Background: an optimization exercise with open tools, aiming at small area, a short achievable clock period and few clock cycles. Do not read the settings as production practice. In this exercise RTL edits were held to simulation tests only and were not proved equivalent to the original. Some runs may be left out. An edit can pass the tests and still lose a function that they never use.

--- design/flow/run.sh ---
#!/bin/bash
# synth_recipe.tcl (not shown) runs the flow's synth.tcl, then flattens the netlist and writes it again
# the make line also repeats each setting of config.mk as NAME=value (left out here)
make -C /OpenROAD-flow-scripts/flow DESIGN_CONFIG=/design/flow/config.mk WORK_HOME=/design/flow/orfs CLKGATE_MAP_FILE= SYNTH_SCRIPT=/design/flow/synth_recipe.tcl finish
--- design/flow/config.mk ---
export PLATFORM = sky130hd
export DESIGN_NAME = MyDesign
export DESIGN_NICKNAME = MyDesign
export VERILOG_FILES = /design/flow/design.v
export SDC_FILE = /design/flow/constraint.sdc
export NUM_CORES = 4
export LEC_CHECK = 0
export CAP_MARGIN = 20
export CORE_MARGIN = 2
export CORE_UTILIZATION = 40
export SLEW_MARGIN = 20
--- design/flow/constraint.sdc ---
create_clock -name core_clock -period 10.0 [get_ports {clk}]
set_input_delay 2.0000 -clock core_clock [delete_from_list [all_inputs] [get_ports {clk}]]
set_output_delay 2.0000 -clock core_clock [all_outputs]
set_load 0.01 [all_outputs]
--- design/flow/design.v ---
module MyDesign (
  input   wire dut_run,
  output  reg  dut_busy,
  input   wire reset_b,
  input   wire clk,
  output wire        input_sram_write_enable,
  output wire [11:0] input_sram_write_addresss,
  output wire [15:0] input_sram_write_data,
  output reg  [11:0] input_sram_read_address,
  input  wire [15:0] input_sram_read_data,
  output reg         output_sram_write_enable,
  output reg  [11:0] output_sram_write_addresss,
  output reg  [15:0] output_sram_write_data,
  output wire [11:0] output_sram_read_address,
  input  wire [15:0] output_sram_read_data,
  output reg         scratchpad_sram_write_enable,
  output reg  [11:0] scratchpad_sram_write_addresss,
  output reg  [15:0] scratchpad_sram_write_data,
  output wire [11:0] scratchpad_sram_read_address,
  input  wire [15:0] scratchpad_sram_read_data,
  output wire        weights_sram_write_enable,
  output wire [11:0] weights_sram_write_addresss,
  output wire [15:0] weights_sram_write_data,
  output reg  [11:0] weights_sram_read_address,
  input  wire [15:0] weights_sram_read_data
);
  assign input_sram_write_enable   = 1'b0;
  assign input_sram_write_addresss = 12'h0;
  assign input_sram_write_data     = 16'h0;
  assign output_sram_read_address  = 12'h0;
  assign weights_sram_write_enable = 1'b0;
  assign weights_sram_write_addresss = 12'h0;
  assign weights_sram_write_data   = 16'h0;
  localparam M_IDLE = 2'd0, M_SIZE = 2'd1, M_PRE = 2'd2, M_STRIP = 2'd3;
  reg  [1:0] mode;
  reg        draining;      
  reg        first;         
  reg        phi;           
  reg  [3:0] w;             
  reg  [3:0] s;             
  reg  [3:0] nh;            
  reg  [2:0] kcnt;
  wire [4:0] hN = {nh, 1'b0};           
  wire [3:0] hNm1 = hN[3:0] - 4'd1;     
  wire       wlast = (w == hNm1);
  wire       slast = (s == hNm1);
  wire       endword = (input_sram_read_data == 16'hffff);
  wire       stop = first & endword;
  assign scratchpad_sram_read_address = {7'd0, phi, w};
  wire dv0  = (mode == M_PRE & ~stop) | (mode == M_STRIP);
  wire cv0  = (mode == M_STRIP) & phi & (w != 4'd0);
  wire lst0 = (mode == M_STRIP) & phi & wlast & slast;
  always @(posedge clk) begin
    if (~reset_b) begin
      mode <= M_IDLE;
      first <= 1'b0;
      phi <= 1'b0;
      w <= 4'd0;
      s <= 4'd0;
      nh <= 4'b0001;
      input_sram_read_address <= 12'd0;
    end else begin
      first <= 1'b0;
      case (mode)
        M_IDLE: begin
          input_sram_read_address <= 12'd0;
          phi <= 1'b0; w <= 4'd0; s <= 4'd0;
          if (dut_run & ~dut_busy) mode <= M_SIZE;
        end
        M_SIZE: begin
          mode <= M_PRE;
          first <= 1'b1;
          phi <= 1'b0; w <= 4'd0; s <= 4'd0;
          input_sram_read_address <= input_sram_read_address + 12'd1;
        end
        M_PRE: begin
          if (first)
            nh <= input_sram_read_data[5:2];
          input_sram_read_address <= input_sram_read_address + 12'd1;
          if (stop) begin
            mode <= M_IDLE;
            input_sram_read_address <= 12'd0;
          end else if (wlast & ~first) begin
            w <= 4'd0;
            phi <= ~phi;
            if (phi) begin
              mode <= M_STRIP;
              phi <= 1'b0;
              s <= 4'd1;
            end
          end else
            w <= w + 4'd1;
        end
        M_STRIP: begin
          phi <= ~phi;
          if (~phi)
            input_sram_read_address <= input_sram_read_address + {7'd0, hN};
          else if (~wlast)
            input_sram_read_address <= input_sram_read_address - {7'd0, hN} + 12'd1;
          else
            input_sram_read_address <= input_sram_read_address + 12'd1;
          if (phi) begin
            w <= w + 4'd1;
            if (wlast) begin
              w <= 4'd0;
              s <= s + 4'd1;
              if (slast) begin
                mode <= M_SIZE;
              end
            end
          end
        end
      endcase
    end
  end
  reg [7:0] K [0:8];
  reg [5:0] kld;
  always @(posedge clk) begin
    if (~reset_b) begin
      weights_sram_read_address <= 12'd0;
      kld <= 6'd0;
    end else begin
      kld <= {kld[4:0], (mode == M_IDLE) & dut_run & ~dut_busy};
      if (mode == M_IDLE)
        weights_sram_read_address <= 12'd0;
      else if (weights_sram_read_address != 12'd4)
        weights_sram_read_address <= weights_sram_read_address + 12'd1;
    end
  end
  always @(posedge clk) begin
    if (kld[1]) begin K[0] <= weights_sram_read_data[15:8]; K[1] <= weights_sram_read_data[7:0]; end
    if (kld[2]) begin K[2] <= weights_sram_read_data[15:8]; K[3] <= weights_sram_read_data[7:0]; end
    if (kld[3]) begin K[4] <= weights_sram_read_data[15:8]; K[5] <= weights_sram_read_data[7:0]; end
    if (kld[4]) begin K[6] <= weights_sram_read_data[15:8]; K[7] <= weights_sram_read_data[7:0]; end
    if (kld[5]) begin K[8] <= weights_sram_read_data[15:8]; end
  end
  reg dv1, cv1, lst1, phi1;
  reg [3:0] w1;
  always @(posedge clk) begin
    if (~reset_b) begin
      dv1 <= 1'b0; cv1 <= 1'b0; lst1 <= 1'b0;
    end else begin
      dv1 <= dv0; cv1 <= cv0; lst1 <= lst0;
    end
    phi1 <= phi;
    w1 <= w;
  end
  reg [15:0] I0, I1, I2, I3, I4;
  reg [15:0] S0, S1, S2, S3, S4;
  reg cv2, lst2, ph3;
  always @(posedge clk) begin
    I0 <= input_sram_read_data; I1 <= I0; I2 <= I1; I3 <= I2; I4 <= I3;
    S0 <= scratchpad_sram_read_data; S1 <= S0; S2 <= S1; S3 <= S2; S4 <= S3;
    scratchpad_sram_write_data <= input_sram_read_data;
    scratchpad_sram_write_addresss <= {7'd0, phi1, w1};
  end
  always @(posedge clk) begin
    if (~reset_b) begin
      cv2 <= 1'b0; lst2 <= 1'b0; ph3 <= 1'b0;
      scratchpad_sram_write_enable <= 1'b0;
    end else begin
      cv2 <= cv1; lst2 <= lst1;
      ph3 <= cv2;
      scratchpad_sram_write_enable <= dv1;
    end
  end
  wire e2 = stop;    
  wire [15:0] ra_c = ph3 ? S2 : S0;
  wire [15:0] ra_p = ph3 ? S4 : S2;
  wire [15:0] rb_c = ph3 ? S1 : I1;
  wire [15:0] rb_p = ph3 ? S3 : I3;
  wire [15:0] rc_c = ph3 ? I2 : I0;
  wire [15:0] rc_p = ph3 ? I4 : I2;
  wire signed [7:0] px [0:11];
  assign px[0] = ra_p[15:8]; assign px[1] = ra_p[7:0]; assign px[2]  = ra_c[15:8]; assign px[3]  = ra_c[7:0];
  assign px[4] = rb_p[15:8]; assign px[5] = rb_p[7:0]; assign px[6]  = rb_c[15:8]; assign px[7]  = rb_c[7:0];
  assign px[8] = rc_p[15:8]; assign px[9] = rc_p[7:0]; assign px[10] = rc_c[15:8]; assign px[11] = rc_c[7:0];
  wire signed [7:0] k0 = K[0], k1 = K[1], k2 = K[2], k3 = K[3], k4 = K[4], k5 = K[5], k6 = K[6], k7 = K[7], k8 = K[8];
  reg signed [16:0] ha0, ha1, ha2, hb0, hb1, hb2;
  always @(posedge clk) begin
    ha0 <= px[0]*k0 + px[1]*k1 + px[2]*k2;
    ha1 <= px[4]*k3 + px[5]*k4 + px[6]*k5;
    ha2 <= px[8]*k6 + px[9]*k7 + px[10]*k8;
    hb0 <= px[1]*k0 + px[2]*k1 + px[3]*k2;
    hb1 <= px[5]*k3 + px[6]*k4 + px[7]*k5;
    hb2 <= px[9]*k6 + px[10]*k7 + px[11]*k8;
  end
  reg cv3, lst3, e3;
  always @(posedge clk) begin
    if (~reset_b) begin
      cv3 <= 1'b0; lst3 <= 1'b0; e3 <= 1'b0;
    end else begin
      cv3 <= cv2; lst3 <= lst2; e3 <= e2;
    end
  end
  wire signed [18:0] ca = ha0 + ha1 + ha2;
  wire signed [18:0] cb = hb0 + hb1 + hb2;
  wire [6:0] qa = ca[18] ? 7'd0 : (|ca[17:7]) ? 7'd127 : ca[6:0];
  wire [6:0] qb = cb[18] ? 7'd0 : (|cb[17:7]) ? 7'd127 : cb[6:0];
  wire [6:0] qm = (qa > qb) ? qa : qb;
  reg  [6:0] modd;
  always @(posedge clk) modd <= qm;
  wire [6:0] pooled = (qm > modd) ? qm : modd;
  reg c4, lst4, e4;
  reg pv4, plst4, pe4;
  reg [6:0] pool4;
  always @(posedge clk) begin
    if (~reset_b) begin
      c4 <= 1'b0; lst4 <= 1'b0; e4 <= 1'b0;
      pv4 <= 1'b0; plst4 <= 1'b0; pe4 <= 1'b0;
    end else begin
      c4 <= cv3; lst4 <= lst3; e4 <= e3;
      pv4 <= c4; plst4 <= lst4; pe4 <= e4;
    end
    pool4 <= pooled;
  end
  reg have;
  reg [6:0] held;
  reg e5;
  always @(posedge clk) begin
    if (~reset_b) begin
      have <= 1'b0;
      e5 <= 1'b0;
      output_sram_write_enable <= 1'b0;
      output_sram_write_addresss <= 12'd0;
      dut_busy <= 1'b0;
    end else begin
      e5 <= pe4;
      output_sram_write_enable <= 1'b0;
      if (output_sram_write_enable)
        output_sram_write_addresss <= output_sram_write_addresss + 12'd1;
      if (~dut_busy)
        output_sram_write_addresss <= 12'd0;
      if (pv4) begin
        if (have) begin
          output_sram_write_enable <= 1'b1;
          output_sram_write_data <= {1'b0, held, 1'b0, pool4};
          have <= 1'b0;
        end else if (plst4) begin
          output_sram_write_enable <= 1'b1;
          output_sram_write_data <= {1'b0, pool4, 8'h00};
        end else begin
          held <= pool4;
          have <= 1'b1;
        end
      end
      if (~dut_busy) have <= 1'b0;
      if (dut_run & ~dut_busy) dut_busy <= 1'b1;
      if (e5) dut_busy <= 1'b0;
    end
  end
endmodule
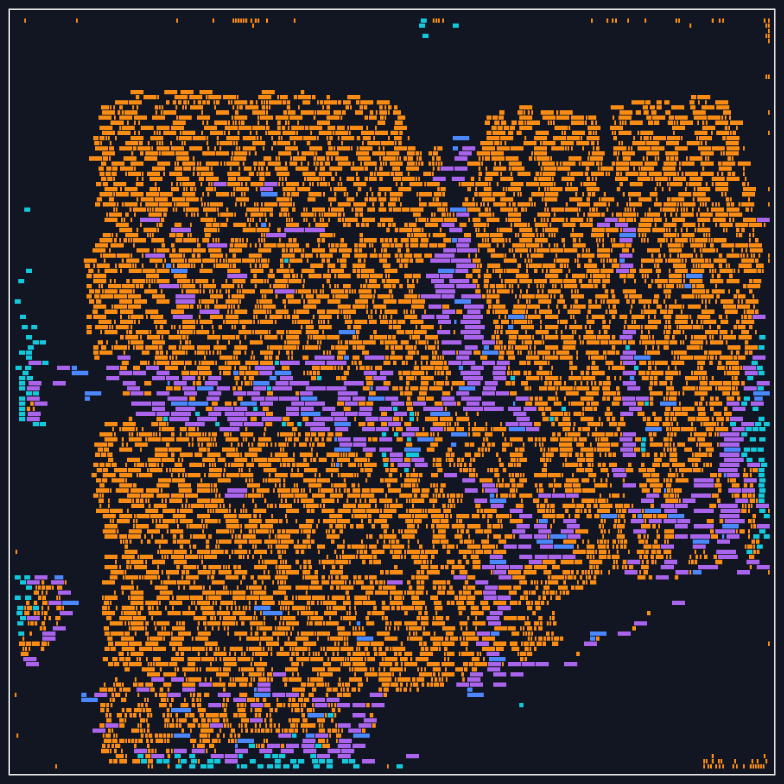
**Above:** run 1 (placement by cell class).
legend:
  remaining logic cells:
    color: orange
    cells: 5836
  remaining buffers and delay cells:
    color: cyan
    cells: 161
  clock drivers and dummy loads:
    color: blue
    cells: 98
  registers:
    color: purple
    cells: 456

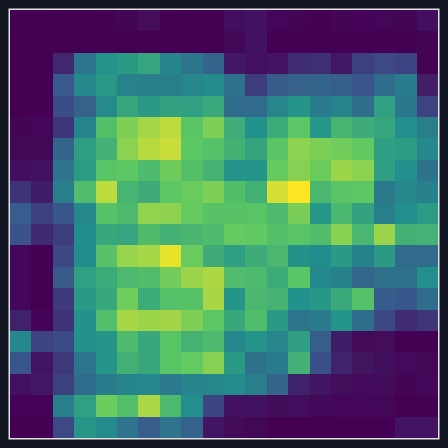
**Above:** run 1 (routed metal per tile).
The die is cut into 20 by 20 equal tiles; dark purple is low, yellow is high, scaled to the fullest tile. Values are wire area over tile area, all layers added.
fullest tile: 0.42
tiles over half the peak: 43%
nearly empty tiles: 18%
emptiest ninth of the die: lower right
mean over tiles: 0.17

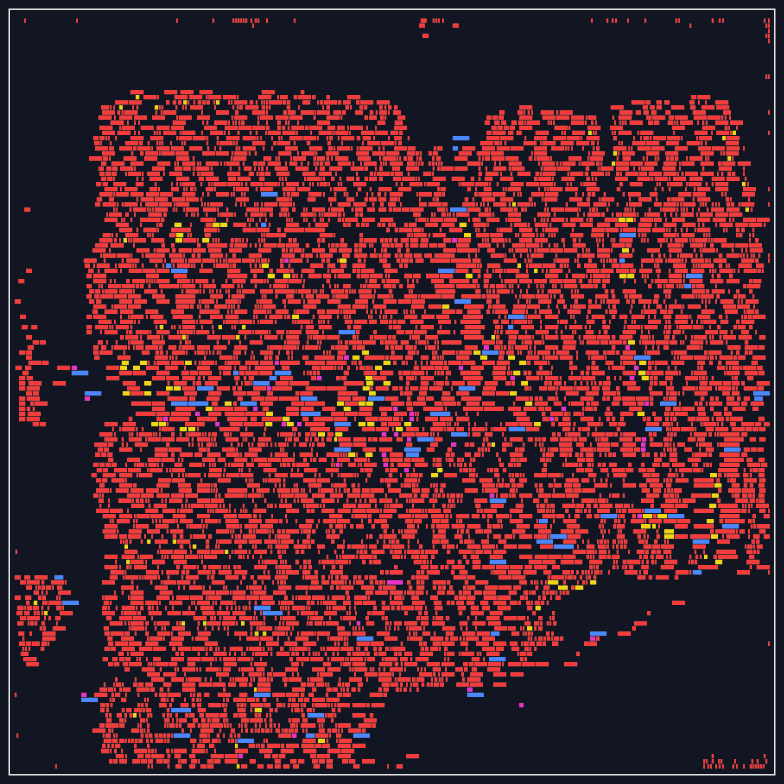
**Above:** run 1 (sizing map).
legend:
  x6 and larger:
    color: blue
    cells: 74
    share: 1.1%
  x1 and smaller:
    color: red
    cells: 6289
    share: 96%
  x2:
    color: yellow
    cells: 141
    share: 2.2%
  x3 and x4:
    color: magenta
    cells: 47
    share: 0.72%

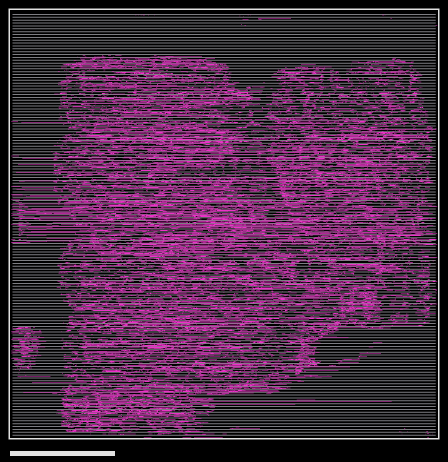
**Above:** run 1 (met1 routing).
Scale bar: 100 µm. Supply wires on this layer in gray.
wire length on this layer: 76.8 mm
share of all routed wire: 44%
longest straight run: 182 µm
nets with wire on the layer: 7743
main direction: horizontal

==> results by group, run 1 <==
Status
  – Status: finished clean

Hold path
  – Tightest Hold Check Type: reg -> reg

Timing
  – Fin crit period: 8.60 ns
  – Max-slew headroom: 0.310
  – Period utilization: 0.860
  – Fmax: 116 MHz
  – Setup violators final: 0
  – Max Slew Vio Count: 0
  – Skew final: 0.0307 ns

Logic synthesis
  – Sequential share of the synthesized area: 0.155
  – Ys async rst share: 0
  – Synth Instances: 6450
  – Avg Cell Area, Syn: 10.1 µm²
  – Ys Warns: 2
  – Synth Cell Area: 64900 µm²
  – Post-synth top area share: 0.427

Final layout
  – Clk_buf instances: 65
  – Leading cell category by total area: multi-input combinational cells
  – Layout cell share with drive strength beyond 1: 0.0400
  – Largest register FFs: 72
  – Final Instance Area: 70100 µm²
  – Signal buf overhead: 0.0220
  – Inverters: 1555
  – N_diodes: 1
  – Non-CTS buffers: 161

Floorplanning
  – Full die area: 166000 µm²
  – CORE AREA: 161000 µm²
  – Ports: 232
  – Row count: 147

Detailed routing
  – Antenna viol nets, final: 0
  – DRC viols: 0
  – First-pass DRT Iterations: 5
  – DRT iter0 DRCs: 2872
  – Met3 wire len: 10600 µm
  – DR top layer: met5

Clock tree
  – CTS tree: done
  – Post-CTS setup buffers: 0
  – Gates resized, CTS repair: 0
  – Sink Count: 456
  – Clock buffer count from CTS: 52

Placement
  – Placed instance area: 68200 µm²
  – Place WS: 1.53 ns

Setup path
  – CP Max Fanout: 36
  – Critical Path RT: 10.53 ns
  – FF-to-FF End: hb1[16]$_DFF_P_
  – CP arrival: 9.13 ns

Global routing
  – Met1 Track Usage GR: 0.306
  – Met3 Use GR: 0.0323
  – Total track usage: 0.218

Job
  – Max-Cap Viols: 0
Testbench counts for the RTL of run 1, summed over its fixed seeds: cycles 34,034.
-- run 1: worst max-delay path, stage by stage, from the launching register on --
cell     delay [ns]
dfxtp_4        0.78
buf_4          0.52
buf_4          0.31
mux2_2         0.52
and2_1         0.24
fa_1           0.51
fa_1           0.55
inv_1          0.06
fa_1           0.53
inv_1          0.05
fa_1           0.49
inv_1          0.06
fa_1           0.50
fa_1           0.49
inv_1          0.05
fa_1           0.44
ha_1           0.33
a21oi_1        0.26
o21ai_0        0.15
a31oi_1        0.28
nor2b_1        0.12
o21a_1         0.22
o41ai_1        0.58
o21ai_0        0.23
xnor2_1        0.16
-- run 1: cell usage in the layout, fill, tap and decap left out, types with 10 or more instances in the layout --
| cell | synthesis | final |
|---|---|---|
| conb_1 | 1 | 86 |
| a21oi_1 | 91 | 91 |
| edfxtp_1 | 93 | 93 |
| o21a_1 | 14 | 14 |
| nor2_1 | 212 | 211 |
| a31oi_1 | 11 | 11 |
| clkdlybuf4s50_1 | 0 | 128 |
| buf_4 | 87 | 31 |
| nand2b_1 | 45 | 45 |
| o21ai_0 | 89 | 89 |
| inv_1 | 1553 | 1553 |
| xor2_1 | 48 | 48 |
| nand2_1 | 573 | 573 |
| o21bai_1 | 10 | 10 |
| mux2_2 | 84 | 84 |
| ha_1 | 516 | 516 |
| mux2i_1 | 44 | 44 |
| a21o_1 | 22 | 22 |
| nand4_1 | 19 | 19 |
| nand3_1 | 41 | 41 |
| and2_1 | 403 | 403 |
| fa_1 | 1385 | 1385 |
| nor3_1 | 34 | 34 |
| or2_2 | 39 | 39 |
| clkbuf_16 | 0 | 53 |
| xnor2_1 | 197 | 197 |
| dfxtp_1 | 363 | 362 |
| nor2b_1 | 201 | 201 |
-- run 1: logic make-up (layout without fill, tap and decap cells) --
logic type	count (synthesis)	count (layout)	share of synthesized area
adders and majority gates	1901	1901	0.527
other	1	87	0.0000578
AOI/OAI and AO/OA	321	321	0.0317
and+or+nand+nor	1599	1599	0.123
DFF	456	456	0.155
buffers and inverters	1798	1814	0.109
muxes	128	128	0.0214
xor gates and xnor gates	246	246	0.0334
## Run 2: large edit since run 1, in outline
design/flow/design.v: 252 -> 1123 lines; modules unchanged: 0
  MyDesign: edited, 252 -> 1123 lines
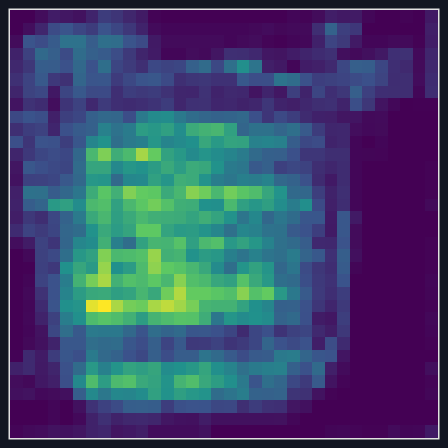
**Above:** run 2 (routed metal per tile).
The die is cut into 34 by 34 equal tiles; dark purple is low, yellow is high, scaled to the fullest tile. Values are wire area over tile area, all layers added.
emptiest ninth of the die: lower right
mean over tiles: 0.21
densest ninth of the die: center
fullest tile: 0.87
tiles over half the peak: 18%
nearly empty tiles: 23%

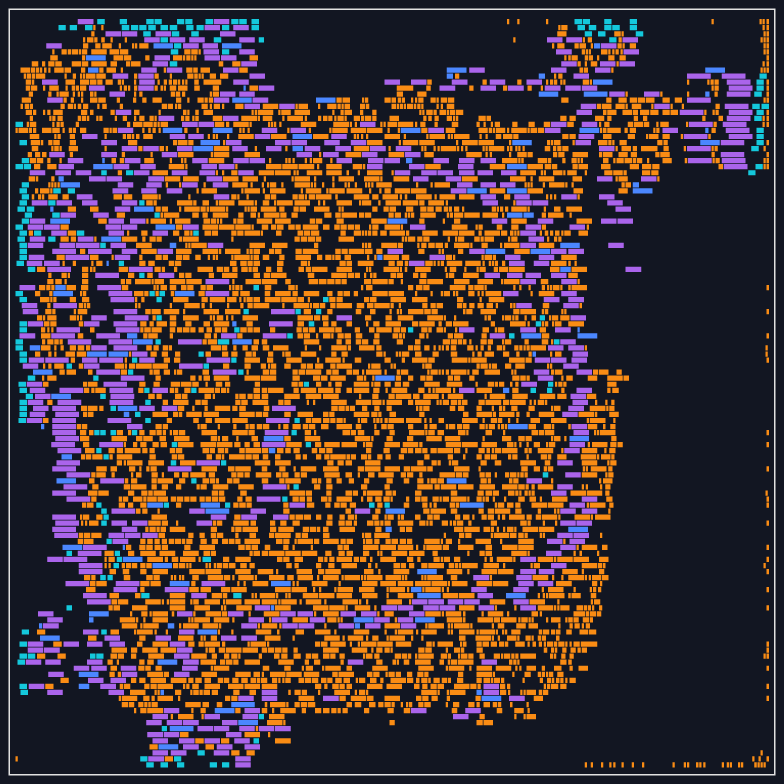
**Above:** run 2 (placement by cell class).
legend:
  remaining logic cells:
    color: orange
    cells: 3707
  clock drivers and dummy loads:
    color: blue
    cells: 118
  registers:
    color: purple
    cells: 551
  remaining buffers and delay cells:
    color: cyan
    cells: 206

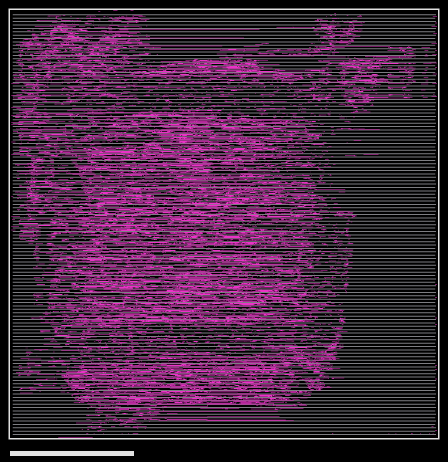
**Above:** run 2 (met1 routing).
Scale bar: 100 µm. Supply wires on this layer in gray.
main direction: horizontal
share of all routed wire: 39%
nets with wire on the layer: 4824
wire length on this layer: 57.3 mm

==> results by group, run 2 <==
Logic synthesis
  – Largest family of logic cells by synthesized area: adder cells (unchanged)
  – Post-synth top area share: 0.260 (was 0.427)
  – Simple-gate portion of the synthesized area: 0.0681 (was 0.123)
  – Primary FF master, synth: dfxtp_1 (unchanged)
  – Sequential share of the synthesized area: 0.261 (was 0.155)
  – Post-Synth Adder-Cell Area: 0.305 (was 0.527)
  – Synth Area in XOR/XNOR: 0.125 (was 0.0334)
  – Compound-Gate Fraction of Synth Area: 0.121 (was 0.0317)
  – Synth Cell Area: 46200 µm² (was 64900 µm²)
  – Synth Instances: 4619 (was 6450)
  – Ys Warns: 2 (unchanged)
  – Avg Cell Area, Syn: 10.0 µm² (was 10.1 µm²)
  – Mux cell area share after synthesis: 0.0251 (was 0.0214)
  – Ys async rst share: 0 (unchanged)

Clock tree
  – Gates resized, CTS repair: 0 (unchanged)
  – Sink Count: 551 (was 456)
  – CTS tree: done (unchanged)
  – Clock buffer count from CTS: 67 (was 52)
  – Post-CTS setup buffers: 0 (unchanged)

Timing
  – Period utilization: 0.545 (was 0.860)
  – Max-slew headroom: 0.173 (was 0.310)
  – Setup violators final: 0 (unchanged)
  – Fmax: 184 MHz (was 116 MHz)
  – Skew final: 0.0357 ns (was 0.0307 ns)
  – Fin crit period: 5.45 ns (was 8.60 ns)
  – Worst-margin pin slew: 1.24 ns (was 1.03 ns)

Status
  – Status: finished clean (unchanged)

Hold path
  – Tightest Hold Check Type: reg -> reg (unchanged)

Setup path
  – CP arrival: 5.98 ns (was 9.13 ns)
  – Critical Path RT: 10.53 ns (about the same)
  – CP Max Fanout: 34 (was 36)
  – CP max-delay cell: ha_1 (was dfxtp_4)
  – Worst path cell trace: buf_4, ha_1, o21ai_0, xnor2_1, fa_1, inv_1, fa_1, inv_1, fa_1, inv_1, fa_1, inv_1, fa_1, inv_1 (was buf_4, buf_4, mux2_2, and2_1, fa_1, fa_1, inv_1, fa_1, inv_1, fa_1, inv_1, fa_1, fa_1, inv_1, fa_1, ha_1, a21oi_1, o21ai_0, a31oi_1, nor2b_1, o21a_1, o41ai_1, o21ai_0, xnor2_1)
  – Critical path's top delay family: adder cells (unchanged)

Detailed routing
  – DRC viols: 0 (unchanged)
  – Antenna viol nets, final: 0 (unchanged)
  – DRT iter0 DRCs: 4154 (was 2872)

Floorplanning
  – Full die area: 118000 µm² (was 166000 µm²)
  – CORE AREA: 115000 µm² (was 161000 µm²)
  – Row count: 124 (was 147)
  – Ports: 232 (unchanged)

Final layout
  – N_diodes: 0 (was 1)
  – Layout cell share with drive strength beyond 1: 0.0690 (was 0.0400)
  – Largest register FFs: 72 (unchanged)
  – Most common cell after layout, fill and taps aside: inv_1 (unchanged)
  – Commonest cells after routing, fill and taps aside: inv_1, fa_1, xor2_1 (was inv_1, fa_1, nand2_1)

Global routing
  – Total track usage: 0.245 (was 0.218)
Testbench counts for the RTL of run 2, summed over its fixed seeds: cycles 34,034.
## run 2: cell count changes after synthesis, moves of 148 or more
cell      previous run  this run
inv_1             1553       614
fa_1              1385       600
xor2_1              48       468
a22oi_1              2       389
and2_1             403        21
nand2_1            573       197
ha_1               516       165
clkbuf_1           142       300
nor2b_1            201        53
## run 2: cell families (layout without fill, tap and decap cells)
group	Yosys count	in the layout
compound gates	840	840
xor+xnor	658	658
simple gates	625	625
fa+ha+maj	765	765
flops	551	551
buf+inv	1069	938
mux	110	110
other cells	1	95
## run 2: per-layer routing
layer  wire length, µm  track usage
met1             57300        0.329
met2             62200        0.362
met3             17300       0.0726
met4              8400        0.121
met5                25            0
## run 2: area by class of cell
class | instances | area [µm²] | share of cell area
clock buffers | 84 | 1900 | 0.0375
clock inverters | 34 | 403 | 0.00793
inverters | 614 | 2300 | 0.0454
multi-input cells | 3093 | 30400 | 0.598
flip-flops and latches | 551 | 12100 | 0.238
well taps | 1512 | 1890 | 0.0373
repair buffers | 206 | 1870 | 0.0367
## run 2: final timing paths
kind / startpoint / end / slack (ns) / cells past startpoint
setup / recovery: K[1][1]$_DFFE_PP_ / uo_r10_5$_DFF_P_ / 4.55 / 14
hold / removal: w1[3]$_DFF_P_ / wa2[3]$_DFF_P_ / 0.32 / 0
setup reg to reg: K[1][1]$_DFFE_PP_ / uo_r10_5$_DFF_P_ / 4.55 / 14
hold reg to reg: w1[3]$_DFF_P_ / wa2[3]$_DFF_P_ / 0.32 / 0
## run 2: through the flow
stage	worst slack (ns)	std cells	utilization	cell area, µm²
2_1_floorplan	5.42	4713	-	46600
3_3_place_gp	4.74	5972	0.423	48400
3_5_place_dp	4.70	5972	0.423	48400
4_1_cts	4.69	6090	0.443	50700
5_1_grt	4.51	6094	0.444	50800
6_report	4.55	6094	0.444	50800
## run 2: worst register-to-register path: stages, from the launching register on
cell	delay, ns
edfxtp_1	0.36
buf_4	0.30
ha_1	1.18
o21ai_0	0.27
xnor2_1	0.21
fa_1	0.56
inv_1	0.06
fa_1	0.53
inv_1	0.05
fa_1	0.63
inv_1	0.09
fa_1	0.53
inv_1	0.05
fa_1	0.49
inv_1	0.04
==> run 2 -> run 3 <==
--- a/design/flow/design.v
+++ b/design/flow/design.v
@@ -116,3 +116,2 @@
   end
-  reg [7:0] K [0:8];
   reg [5:0] kld;
@@ -142,9 +141,27 @@
   end
+  reg [3:0] one0, one1, one2, one3, one4, one5, one6, one7, one8;
+  reg [3:0] two0, two1, two2, two3, two4, two5, two6, two7, two8;
+  reg [3:0] neg0, neg1, neg2, neg3, neg4, neg5, neg6, neg7, neg8;
+  function [3:0] bone;
+    input [7:0] k;
+    bone = {k[6] ^ k[5], k[4] ^ k[3], k[2] ^ k[1], k[0]};
+  endfunction
+  function [3:0] btwo;
+    input [7:0] k;
+    btwo = {(k[7] & ~k[6] & ~k[5]) | (~k[7] & k[6] & k[5]),
+            (k[5] & ~k[4] & ~k[3]) | (~k[5] & k[4] & k[3]),
+            (k[3] & ~k[2] & ~k[1]) | (~k[3] & k[2] & k[1]),
+            k[1] & ~k[0]};
+  endfunction
+  function [3:0] bneg;
+    input [7:0] k;
+    bneg = {k[7] & ~(k[6] & k[5]), k[5] & ~(k[4] & k[3]), k[3] & ~(k[2] & k[1]), k[1]};
+  endfunction
   always @(posedge clk) begin
     if (start) cacc <= 10'd0;
-    if (kld[1]) begin K[0] <= weights_sram_read_data[15:8]; K[1] <= weights_sram_read_data[7:0]; end
-    if (kld[2]) begin K[2] <= weights_sram_read_data[15:8]; K[3] <= weights_sram_read_data[7:0]; end
-    if (kld[3]) begin K[4] <= weights_sram_read_data[15:8]; K[5] <= weights_sram_read_data[7:0]; end
-    if (kld[4]) begin K[6] <= weights_sram_read_data[15:8]; K[7] <= weights_sram_read_data[7:0]; end
-    if (kld[5]) begin K[8] <= weights_sram_read_data[15:8]; end
+    if (kld[1]) begin one0 <= bone(weights_sram_read_data[15:8]); two0 <= btwo(weights_sram_read_data[15:8]); neg0 <= bneg(weights_sram_read_data[15:8]); one1 <= bone(weights_sram_read_data[7:0]); two1 <= btwo(weights_sram_read_data[7:0]); neg1 <= bneg(weights_sram_read_data[7:0]); end
+    if (kld[2]) begin one2 <= bone(weights_sram_read_data[15:8]); two2 <= btwo(weights_sram_read_data[15:8]); neg2 <= bneg(weights_sram_read_data[15:8]); one3 <= bone(weights_sram_read_data[7:0]); two3 <= btwo(weights_sram_read_data[7:0]); neg3 <= bneg(weights_sram_read_data[7:0]); end
+    if (kld[3]) begin one4 <= bone(weights_sram_read_data[15:8]); two4 <= btwo(weights_sram_read_data[15:8]); neg4 <= bneg(weights_sram_read_data[15:8]); one5 <= bone(weights_sram_read_data[7:0]); two5 <= btwo(weights_sram_read_data[7:0]); neg5 <= bneg(weights_sram_read_data[7:0]); end
+    if (kld[4]) begin one6 <= bone(weights_sram_read_data[15:8]); two6 <= btwo(weights_sram_read_data[15:8]); neg6 <= bneg(weights_sram_read_data[15:8]); one7 <= bone(weights_sram_read_data[7:0]); two7 <= btwo(weights_sram_read_data[7:0]); neg7 <= bneg(weights_sram_read_data[7:0]); end
+    if (kld[5]) begin one8 <= bone(weights_sram_read_data[15:8]); two8 <= btwo(weights_sram_read_data[15:8]); neg8 <= bneg(weights_sram_read_data[15:8]); end
     kw <= weights_sram_read_data;
@@ -155,64 +172,2 @@
   end
-  wire [3:0] one0, one1, one2, one3, one4, one5, one6, one7, one8;
-  wire [3:0] two0, two1, two2, two3, two4, two5, two6, two7, two8;
-  wire [3:0] neg0, neg1, neg2, neg3, neg4, neg5, neg6, neg7, neg8;
-  genvar gi, gd;
-  generate
-    for (gd = 0; gd < 4; gd = gd + 1) begin : booth
-        wire b2_0 = K[0][2*gd+1]; 
-        wire b1_0 = K[0][2*gd]; 
-        wire b0_0 = (gd == 0) ? 1'b0 : K[0][(gd == 0) ? 0 : 2*gd-1]; 
-        assign one0[gd] = b1_0 ^ b0_0; 
-        assign two0[gd] = (b2_0 & ~b1_0 & ~b0_0) | (~b2_0 & b1_0 & b0_0); 
-        assign neg0[gd] = b2_0 & ~(b1_0 & b0_0);
-        wire b2_1 = K[1][2*gd+1]; 
-        wire b1_1 = K[1][2*gd]; 
-        wire b0_1 = (gd == 0) ? 1'b0 : K[1][(gd == 0) ? 0 : 2*gd-1]; 
-        assign one1[gd] = b1_1 ^ b0_1; 
-        assign two1[gd] = (b2_1 & ~b1_1 & ~b0_1) | (~b2_1 & b1_1 & b0_1); 
-        assign neg1[gd] = b2_1 & ~(b1_1 & b0_1);
-        wire b2_2 = K[2][2*gd+1]; 
-        wire b1_2 = K[2][2*gd]; 
-        wire b0_2 = (gd == 0) ? 1'b0 : K[2][(gd == 0) ? 0 : 2*gd-1]; 
-        assign one2[gd] = b1_2 ^ b0_2; 
-        assign two2[gd] = (b2_2 & ~b1_2 & ~b0_2) | (~b2_2 & b1_2 & b0_2); 
-        assign neg2[gd] = b2_2 & ~(b1_2 & b0_2);
-        wire b2_3 = K[3][2*gd+1]; 
-        wire b1_3 = K[3][2*gd]; 
-        wire b0_3 = (gd == 0) ? 1'b0 : K[3][(gd == 0) ? 0 : 2*gd-1]; 
-        assign one3[gd] = b1_3 ^ b0_3; 
-        assign two3[gd] = (b2_3 & ~b1_3 & ~b0_3) | (~b2_3 & b1_3 & b0_3); 
-        assign neg3[gd] = b2_3 & ~(b1_3 & b0_3);
-        wire b2_4 = K[4][2*gd+1]; 
-        wire b1_4 = K[4][2*gd]; 
-        wire b0_4 = (gd == 0) ? 1'b0 : K[4][(gd == 0) ? 0 : 2*gd-1]; 
-        assign one4[gd] = b1_4 ^ b0_4; 
-        assign two4[gd] = (b2_4 & ~b1_4 & ~b0_4) | (~b2_4 & b1_4 & b0_4); 
-        assign neg4[gd] = b2_4 & ~(b1_4 & b0_4);
-        wire b2_5 = K[5][2*gd+1]; 
-        wire b1_5 = K[5][2*gd]; 
-        wire b0_5 = (gd == 0) ? 1'b0 : K[5][(gd == 0) ? 0 : 2*gd-1]; 
-        assign one5[gd] = b1_5 ^ b0_5; 
-        assign two5[gd] = (b2_5 & ~b1_5 & ~b0_5) | (~b2_5 & b1_5 & b0_5); 
-        assign neg5[gd] = b2_5 & ~(b1_5 & b0_5);
-        wire b2_6 = K[6][2*gd+1]; 
-        wire b1_6 = K[6][2*gd]; 
-        wire b0_6 = (gd == 0) ? 1'b0 : K[6][(gd == 0) ? 0 : 2*gd-1]; 
-        assign one6[gd] = b1_6 ^ b0_6; 
-        assign two6[gd] = (b2_6 & ~b1_6 & ~b0_6) | (~b2_6 & b1_6 & b0_6); 
-        assign neg6[gd] = b2_6 & ~(b1_6 & b0_6);
-        wire b2_7 = K[7][2*gd+1]; 
-        wire b1_7 = K[7][2*gd]; 
-        wire b0_7 = (gd == 0) ? 1'b0 : K[7][(gd == 0) ? 0 : 2*gd-1]; 
-        assign one7[gd] = b1_7 ^ b0_7; 
-        assign two7[gd] = (b2_7 & ~b1_7 & ~b0_7) | (~b2_7 & b1_7 & b0_7); 
-        assign neg7[gd] = b2_7 & ~(b1_7 & b0_7);
-        wire b2_8 = K[8][2*gd+1]; 
-        wire b1_8 = K[8][2*gd]; 
-        wire b0_8 = (gd == 0) ? 1'b0 : K[8][(gd == 0) ? 0 : 2*gd-1]; 
-        assign one8[gd] = b1_8 ^ b0_8; 
-        assign two8[gd] = (b2_8 & ~b1_8 & ~b0_8) | (~b2_8 & b1_8 & b0_8); 
-        assign neg8[gd] = b2_8 & ~(b1_8 & b0_8);
-    end
-  endgenerate
   reg dv1, phi1, ph2;
@@ -1081,9 +1036,8 @@
   wire [18:0] uo_s = {1'b1, uof_129, uof_127, uof_125, uof_123, uof_121, uof_119, uof_117, uof_115, uof_113, uof_111, uof_109, uof_107, uof_105, uof_103, uof_101, uof_99, uof_97, uof_96} + {1'b0, uof_95, uof_128, uof_126, uof_124, uof_122, uof_120, uof_118, uof_116, uof_114, uof_112, uof_110, uof_108, uof_106, uof_104, uof_102, uof_100, uof_98, uo_r0_5};
-  wire [6:0] qe = ue_s[18] ? 7'd0 : (|ue_s[17:7]) ? 7'd127 : ue_s[6:0];
-  wire [6:0] qo = uo_s[18] ? 7'd0 : (|uo_s[17:7]) ? 7'd127 : uo_s[6:0];
-  reg  [6:0] qe_r, qo_r, mo;
-  always @(posedge clk) begin
-    qe_r <= qe; qo_r <= qo;
-    mo <= (qe_r > qo_r) ? qe_r : qo_r;
-  end
+  reg  [18:0] se_r, so_r;
+  always @(posedge clk) begin se_r <= ue_s; so_r <= uo_s; end
+  wire [6:0] qe_r = se_r[18] ? 7'd0 : (|se_r[17:7]) ? 7'd127 : se_r[6:0];
+  wire [6:0] qo_r = so_r[18] ? 7'd0 : (|so_r[17:7]) ? 7'd127 : so_r[6:0];
+  reg  [6:0] mo;
+  always @(posedge clk) mo <= (qe_r > qo_r) ? qe_r : qo_r;
   wire ab = qe_r > qo_r, am = qe_r > mo, bm = qo_r > mo;
--- a/design/flow/config.mk
+++ b/design/flow/config.mk
@@ -7,5 +7,6 @@
 export LEC_CHECK = 0
+export ABC_AREA = 1
 export CAP_MARGIN = 20
 export CORE_MARGIN = 2
-export CORE_UTILIZATION = 40
+export CORE_UTILIZATION = 50
 export SLEW_MARGIN = 20
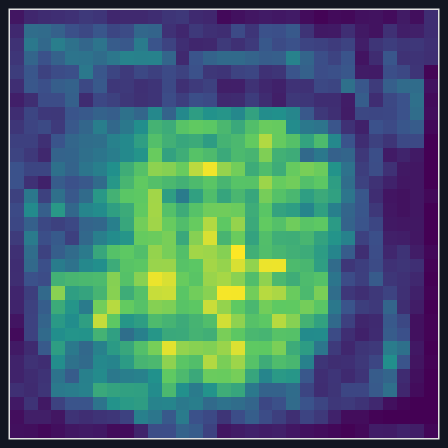
**Above:** run 3 (routed metal per tile).
The die is cut into 31 by 31 equal tiles; dark purple is low, yellow is high, scaled to the fullest tile. Values are wire area over tile area, all layers added.
nearly empty tiles: 2.9%
densest ninth of the die: center
fullest tile: 0.82
tiles over half the peak: 33%

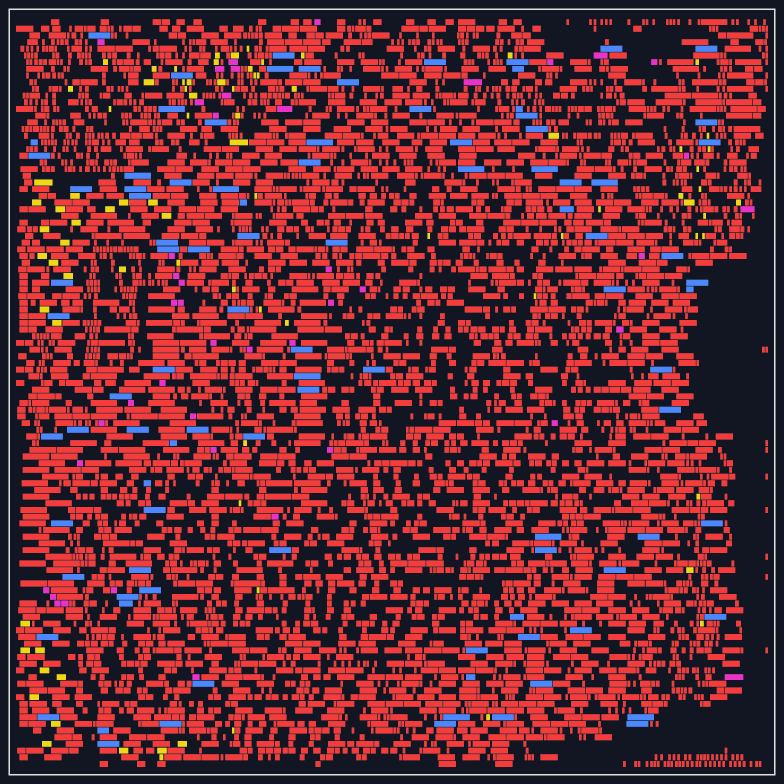
**Above:** run 3 (sizing map).
legend:
  x6 and larger:
    color: blue
    cells: 95
    share: 1.9%
  x3 and x4:
    color: magenta
    cells: 44
    share: 0.88%
  x1 and smaller:
    color: red
    cells: 4751
    share: 95%
  x2:
    color: yellow
    cells: 85
    share: 1.7%

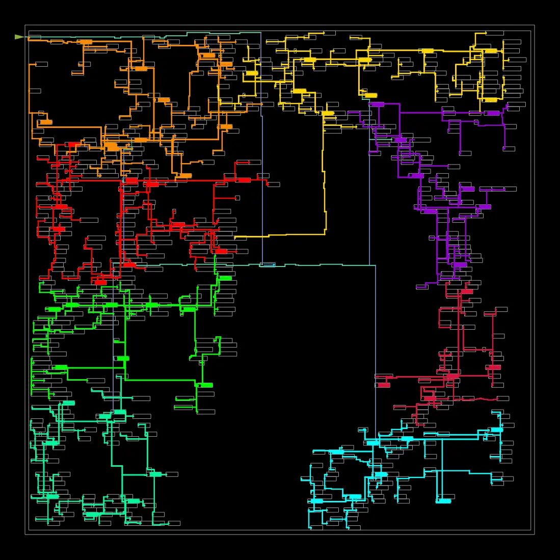
**Above:** run 3 (CTS result over the die).
Seq cells: 611
H-tree depth: 3
Root Buffer: clkbuf_16

==> results by group, run 3 <==
Global routing
  – Met3 Use GR: 0.130 (was 0.0726)
  – Met1 Track Usage GR: 0.458 (was 0.329)
  – Total track usage: 0.343 (was 0.245)
  – GRT met2 Usage: 0.488 (was 0.362)

Setup path
  – Crit path largest cell delay: 1.01 ns (was 1.17 ns)
  – Worst path cell trace: clkinv_1, xor2_1, fa_1, fa_1, inv_1, fa_1, inv_1, fa_1, inv_1, fa_1 (was buf_4, ha_1, o21ai_0, xnor2_1, fa_1, inv_1, fa_1, inv_1, fa_1, inv_1, fa_1, inv_1, fa_1, inv_1)
  – FF-to-FF End: ue_r7_5$_DFF_P_ (was uo_r10_5$_DFF_P_)
  – Stages on worst setup path: 10 (was 14)
  – CP max-delay cell: clkinv_1 (was ha_1)
  – Reg2Reg Launch Point: neg4[0]$_DFFE_PP_ (was K[1][1]$_DFFE_PP_)
  – CP arrival: 5.67 ns (was 5.98 ns)
  – Cell repeated most along the worst path: fa_1
  – FF-to-FF path depth: 10 (was 14)
  – CP Launch Point: neg4[0]$_DFFE_PP_ (was K[1][1]$_DFFE_PP_)

Clock tree
  – Post-CTS setup buffers: 0 (unchanged)
  – Clock buffer count from CTS: 69 (was 67)
  – Gates resized, CTS repair: 0 (unchanged)
  – CTS tree: done (unchanged)
  – Sink Count: 611 (was 551)

Final layout
  – Commonest cells after routing, fill and taps aside: inv_1, xor2_1, fa_1 (was inv_1, fa_1, xor2_1)
  – Most common cell after layout, fill and taps aside: inv_1 (unchanged)
  – Final Instance Area: 51300 µm² (was 50800 µm²)
  – Finished Layout Cells: 6231 (was 6094)

Timing
  – Fmax: 194 MHz (was 184 MHz)
  – Worst-margin pin slew: 1.13 ns (was 1.24 ns)
  – Setup violators final: 0 (unchanged)
  – Max-slew headroom: 0.245 (was 0.173)
  – Fin crit period: 5.16 ns (was 5.45 ns)

Hold path
  – Tightest Hold Check Type: reg -> reg (unchanged)

Logic synthesis
  – Primary FF master, synth: dfxtp_1 (unchanged)
  – Ys async rst share: 0 (unchanged)
  – Synth Cell Area: 47100 µm² (was 46200 µm²)
  – Ys Warns: 1 (was 2)
  – Sequential share of the synthesized area: 0.289 (was 0.261)

Placement
  – Placed cells: 6103 (was 5972)
  – Placed instance area: 48900 µm² (was 48400 µm²)

Detailed routing
  – DR top layer: met5 (unchanged)
  – First-pass DRT Iterations: 6 (was 9)
  – Met3 wire len: 23500 µm (was 17300 µm)

Floorplanning
  – Ports: 232 (unchanged)
  – Row count: 112 (was 124)

Status
  – Status: finished clean (unchanged)

Job
  – Max-Cap Viols: 0 (unchanged)
Testbench counts for the RTL of run 3, summed over its fixed seeds: cycles 34,034.
run 3: area by class of cell:
| type | count | area [µm²] | area share |
|---|---|---|---|
| Antenna cell | 2 | 5.00 | 0.0000975 |
| Multi-Input combinational cell | 3129 | 28700 | 0.559 |
| Clock inverter | 42 | 594 | 0.0116 |
| Inverter | 963 | 3610 | 0.0704 |
| Clock buffer | 84 | 1850 | 0.0360 |
| Tap cell | 1254 | 1570 | 0.0306 |
| Sequential cell | 611 | 13600 | 0.266 |
| Timing Repair Buffer | 146 | 1400 | 0.0272 |
run 3: per-stage QoR:
| step | util | setup slack (ns) |
|---|---|---|
| 2_1_floorplan | - | 6.12 |
| 3_3_place_gp | 0.524 | 5.00 |
| 3_5_place_dp | 0.524 | 5.02 |
| 4_1_cts | 0.550 | 5.01 |
| 5_1_grt | 0.550 | 4.85 |
| 6_report | 0.550 | 4.84 |
run 3: worst min-delay path by stage:
| stage | depth (start not counted) | to | from |
|---|---|---|---|
| floorplan | 0 | ph2$_DFF_P_ | phi1$_DFF_P_ |
| global placement | 0 | wa2[3]$_DFF_P_ | w1[3]$_DFF_P_ |
| detailed placement | 0 | wa2[0]$_DFF_P_ | w1[0]$_DFF_P_ |
| CTS | 0 | wa2[0]$_DFF_P_ | w1[0]$_DFF_P_ |
| global route | 0 | wa2[0]$_DFF_P_ | w1[0]$_DFF_P_ |
| finish | 0 | wa2[0]$_DFF_P_ | w1[0]$_DFF_P_ |
run 3: cells by family (layout without fill, tap and decap cells):
| group | Yosys count | in the layout | synth area share |
|---|---|---|---|
| buffers and inverters | 1256 | 1235 | 0.110 |
| and+or+nand+nor | 791 | 791 | 0.0724 |
| AOI/OAI and AO/OA | 772 | 772 | 0.0982 |
| adders and majority gates | 745 | 745 | 0.294 |
| xor gates and xnor gates | 694 | 694 | 0.129 |
| DFF | 611 | 611 | 0.289 |
| muxes | 32 | 32 | 0.00765 |
| other | 1 | 97 | 0.0000796 |
==> run 3 -> run 4 <==
--- a/design/flow/config.mk
+++ b/design/flow/config.mk
@@ -8,5 +8,5 @@
 export ABC_AREA = 1
-export CAP_MARGIN = 20
+export CAP_MARGIN = 50
 export CORE_MARGIN = 2
 export CORE_UTILIZATION = 50
-export SLEW_MARGIN = 20
+export SLEW_MARGIN = 70
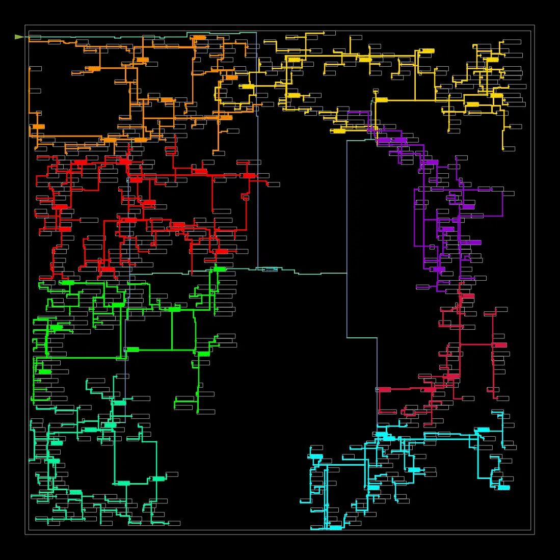
**Above:** run 4 (CTS result over the die).
Sink Count: 611
clock buffer count from CTS: 68

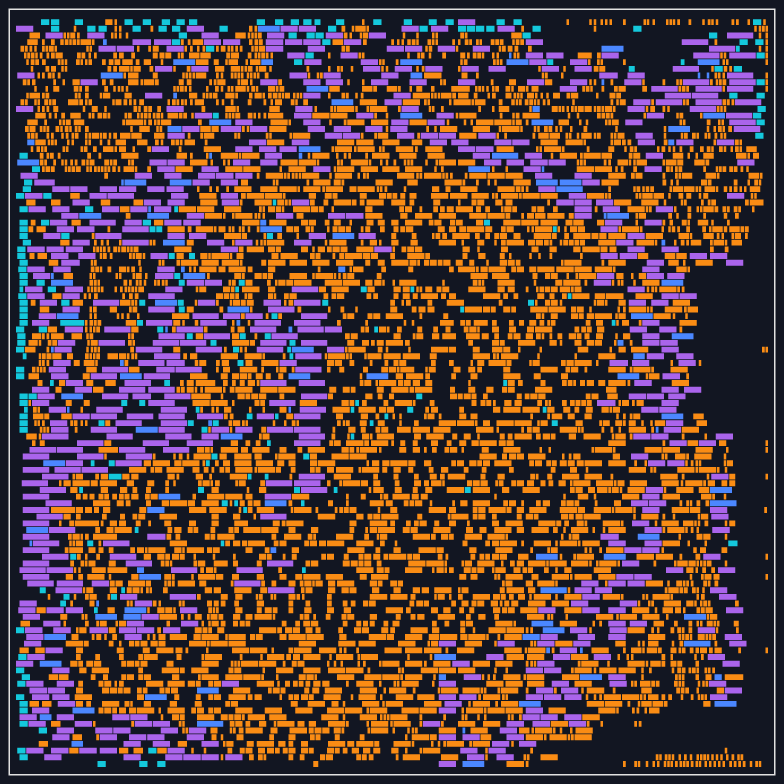
**Above:** run 4 (placement by cell class).
legend:
  registers:
    color: purple
    cells: 611
  remaining buffers and delay cells:
    color: cyan
    cells: 213
  clock drivers and dummy loads:
    color: blue
    cells: 122
  remaining logic cells:
    color: orange
    cells: 4092

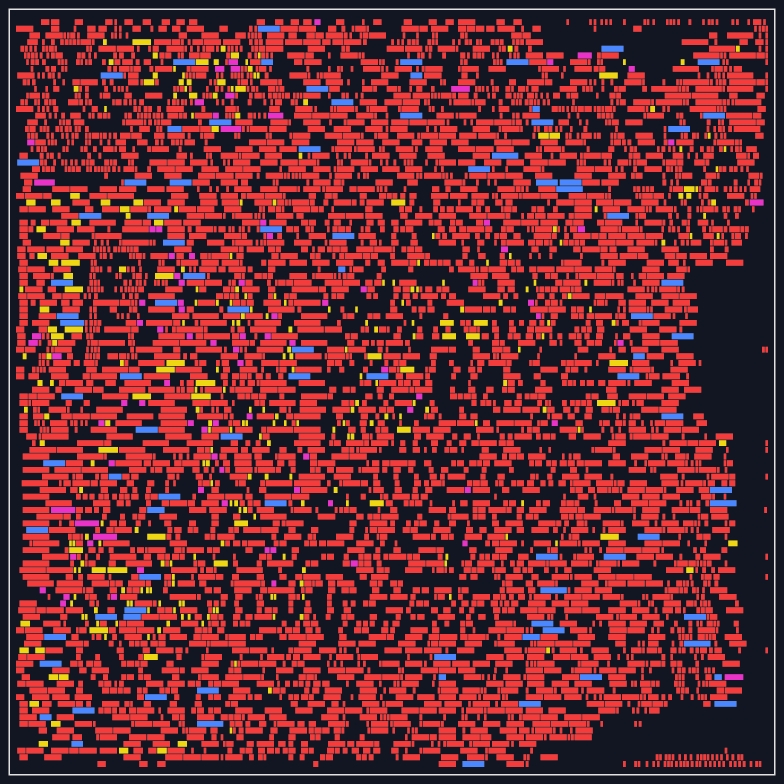
**Above:** run 4 (sizing map).
Final Instance Area: 51900 µm²
Layout area overhead: 10.1%
final setup margin: 5.36 ns

==> results by group, run 4 <==
Setup path
  – CP Launch Point: neg4[1]$_DFFE_PP_ (was neg4[0]$_DFFE_PP_)
  – Reg2Reg Launch Point: neg4[1]$_DFFE_PP_ (was neg4[0]$_DFFE_PP_)
  – CP arrival: 5.16 ns (was 5.67 ns)
  – CP Max Fanout: 7 (was 14)

Final layout
  – Layout cell share with drive strength beyond 1: 0.0935 (was 0.0450)
  – Finished Layout Cells: 6294 (was 6231)
  – Most common cell after layout, fill and taps aside: inv_1 (unchanged)
  – Commonest cells after routing, fill and taps aside: inv_1, xor2_1, fa_1 (unchanged)

Logic synthesis
  – Synth Instances: 4902 (unchanged)
  – Ys async rst share: 0 (unchanged)
  – Sequential share of the synthesized area: 0.289 (unchanged)
  – Avg Cell Area, Syn: 9.61 µm² (unchanged)
  – Synth Cell Area: 47100 µm² (unchanged)

Detailed routing
  – Met1 WL: 65800 µm (was 65200 µm)
  – DRT iter0 DRCs: 4791 (was 4511)
  – Routed met2 length: 69000 µm (was 68400 µm)
  – Met3 wire len: 23300 µm (was 23500 µm)
  – First-pass DRT Iterations: 6 (unchanged)
  – Antenna viol nets, final: 0 (unchanged)
  – DR top layer: met5 (unchanged)
  – DRC viols: 0 (unchanged)

Placement
  – Placed cells: 6162 (was 6103)

Clock tree
  – Root Buffer: clkbuf_16 (unchanged)
  – H-tree depth: 3 (unchanged)
  – CTS tree: done (unchanged)
  – Post-CTS setup buffers: 0 (unchanged)

Timing
  – Max Slew Vio Count: 0 (unchanged)
  – Worst-margin pin slew: 0.526 ns (was 1.13 ns)
  – Skew final: 0.0632 ns (was 0.0494 ns)
  – Setup violators final: 0 (unchanged)
  – Period utilization: 0.464 (was 0.516)

Status
  – Status: finished clean (unchanged)

Floorplanning
  – CORE AREA: 93300 µm² (unchanged)
  – Full die area: 96700 µm² (unchanged)
  – Row count: 112 (unchanged)
  – Ports: 232 (unchanged)

Global routing
  – Total track usage: 0.345 (was 0.343)

Hold path
  – Hold Path Origin: phi1$_DFF_P_ (was w1[0]$_DFF_P_)
run 4: layer usage:
layer,vias to the layer above,track usage
li1,15500,-
met1,17500,0.458
met2,2253,0.490
met3,413,0.136
met4,4,0.169
met5,-,0
run 4: path summary, 6_finish.rpt:
path,slack (ns),cells after the start,end
setup reg to reg,5.36,13,ue_r7_5$_DFF_P_
hold / removal,0.32,0,ph2$_DFF_P_
hold reg to reg,0.32,0,ph2$_DFF_P_
setup / recovery,5.36,13,ue_r7_5$_DFF_P_
run 4: logic make-up (layout without fill, tap and decap cells):
| logic type | count (synthesis) | count (layout) | share of synthesized area |
|---|---|---|---|
| other | 1 | 97 | 0.0000796 |
| multiplexers | 32 | 32 | 0.00765 |
| adder cells (fa/ha/maj) | 745 | 745 | 0.294 |
| AO/OA/AOI/OAI | 772 | 772 | 0.0982 |
| XOR/XNOR | 694 | 694 | 0.129 |
| AND/OR/NAND/NOR | 791 | 791 | 0.0724 |
| flip-flops | 611 | 611 | 0.289 |
| buffers and inverters | 1256 | 1298 | 0.110 |
run 4: cell type report:
cell class,instances,area [µm²]
antenna,2,5.00
clock buffer,91,1840
clock inverter,31,393
fill,8542,41500
inverter,963,3670
multi-input combinational,3129,28900
sequential,611,13600
tap,1254,1570
timing repair buffer,213,1820
run 4: critical path, cell delays in order (launching register included):
cell and delay [ns]:
edfxtp_1 0.47, buf_2 0.24, buf_2 0.18, inv_1 0.35
buf_4 0.30, xor2_1 0.22, fa_1 0.48, fa_1 0.51
inv_1 0.06, fa_1 0.54, inv_1 0.08, fa_1 0.53
inv_1 0.05, fa_1 0.45
run 4: stage by stage:
step / setup WS, ns / area (µm²) / hold WS [ns] / util
6_report: 5.36 / 51900 / 0.323 / 0.556
5_1_grt: 5.32 / 51800 / 0.333 / 0.556
4_1_cts: 5.45 / 51700 / 0.324 / 0.554
3_5_place_dp: 5.48 / 49500 / 0.312 / 0.530
3_3_place_gp: 5.00 / 48900 / 0.311 / 0.524
2_1_floorplan: 6.12 / 47500 / 0.310 / -
==> run 4 -> run 5 <==
--- a/design/flow/config.mk
+++ b/design/flow/config.mk
@@ -11,2 +11,3 @@
 export CORE_UTILIZATION = 50
+export SETUP_SLACK_MARGIN = 5
 export SLEW_MARGIN = 70
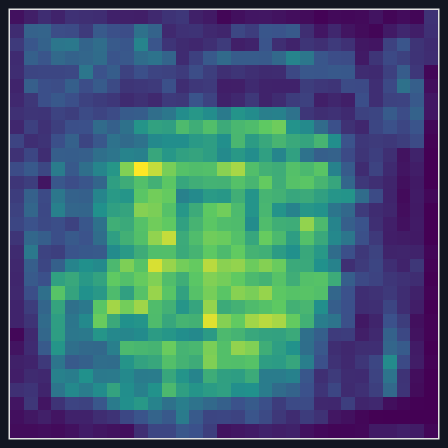
**Above:** run 5 (routed metal per tile).
The die is cut into 31 by 31 equal tiles; dark purple is low, yellow is high, scaled to the fullest tile. Values are wire area over tile area, all layers added.
densest ninth of the die: center
nearly empty tiles: 4.0%
tiles over half the peak: 30%

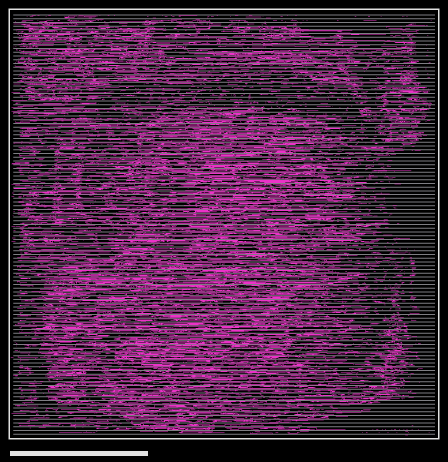
**Above:** run 5 (met1 routing).
Scale bar: 100 µm. Supply wires on this layer in gray.
share of all routed wire: 39%
wire length on this layer: 65.8 mm
longest straight run: 99.4 µm
main direction: horizontal

==> results by group, run 5 <==
Setup path
  – CP arrival: 5.16 ns (about the same)
  – Buf/Inv on CP: 7 (unchanged)
  – CP Max Fanout: 7 (unchanged)
  – Critical path's top delay family: adder cells (unchanged)
  – Reg2Reg Launch Point: neg4[1]$_DFFE_PP_ (unchanged)
  – FF-to-FF End: ue_r7_5$_DFF_P_ (unchanged)
  – Flop-to-flop setup slack: 5.36 ns (about the same)
  – Critical Path RT: 10.52 ns (about the same)
  – Crit path largest cell delay: 0.54 ns (about the same)
  – Cell repeated most along the worst path: fa_1 (unchanged)
  – CP max-delay cell: fa_1 (unchanged)

Final layout
  – Layout cell share with drive strength beyond 1: 0.0935 (unchanged)
  – Fillers: 8542 (unchanged)
  – Layout area overhead: 10.1% (unchanged)
  – Multi-input combinational cell area: 28900 µm² (unchanged)
  – Most common cell after layout, fill and taps aside: inv_1 (unchanged)
  – Reg area: 13600 µm² (unchanged)

Timing
  – Max-slew headroom: 0.649 (unchanged)
  – Fmax: 216 MHz (unchanged)
  – Worst-margin pin slew: 0.526 ns (unchanged)
  – Setup violators final: 0 (unchanged)
  – Hold_ws: 0.323 ns (unchanged)

Logic synthesis
  – Synth Instances: 4902 (unchanged)
  – Primary FF master, synth: dfxtp_1 (unchanged)
  – Avg Cell Area, Syn: 9.61 µm² (unchanged)
  – Sequential share of the synthesized area: 0.289 (unchanged)
  – Post-synth top area share: 0.255 (unchanged)
  – Ys Warns: 1 (unchanged)

Job
  – Max-Cap Viols: 0 (unchanged)

Hold path
  – Hold Path Origin: phi1$_DFF_P_ (unchanged)
  – Worst Hold Path Cells: 0 (unchanged)
  – Tightest Hold Check Type: reg -> reg (unchanged)
  – Hold Path Sink: ph2$_DFF_P_ (unchanged)

Floorplanning
  – Row count: 112 (unchanged)
  – Full die area: 96700 µm² (unchanged)
  – CORE AREA: 93300 µm² (unchanged)
  – Ports: 232 (unchanged)

Clock tree
  – CTS tree: done (unchanged)
  – Sink Count: 611 (unchanged)

Global routing
  – Total track usage: 0.345 (unchanged)

Detailed routing
  – DRC viols: 0 (unchanged)
  – DRT iter0 DRCs: 4791 (unchanged)

Status
  – Status: finished clean (unchanged)
-- run 5: cells by family after synthesis --
group / Yosys count / share of synthesized area
other: 1 / 0.0000796
buffers and inverters: 1256 / 0.110
AOI/OAI and AO/OA: 772 / 0.0982
muxes: 32 / 0.00765
xor gates and xnor gates: 694 / 0.129
DFF: 611 / 0.289
and+or+nand+nor: 791 / 0.0724
adders and majority gates: 745 / 0.294
-- run 5: per-layer routing --
layer / up-vias / global-route usage / part of all wire
met5: - / 0 / 0.00016
met4: 4 / 0.169 / 0.059
met3: 413 / 0.136 / 0.14
met2: 2253 / 0.490 / 0.41
met1: 17500 / 0.458 / 0.39
li1: 15500 / - / -
-- run 5: how the worst max path moves through the flow --
stage                      start               to  slack [ns]  cells after the start
6_report       neg4[1]$_DFFE_PP_  ue_r7_5$_DFF_P_        5.36                     13
5_1_grt        neg4[1]$_DFFE_PP_  ue_r7_5$_DFF_P_        5.32                     13
4_1_cts        neg4[1]$_DFFE_PP_  ue_r7_5$_DFF_P_        5.45                     13
3_5_place_dp   neg4[1]$_DFFE_PP_  ue_r7_5$_DFF_P_        5.48                     13
3_3_place_gp   neg4[0]$_DFFE_PP_  ue_r7_5$_DFF_P_        5.00                     10
2_1_floorplan  one0[0]$_DFFE_PP_  uo_r7_5$_DFF_P_        6.12                     12
-- run 5: cell type report --
cell class,count,area share
sequential,611,0.263
tap,1254,0.0303
antenna,2,0.0000965
clock inverter,31,0.00758
inverter,963,0.0707
clock buffer,91,0.0354
timing repair buffer,213,0.0351
multi-input combinational,3129,0.558
-- run 5: stage by stage --
stage          instance area [µm²]  utilization  cells  setup slack, ns
6_report                     51900        0.556   6294             5.36
3_3_place_gp                 48900        0.524   6103             5.00
4_1_cts                      51700        0.554   6284             5.45
2_1_floorplan                47500            -   4996             6.12
5_1_grt                      51800        0.556   6292             5.32
3_5_place_dp                 49500        0.530   6162             5.48
==> run 6: too many edits to list; what changed since run 5 <==
design/flow/design.v: 1077 -> 1157 lines; modules unchanged: 0
  MyDesign: edited, 1077 -> 1157 lines
--- a/design/flow/config.mk
+++ b/design/flow/config.mk
@@ -10,4 +10,3 @@
 export CORE_MARGIN = 2
 export CORE_UTILIZATION = 50
-export SETUP_SLACK_MARGIN = 5
 export SLEW_MARGIN = 70
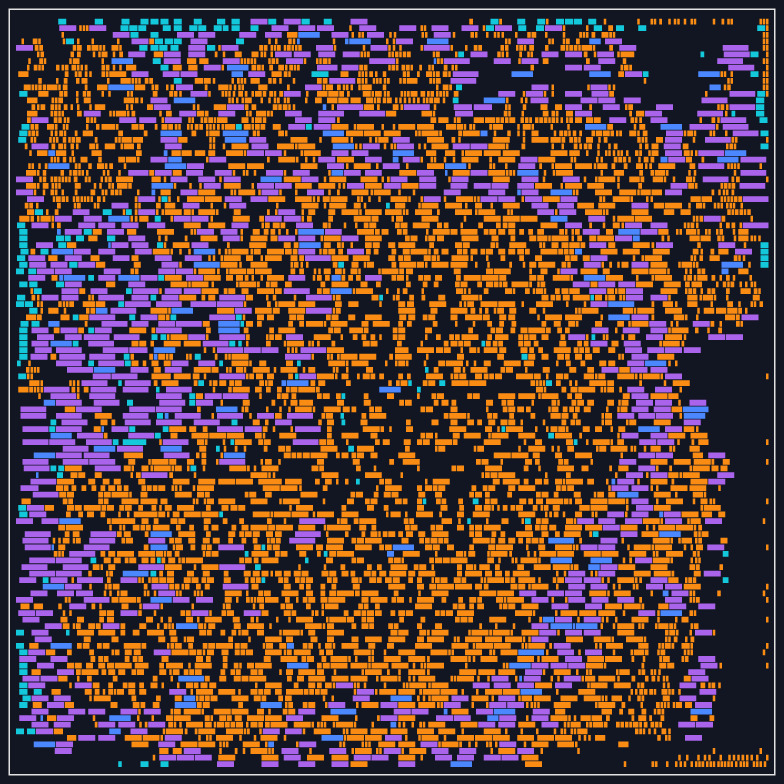
**Above:** run 6 (placement by cell class).
legend:
  clock drivers and dummy loads:
    color: blue
    cells: 142
  remaining buffers and delay cells:
    color: cyan
    cells: 219
  registers:
    color: purple
    cells: 685
  remaining logic cells:
    color: orange
    cells: 4178

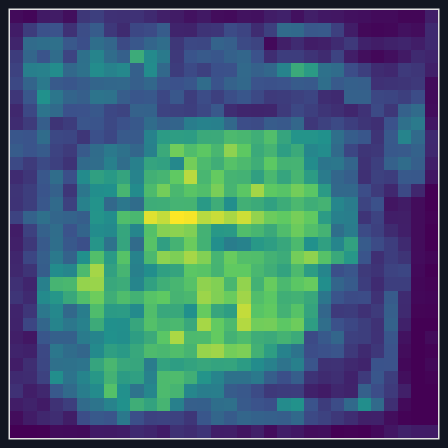
**Above:** run 6 (routed metal per tile).
The die is cut into 32 by 32 equal tiles; dark purple is low, yellow is high, scaled to the fullest tile. Values are wire area over tile area, all layers added.
mean over tiles: 0.30
fullest tile: 0.85
nearly empty tiles: 3.6%
tiles over half the peak: 28%
densest ninth of the die: center
emptiest ninth of the die: lower right

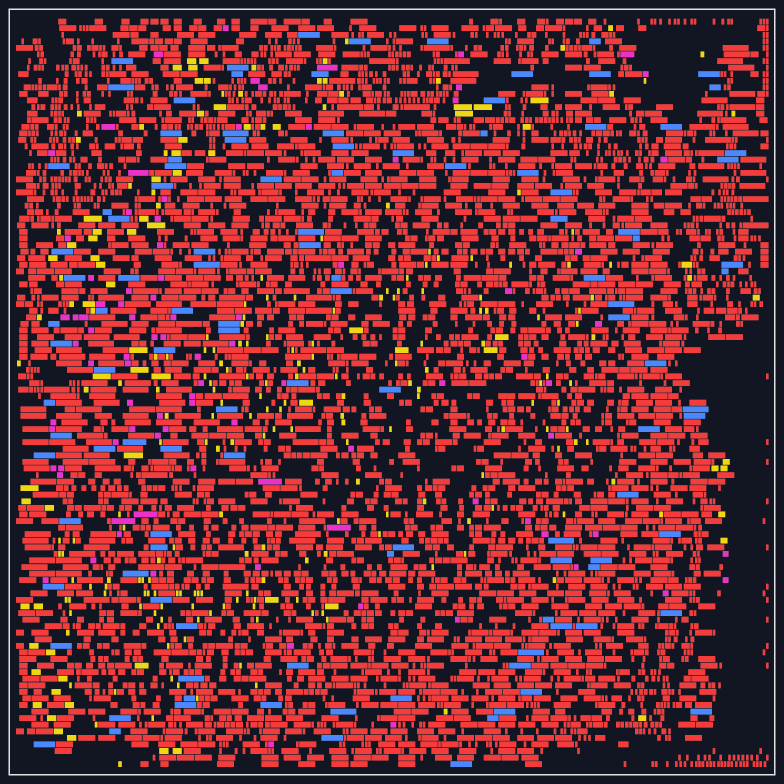
**Above:** run 6 (sizing map).
Final Instance Area: 54200 µm²
final setup margin: 5.80 ns
Layout area overhead: 11.2%
Non-CTS buffers: 219

==> results by group, run 6 <==
Hold path
  – Worst Hold Path Cells: 0 (unchanged)
  – Hold Path Origin: phi1$_DFF_P_ (unchanged)
  – Tightest Hold Check Type: reg -> reg (unchanged)
  – Hold Path Sink: ph2$_DFF_P_ (unchanged)

Timing
  – Fin crit period: 4.20 ns (was 4.64 ns)
  – Period utilization: 0.420 (was 0.464)
  – Worst-margin pin slew: 0.509 ns (was 0.526 ns)
  – Setup violators final: 0 (unchanged)
  – Skew final: 0.0398 ns (was 0.0632 ns)
  – Max-slew headroom: 0.661 (was 0.649)

Final layout
  – Most common cell after layout, fill and taps aside: inv_1 (unchanged)
  – Reg area: 15100 µm² (was 13600 µm²)
  – Fillers: 8677 (was 8542)
  – Layout cell share with drive strength beyond 1: 0.0919 (was 0.0935)
  – Multi-input combinational cell area: 28900 µm² (about the same)

Floorplanning
  – Initial Utilization: 0.504 (was 0.505)
  – Row count: 114 (was 112)
  – CORE AREA: 96700 µm² (was 93300 µm²)
  – Full die area: 100000 µm² (was 96700 µm²)
  – Ports: 232 (unchanged)

Clock tree
  – CTS tree: done (unchanged)
  – Sink Count: 685 (was 611)
  – Gates resized, CTS repair: 0 (unchanged)
  – Root Buffer: clkbuf_16 (unchanged)
  – Post-CTS setup buffers: 0 (unchanged)
  – Clock buffer count from CTS: 77 (was 68)

Logic synthesis
  – Avg Cell Area, Syn: 9.65 µm² (was 9.61 µm²)
  – Post-synth top area share: 0.246 (was 0.255)
  – Sequential share of the synthesized area: 0.310 (was 0.289)
  – Synth Instances: 5053 (was 4902)
  – Ys Warns: 1 (unchanged)
  – Primary FF master, synth: dfxtp_1 (unchanged)
  – Ys async rst share: 0 (unchanged)
  – Synth Cell Area: 48800 µm² (was 47100 µm²)

Setup path
  – FF-to-FF End: uo_r7_7$_DFF_P_ (was ue_r7_5$_DFF_P_)
  – CP arrival: 4.77 ns (was 5.16 ns)
  – Critical Path RT: 10.56 ns (was 10.52 ns)
  – CP Launch Point: w1_2[7]$_DFF_P_ (was neg4[1]$_DFFE_PP_)
  – Reg2Reg Launch Point: w1_2[7]$_DFF_P_ (was neg4[1]$_DFFE_PP_)
  – CP Max Fanout: 10 (was 7)
  – CP max-delay cell: fa_1 (unchanged)
  – FF-to-FF path depth: 10 (was 13)
  – Crit path largest cell delay: 0.61 ns (was 0.54 ns)
  – Critical path's top delay family: adder cells (unchanged)
  – Worst path cell trace: clkinv_1, o22ai_1, xor2_1, fa_1, fa_1, inv_1, fa_1, inv_1, fa_1, inv_1 (was buf_2, buf_2, inv_1, buf_4, xor2_1, fa_1, fa_1, inv_1, fa_1, inv_1, fa_1, inv_1, fa_1)
  – Buf/Inv on CP: 4 (was 7)

Global routing
  – Met1 Track Usage GR: 0.463 (was 0.458)
  – GRT met2 Usage: 0.497 (was 0.490)
  – Met3 Use GR: 0.112 (was 0.136)

Placement
  – Placed instance area: 51400 µm² (was 49500 µm²)

Status
  – Status: finished clean (unchanged)

Detailed routing
  – Antenna viol nets, final: 0 (unchanged)
  – DRT iter0 DRCs: 4174 (was 4791)
  – First-pass DRT Iterations: 6 (unchanged)
Testbench counts for the RTL of run 6, summed over its fixed seeds: cycles 34,034.
-- run 6: cell type report --
type	count	share of cell area
diodes	2	0.0000924
clock buffers	101	0.0406
clock inverters	41	0.0105
inverters	1047	0.0731
multi-input cells	3131	0.532
flip-flops and latches	685	0.279
well taps	1276	0.0295
repair buffers	219	0.0347
-- run 6: logic make-up after synthesis --
group                    after synthesis  share of synthesized area
buffers and inverters               1331                      0.111
other                                  1                  0.0000769
AO/OA/AOI/OAI                        774                     0.0954
XOR/XNOR                             695                      0.125
multiplexers                          32                    0.00739
AND/OR/NAND/NOR                      791                     0.0684
adder cells (fa/ha/maj)              744                      0.283
flip-flops                           685                      0.310
-- run 6: per-layer routing --
layer  wire (µm)  up-vias  part of all wire
met5          87        -           0.00051
met2       71200     2169              0.42
met4       10100       12             0.059
met1       67500    17900              0.40
li1            -    16000                 -
met3       21300      421              0.13
-- run 6: metrics by stage --
step	hold slack (ns)	util	instances	setup WS [ns]
final	0.326	0.560	6502	5.80
after global routing	0.330	0.560	6500	5.63
after CTS	0.327	0.560	6498	5.83
after detailed placement	0.313	0.531	6356	5.83
after global placement	0.310	0.525	6306	5.38
after floorplan	0.310	-	5147	6.27
-- run 6: worst max-delay path by stage --
stage | to | slack, ns | depth (start not counted)
5_1_grt | se_r[16]$_DFF_P_ | 5.63 | 15
3_5_place_dp | so_r[16]$_DFF_P_ | 5.83 | 14
6_report | uo_r7_7$_DFF_P_ | 5.80 | 10
3_3_place_gp | uo_r7_7$_DFF_P_ | 5.38 | 9
4_1_cts | so_r[16]$_DFF_P_ | 5.83 | 14
2_1_floorplan | output_sram_write_data[0]$_SDFFCE_PN0P_ | 6.27 | 3
-- run 6: worst register-to-register path, delay by kind of cell (launching register included) --
family	cells	cell delay, ns
adder cells (fa/ha/maj)	4	2.21
AO/OA/AOI/OAI	1	0.35
buffers and inverters	4	0.73
XOR/XNOR	1	0.26
flip-flops	1	0.54
==> run 7: too many edits to list; what changed since run 6 <==
design/flow/design.v: 1157 -> 1157 lines; modules unchanged: 0
  MyDesign: edited, 1157 -> 1157 lines
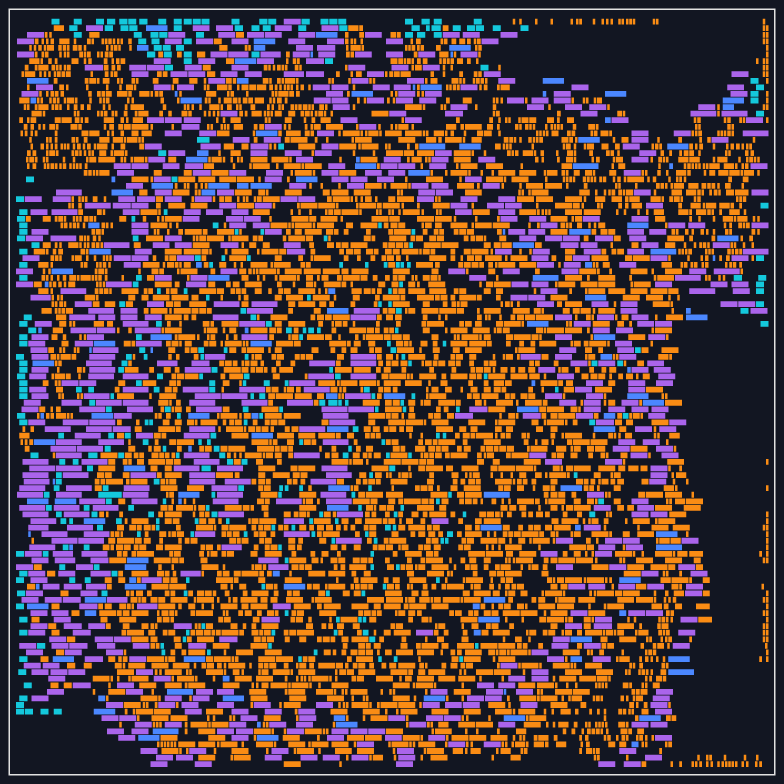
**Above:** run 7 (placement by cell class).
legend:
  remaining buffers and delay cells:
    color: cyan
    cells: 359
  clock drivers and dummy loads:
    color: blue
    cells: 146
  registers:
    color: purple
    cells: 685
  remaining logic cells:
    color: orange
    cells: 4005

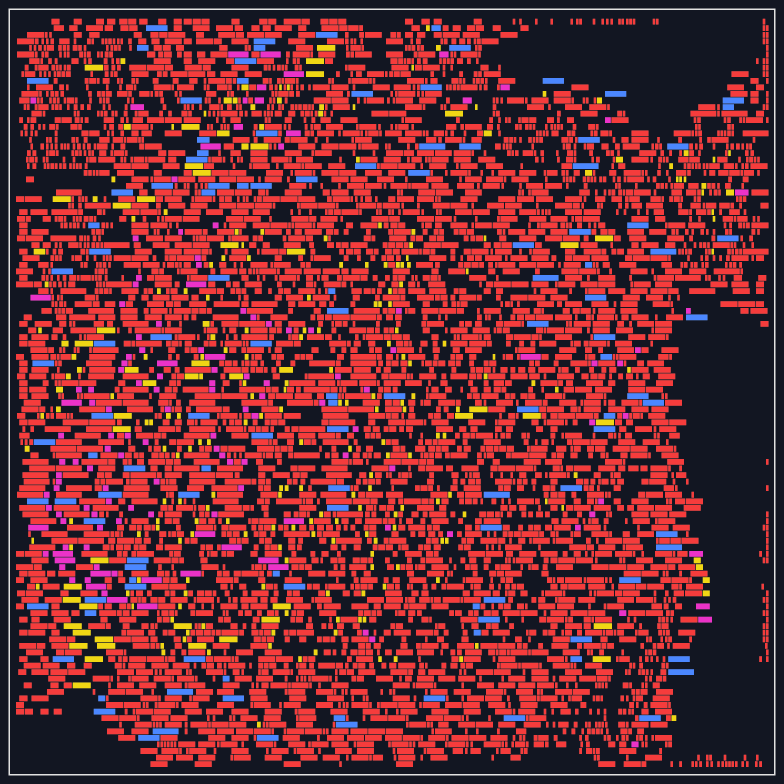
**Above:** run 7 (sizing map).
legend:
  x2:
    color: yellow
    cells: 271
    share: 5.2%
  x3 and x4:
    color: magenta
    cells: 141
    share: 2.7%
  x1 and smaller:
    color: red
    cells: 4665
    share: 90%
  x6 and larger:
    color: blue
    cells: 118
    share: 2.3%

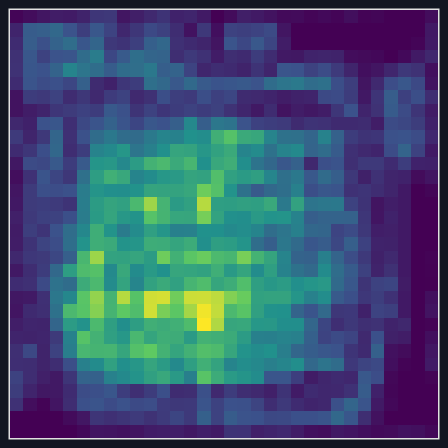
**Above:** run 7 (routed metal per tile).
The die is cut into 32 by 32 equal tiles; dark purple is low, yellow is high, scaled to the fullest tile. Values are wire area over tile area, all layers added.
mean over tiles: 0.28
nearly empty tiles: 7.6%
emptiest ninth of the die: upper right

==> results by group, run 7 <==
Global routing
  – Total track usage: 0.317 (was 0.344)
  – GRT met2 Usage: 0.447 (was 0.497)
  – Met3 Use GR: 0.103 (was 0.112)
  – GRT busiest layer: met2 (unchanged)

Logic synthesis
  – Ys Warns: 1 (unchanged)
  – Primary FF master, synth: dfxtp_1 (unchanged)
  – Post-Synth Adder-Cell Area: 0.284 (was 0.283)
  – Mux cell area share after synthesis: 0.00657 (was 0.00739)
  – Avg Cell Area, Syn: 9.62 µm² (was 9.65 µm²)
  – Ys async rst share: 0 (unchanged)
  – Synth Instances: 5066 (was 5053)
  – Compound-Gate Fraction of Synth Area: 0.0981 (was 0.0954)
  – Synth Area in XOR/XNOR: 0.125 (about the same)
  – Largest family of logic cells by synthesized area: adder cells (unchanged)

Final layout
  – Final Util: 0.560 (about the same)
  – Fillers: 8662 (was 8677)
  – Most common cell after layout, fill and taps aside: inv_1 (unchanged)
  – Reg area: 15100 µm² (about the same)
  – Layout cell share with drive strength beyond 1: 0.102 (was 0.0919)
  – Commonest cells after routing, fill and taps aside: inv_1, xor2_1, fa_1 (unchanged)
  – Multi-input combinational cell area: 28700 µm² (was 28900 µm²)

Floorplanning
  – Full die area: 100000 µm² (about the same)
  – Row count: 114 (unchanged)
  – CORE AREA: 96700 µm² (unchanged)
  – Ports: 232 (unchanged)

Clock tree
  – CTS tree: done (unchanged)
  – Clock buffer count from CTS: 79 (was 77)
  – Post-CTS setup buffers: 0 (unchanged)
  – Root Buffer: clkbuf_16 (unchanged)

Job
  – Max-Cap Viols: 0 (unchanged)

Setup path
  – Critical Path RT: 10.54 ns (was 10.56 ns)
  – CP Max Fanout: 4 (was 10)
  – CP Launch Point: uo_r1_0$_DFF_P_ (was w1_2[7]$_DFF_P_)
  – CP arrival: 4.67 ns (was 4.77 ns)
  – Worst setup endpoint: so_r[16]$_DFF_P_ (was uo_r7_7$_DFF_P_)
  – FF-to-FF End: so_r[16]$_DFF_P_ (was uo_r7_7$_DFF_P_)
  – Reg2Reg Launch Point: uo_r1_0$_DFF_P_ (was w1_2[7]$_DFF_P_)

Timing
  – Max-slew headroom: 0.653 (was 0.661)
  – Max Slew Vio Count: 0 (unchanged)
  – Worst-margin pin slew: 0.520 ns (was 0.509 ns)
  – Fmax: 242 MHz (was 238 MHz)
  – Setup violators final: 0 (unchanged)
  – Fin crit period: 4.13 ns (was 4.20 ns)

Detailed routing
  – DRC viols: 0 (unchanged)
  – Antenna viol nets, final: 0 (unchanged)

Status
  – Status: finished clean (unchanged)

Hold path
  – Worst Hold Path Cells: 0 (unchanged)

Placement
  – Placed cells: 6321 (was 6356)
Testbench counts for the RTL of run 7, summed over its fixed seeds: cycles 34,034.
## run 7: cell count changes in the layout (fill, tap and decap cells not counted), sizes merged, moves of 5 or more
cell	delta
a21oi	+76
nand2	-74
edfxtp	-14
nand3b	-6
o21ai	-54
mux2	-32
o21bai	-5
nor2	+37
dfxtp	+14
mux2i	+32
inv	-151
buf	+138
## run 7: logic make-up (layout without fill, tap and decap cells)
logic type,Yosys count,after routing
AO/OA/AOI/OAI,798,798
buffers and inverters,1361,1396
other,1,95
AND/OR/NAND/NOR,748,748
XOR/XNOR,696,696
adder cells (fa/ha/maj),745,745
multiplexers,32,32
flip-flops,685,685
## run 7: worst min path at each step
| stage | start | to | slack (ns) |
|---|---|---|---|
| 6_report | w1[3]$_DFF_P_ | wa2[3]$_DFF_P_ | 0.33 |
| 5_1_grt | phi1$_DFF_P_ | ph2$_DFF_P_ | 0.33 |
| 4_1_cts | w1[3]$_DFF_P_ | wa2[3]$_DFF_P_ | 0.33 |
| 3_5_place_dp | w1[3]$_DFF_P_ | wa2[3]$_DFF_P_ | 0.32 |
| 2_1_floorplan | phi1$_DFF_P_ | ph2$_DFF_P_ | 0.31 |
| 3_3_place_gp | w1[1]$_DFF_P_ | wa2[1]$_DFF_P_ | 0.31 |
## run 7: worst max-delay path: stages, from the launching register on
cell and delay (ns):
dfxtp_1 0.30, inv_1 0.05, fa_1 0.58, fa_1 0.46, fa_1 0.50, inv_1 0.05
fa_1 0.54, inv_1 0.08, fa_1 0.51, o21ai_2 0.20, a21oi_1 0.14, o21bai_1 0.25
nand3_1 0.18, nand3_1 0.11, nand2_1 0.06
## run 7: area by class of cell
class | count | share of cell area
multi-input combinational | 3114 | 0.530
sequential | 685 | 0.279
inverter | 891 | 0.0619
timing repair buffer | 359 | 0.0496
clock buffer | 104 | 0.0414
tap | 1276 | 0.0295
clock inverter | 42 | 0.00919
## run 7: per-stage QoR
step           hold WS (ns)  area (µm²)
2_1_floorplan         0.310       49100
3_3_place_gp          0.312       50200
3_5_place_dp          0.315       51300
4_1_cts               0.329       54100
5_1_grt               0.330       54200
6_report              0.327       54200
## run 7: per-layer routing
| metal | wire [µm] | vias up |
|---|---|---|
| met5 | 0 | - |
| met4 | 9590 | 0 |
| met3 | 21300 | 463 |
| met2 | 64400 | 2548 |
| met1 | 62000 | 17500 |
| li1 | - | 15900 |
==> run 7 -> run 8 <==
==> design/flow/flow/run.sh (new file) <==
#!/bin/bash
# Standard layout, with one netlist pass between synthesis and floorplan:
# flow/polarity.py removes inverters between full adders (a full adder is
# self-dual, so it can take its inputs in the other polarity). Registers and
# all other logic stay as the standard synthesis made them.
set -uo pipefail
W=$PWD
R=$W/orfs/results/$FLOW_PLATFORM/MyDesign/base
LIB=$FLOW_HOME/platforms/$FLOW_PLATFORM/lib/sky130_fd_sc_hd__tt_025C_1v80.lib

bash standard.sh synth > $W/synth.log 2>&1 || { echo "synthesis failed"; exit 1; }

cp $R/1_2_yosys.v $W/1_2_yosys.standard.v
if python3 flow/polarity.py $W/1_2_yosys.standard.v $W/1_2_yosys.polarity.v "$LIB" > $W/polarity.log 2>&1; then
  # the synthesis netlist is now newer than 1_synth.odb: make rebuilds it
  cp $W/1_2_yosys.polarity.v $R/1_2_yosys.v
  echo "polarity pass applied"
else
  echo "polarity pass failed, keeping the standard netlist"
fi

bash standard.sh finish > $W/finish.log 2>&1 || { echo "layout failed"; exit 1; }
==> design/flow/flow/polarity.py (new file) <==
#!/usr/bin/env python3
"""Removes inverters between full adders in a mapped sky130 netlist.

A full adder is self-dual: FA(~a, ~b, ~c) = (~cout, ~sum). Each full adder may
therefore be flipped (its inputs taken in the other polarity, its outputs then
carrying the complements), and each xor2/xnor2 gate may be swapped for the
other. This picks flips that need fewest inverters, then rewires the netlist:
every inverter is replaced by at most one inverter per signal that some pin
needs in the other polarity. Registers, ports and all other cells are kept.

usage: polarity.py IN.v OUT.v LIBERTY
"""
import re, sys, random, collections

src, dst, lib = sys.argv[1], sys.argv[2], sys.argv[3]

# pin directions from the liberty file
outpins = collections.defaultdict(set)
cell = None
pin = None
for line in open(lib):
    m = re.match(r'\s*cell\s*\(\s*"?([\w]+)"?\s*\)', line)
    if m:
        cell = m.group(1); continue
    m = re.match(r'\s*pin\s*\(\s*"?([\w]+)"?\s*\)', line)
    if m:
        pin = m.group(1); continue
    m = re.match(r'\s*direction\s*:\s*"?(\w+)"?', line)
    if m and cell and pin:
        if m.group(1) == 'output':
            outpins[cell].add(pin)

text = open(src).read()
mod_start = text.index('module ')
body_start = text.index(');', mod_start) + 2
end = text.rindex('endmodule')
header = text[:body_start]
body = text[body_start:end]

inst_re = re.compile(r'((?:\s*\(\*[^*]*\*\))*)\s*(sky130_fd_sc_hd__\w+)\s+(\S+)\s*\((.*?)\);', re.S)
pin_re = re.compile(r'\.(\w+)\(\s*([^()]*?)\s*\)')

decls = []
cells = []
pos = 0
for m in inst_re.finditer(body):
    decls.append(body[pos:m.start()])
    pos = m.end()
    attrs, typ, name, pins = m.group(1), m.group(2), m.group(3), m.group(4)
    cells.append({'attrs': attrs, 'type': typ, 'name': name,
                  'pins': [(p, n) for p, n in pin_re.findall(pins)]})
decls.append(body[pos:])
decl_text = ''.join(decls)
assert 'assign' not in decl_text, 'assign statements not handled'

ports = set()
for m in re.finditer(r'^\s*(input|output)\s+(?:\[(\d+):(\d+)\]\s+)?(\S+);', header + decl_text, re.M):
    d, hi, lo, nm = m.groups()
    if hi is None:
        ports.add(nm)
    else:
        for i in range(int(lo), int(hi) + 1):
            ports.add('%s[%d]' % (nm, i))

def is_inv(c):
    return re.match(r'sky130_fd_sc_hd__(clk)?inv_\d+$', c['type']) is not None
def is_fa(c):
    return c['type'].startswith('sky130_fd_sc_hd__fa_')
def is_x(c):
    return re.match(r'sky130_fd_sc_hd__x(n)?or2_\d+$', c['type']) is not None

driver = {}
for c in cells:
    for p, n in c['pins']:
        if p in outpins[c['type']]:
            driver[n] = (c, p)

def lit(n):
    par = 0
    while n in driver and is_inv(driver[n][0]) and n not in ports:
        c = driver[n][0]
        n = dict(c['pins'])['A']
        par ^= 1
    # a port driven by an inverter stays as it is: treat the port as a base
    return n, par

# flippable drivers: full adders and xor/xnor gates, unless they drive a port
flip = {}
for c in cells:
    if is_fa(c) or is_x(c):
        outs = [n for p, n in c['pins'] if p in outpins[c['type']]]
        flip[c['name']] = 0 if not any(n in ports for n in outs) else None

def avail(base):
    d = driver.get(base)
    if d is None:
        return 0
    f = flip.get(d[0]['name'])
    return f if f else 0

# requirements: (cell, pin) -> (base, parity required before flips)
req = []
for c in cells:
    if is_inv(c):
        continue
    for p, n in c['pins']:
        if p in outpins[c['type']]:
            continue
        if re.match(r"\d+'", n) or n == '':
            continue
        b, par = lit(n)
        req.append((c, p, b, par))
# inverters that drive ports are kept: their input is a requirement
keep_inv = [c for c in cells if is_inv(c) and dict(c['pins'])['Y'] in ports]
for c in keep_inv:
    b, par = lit(dict(c['pins'])['A'])
    req.append((c, 'A', b, par))

def need(c, par):
    if is_fa(c) and flip.get(c['name']):
        return par ^ 1
    return par

def cost():
    s = set()
    for c, p, b, par in req:
        q = need(c, par)
        if q != avail(b):
            s.add(b)
    return len(s)

# local search over FA flips and xor swaps
by_cell = collections.defaultdict(list)
by_base = collections.defaultdict(list)
for r in req:
    by_cell[r[0]['name']].append(r)
    by_base[r[2]].append(r)
outs_of = {c['name']: [n for p, n in c['pins'] if p in outpins[c['type']]] for c in cells}

def local(name):
    # requirements touched by flipping `name`: its own inputs (FA) and users of its outputs
    bases = set()
    for r in by_cell[name]:
        bases.add(r[2])
    for n in outs_of[name]:
        bases.add(n)
    tot = 0
    for b in bases:
        a = avail(b)
        if any(need(c, par) != a for c, p, bb, par in by_base[b]):
            tot += 1
    return tot

cands = [n for n, f in flip.items() if f is not None]
before = cost()
random.seed(1)
for it in range(20):
    changed = 0
    random.shuffle(cands)
    for n in cands:
        c0 = local(n)
        flip[n] ^= 1
        c1 = local(n)
        if c1 < c0:
            changed += 1
        else:
            flip[n] ^= 1
    if not changed:
        break
after = cost()
ninv = sum(1 for c in cells if is_inv(c))
sys.stderr.write('inverters: %d before, %d needed after (%d kept on ports); flips %d\n'
                 % (ninv, after, len(keep_inv), sum(1 for f in flip.values() if f)))

# rewrite
newinv = {}
extra = []
def net_for(b, q):
    if q == avail(b):
        return b
    if b not in newinv:
        k = len(newinv)
        y = 'polinv_%d_y' % k
        newinv[b] = y
        extra.append((k, b, y))
    return newinv[b]

out_cells = []
for c in cells:
    if is_inv(c) and c not in keep_inv:
        continue
    if is_x(c) and flip.get(c['name']):
        t = c['type']
        if '__xor2_' in t:
            c['type'] = t.replace('__xor2_', '__xnor2_')
            c['rename'] = {'X': 'Y'}
        else:
            c['type'] = t.replace('__xnor2_', '__xor2_')
            c['rename'] = {'Y': 'X'}
    out_cells.append(c)
pinmap = {}
for c, p, b, par in req:
    pinmap[(c['name'], p)] = net_for(b, need(c, par))

lines = [header, decl_text.rstrip('\n') + '\n']
for k, b, y in extra:
    lines.append('  wire %s;\n' % y)
for c in out_cells:
    ps = []
    for p, n in c['pins']:
        n2 = pinmap.get((c['name'], p), n)
        ps.append('    .%s(%s%s)' % (c.get('rename', {}).get(p, p), n2, ' ' if n2.startswith('\\') else ''))
    lines.append('%s\n  %s %s (\n%s\n  );\n' % (c['attrs'], c['type'], c['name'], ',\n'.join(ps)))
for k, b, y in extra:
    lines.append('  sky130_fd_sc_hd__inv_1 polinv_%d (\n    .A(%s%s),\n    .Y(%s)\n  );\n' % (k, b, ' ' if b.startswith('\\') else '', y))
lines.append('endmodule\n')
open(dst, 'w').write(''.join(lines))
if len(sys.argv) > 4:
    st = collections.Counter()
    for c, p, b, par in req:
        if need(c, par) != avail(b):
            d = driver.get(b)
            dt = d[0]['type'].split('__')[1] + '.' + d[1] if d else 'port'
            st[(dt, c['type'].split('__')[1], 'flippable' if flip.get(d[0]['name'] if d else '') is not None else 'fixed')] += 1
    for k, v in st.most_common(25):
        sys.stderr.write('%s %d\n' % (k, v))
==> design/flow/standard.sh (new file) <==
#!/bin/bash
# synth_recipe.tcl (not shown) runs the flow's synth.tcl, then flattens the netlist and writes it again
# the make line also repeats each setting of config.mk as NAME=value (left out here)
make -C /OpenROAD-flow-scripts/flow DESIGN_CONFIG=/design/flow/config.mk WORK_HOME=/design/flow/orfs CLKGATE_MAP_FILE= SYNTH_SCRIPT=/design/flow/synth_recipe.tcl "${@:-finish}"
removed: design/flow/run.sh
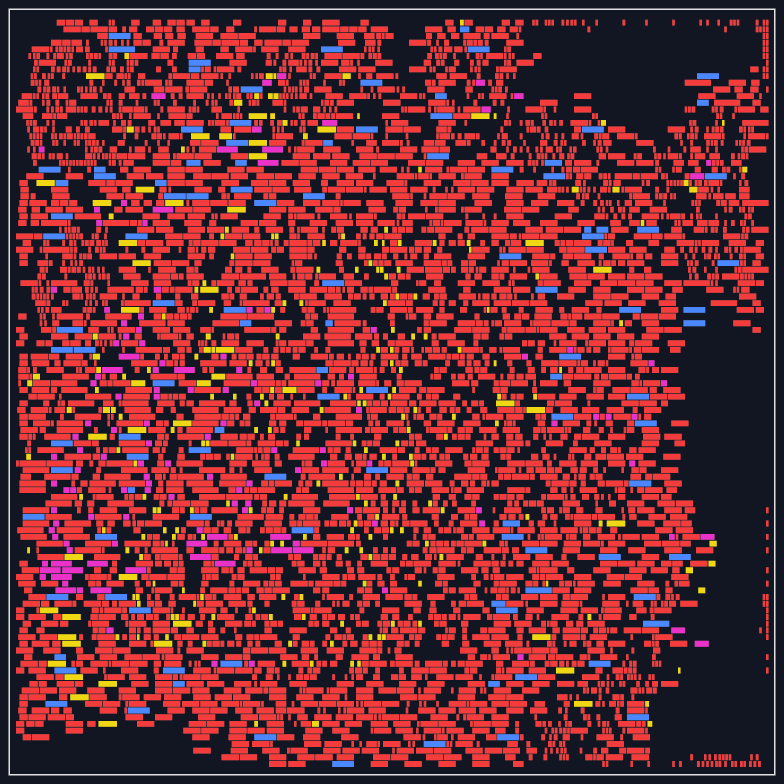
**Above:** run 8 (sizing map).
legend:
  x6 and larger:
    color: blue
    cells: 109
    share: 2.3%
  x3 and x4:
    color: magenta
    cells: 135
    share: 2.8%
  x2:
    color: yellow
    cells: 260
    share: 5.4%
  x1 and smaller:
    color: red
    cells: 4268
    share: 89%

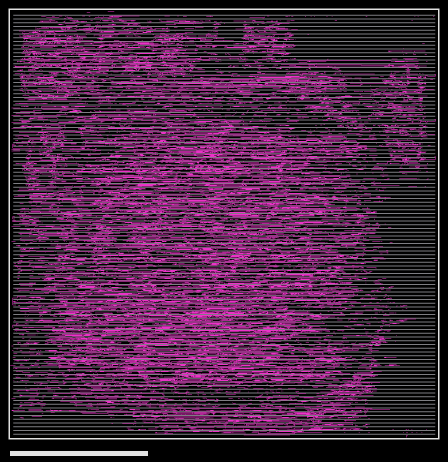
**Above:** run 8 (met1 routing).
Scale bar: 100 µm. Supply wires on this layer in gray.
wire length on this layer: 60.5 mm
nets with wire on the layer: 4929
longest straight run: 89.7 µm

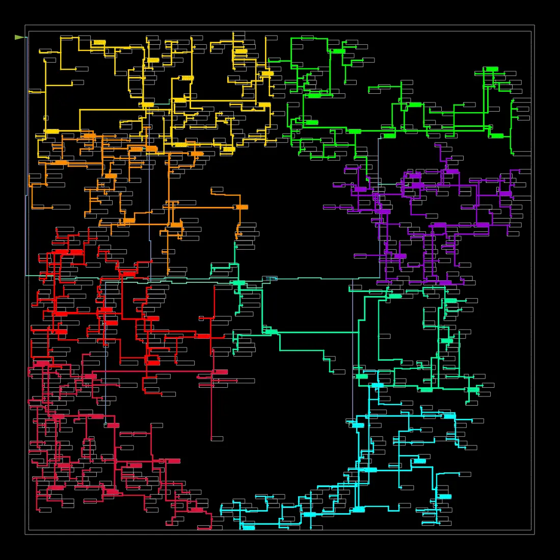
**Above:** run 8 (CTS result over the die).
Sink Count: 685
Seq cells: 685
clock buffer count from CTS: 78

==> results by group, run 8 <==
Status
  – Status: finished clean (unchanged)

Detailed routing
  – Vias per cell: 5.78 (was 5.63)
  – DRT iter0 DRCs: 4592 (was 4932)
  – First-pass DRT Iterations: 7 (was 8)
  – DRC viols: 0 (unchanged)
  – WL/cell: 25.6 µm (was 24.3 µm)
  – Antenna viol nets, final: 0 (unchanged)

Clock tree
  – CTS tree: done (unchanged)
  – Worst-skew pair later-pin latency: 0.68 ns (about the same)
  – Gates resized, CTS repair: 0 (unchanged)
  – Root Buffer: clkbuf_16 (unchanged)
  – H-tree depth: 3 (unchanged)
  – Post-CTS setup buffers: 0 (unchanged)

Final layout
  – Layout cell share with drive strength beyond 1: 0.106 (was 0.102)
  – Most common cell after layout, fill and taps aside: xor2_1 (was inv_1)
  – Reg area: 15100 µm² (about the same)
  – Nets: 5520 (was 5942)
  – Multi-input combinational cell area: 28700 µm² (about the same)
  – Layout area overhead: 11.1% (about the same)
  – Finished Layout Cells: 6026 (was 6471)
  – Commonest cells after routing, fill and taps aside: xor2_1, fa_1, o22ai_1 (was inv_1, xor2_1, fa_1)
  – Fillers: 8248 (was 8662)
  – N_diodes: 0 (unchanged)
  – Top flop regs: se_r (19), so_r (19) (unchanged)

Setup path
  – CP arrival: 4.51 ns (was 4.67 ns)
  – Critical Path RT: 10.57 ns (was 10.54 ns)
  – CP Class: reg -> reg (unchanged)
  – CP Max Fanout: 4 (unchanged)

Logic synthesis
  – Synth Instances: 4645 (was 5066)
  – Avg Cell Area, Syn: 10.2 µm² (was 9.62 µm²)
  – Ys Warns: 1 (unchanged)
  – Synth Cell Area: 47200 µm² (was 48800 µm²)

Timing
  – Max-slew headroom: 0.670 (was 0.653)
  – Fmax: 254 MHz (was 242 MHz)
  – Period utilization: 0.394 (was 0.413)
  – Worst-margin pin slew: 0.492 ns (was 0.520 ns)
  – Fin crit period: 3.94 ns (was 4.13 ns)
  – Max Slew Vio Count: 0 (unchanged)
  – Setup violators final: 0 (unchanged)
  – Final setup margin: 6.06 ns (was 5.87 ns)
  – Skew final: 0.0373 ns (was 0.0346 ns)

Global routing
  – Grt ovf: 0 (unchanged)
  – Vias in the first global route: 34700 (was 36400)
  – Total track usage: 0.316 (was 0.317)

Floorplanning
  – Full die area: 96800 µm² (was 100000 µm²)
  – Row count: 112 (was 114)
  – Initial Utilization: 0.505 (was 0.504)
  – Ports: 232 (unchanged)
  – Die height: 311 µm (was 316 µm)
  – CORE AREA: 93500 µm² (was 96700 µm²)

Job
  – Max-Cap Viols: 0 (unchanged)

Placement
  – Place WS: 6.12 ns (was 5.89 ns)
  – Placed cells: 5879 (was 6321)

Hold path
  – Tightest Hold Check Type: reg -> reg (unchanged)
-- run 8: changes by cell type in the layout (fill, tap and decap cells not counted), sizes merged, moves of 3 or more --
cell	before	now
xor2	682	672
xnor2	14	24
bufinv	7	4
inv	891	476
clkinvlp	4	7
clkinv	31	20
-- run 8: layout make-up --
type / count / share of cell area
well taps: 1254 / 0.0299
inverters: 470 / 0.0337
repair buffers: 359 / 0.0504
clock inverters: 37 / 0.00719
multi-input cells: 3114 / 0.548
clock buffers: 107 / 0.0430
flip-flops and latches: 685 / 0.288
-- run 8: final timing paths --
check,start,end,slack (ns),depth (start not counted)
worst max-delay path,ue_r7_8$_DFF_P_,se_r[12]$_DFF_P_,6.06,13
worst min register to register,w1[2]$_DFF_P_,wa2[2]$_DFF_P_,0.33,0
worst max register to register,ue_r7_8$_DFF_P_,se_r[12]$_DFF_P_,6.06,13
worst min-delay path,w1[2]$_DFF_P_,wa2[2]$_DFF_P_,0.33,0
-- run 8: worst max-delay path: stages (launching register included) --
cell and delay (ns):
dfxtp_2 0.58, fa_1 0.53, fa_1 0.42, fa_1 0.51, fa_1 0.42, ha_1 0.38
nand2_1 0.14, nor2_1 0.16, nand2_1 0.09, o211ai_1 0.15, buf_2 0.18, nand2_1 0.06
nand2_1 0.07, xor2_1 0.16
-- run 8: stage by stage --
step	instance area, µm²	hold slack, ns	util
floorplan	47500	0.310	-
finish	52400	0.326	0.561
global route	52400	0.328	0.561
CTS	52300	0.327	0.560
global placement	48600	0.311	0.520
detailed placement	49700	0.314	0.532
-- run 8: layer usage --
| metal | global-route usage | vias to the layer above | wire length (µm) |
|---|---|---|---|
| met5 | 0.000494 | - | 0 |
| met3 | 0.102 | 414 | 20700 |
| li1 | - | 15100 | - |
| met4 | 0.176 | 0 | 9850 |
| met2 | 0.443 | 2489 | 62900 |
| met1 | 0.431 | 16900 | 60500 |

[re-timing with driven ports]
The results above use ideal ports. As a check the final layouts listed here were re-extracted and re-timed, cells and wires unchanged.
Step 1 assumes that a clkbuf_16 drives the clock port and a buf_2 every other input.
Step 2 also shifts input and output timing later by t, the mid clock arrival at the registers, as if the neighbouring blocks saw the same clock.
Three values: no drivers, after step 1, after step 2; two values: the first two.
| run | t, ns | setup WS [ns] | hold slack, ns | clock arrival spread, ns | worst slew at a driven data input, ns |
|---|---|---|---|---|---|
| run 1 | 0.719 | 1.402 / 1.402 / 1.402 | 0.326 / 0.326 / 0.326 | 0.032 / 0.032 | 0.05 |
| run 2 | 0.710 | 4.553 / 4.553 / 4.553 | 0.325 / 0.325 / 0.325 | 0.036 / 0.037 | 0.06 |
| run 3 | 0.708 | 4.836 / 4.836 / 4.836 | 0.326 / 0.326 / 0.326 | 0.050 / 0.049 | 0.04 |
| run 4 | 0.712 | 5.364 / 5.364 / 5.364 | 0.323 / 0.323 / 0.323 | 0.064 / 0.064 | 0.04 |
| run 5 | 0.712 | 5.364 / 5.364 / 5.364 | 0.323 / 0.323 / 0.323 | 0.064 / 0.064 | 0.04 |
| run 6 | 0.750 | 5.797 / 5.797 / 5.797 | 0.326 / 0.326 / 0.326 | 0.039 / 0.039 | 0.05 |
| run 7 | 0.739 | 5.873 / 5.873 / 5.873 | 0.327 / 0.327 / 0.327 | 0.041 / 0.042 | 0.06 |
| run 8 | 0.732 | 6.061 / 6.009 / 6.061 | 0.326 / 0.326 / 0.326 | 0.037 / 0.038 | 0.06 |
After both steps every run listed still meets setup and hold.
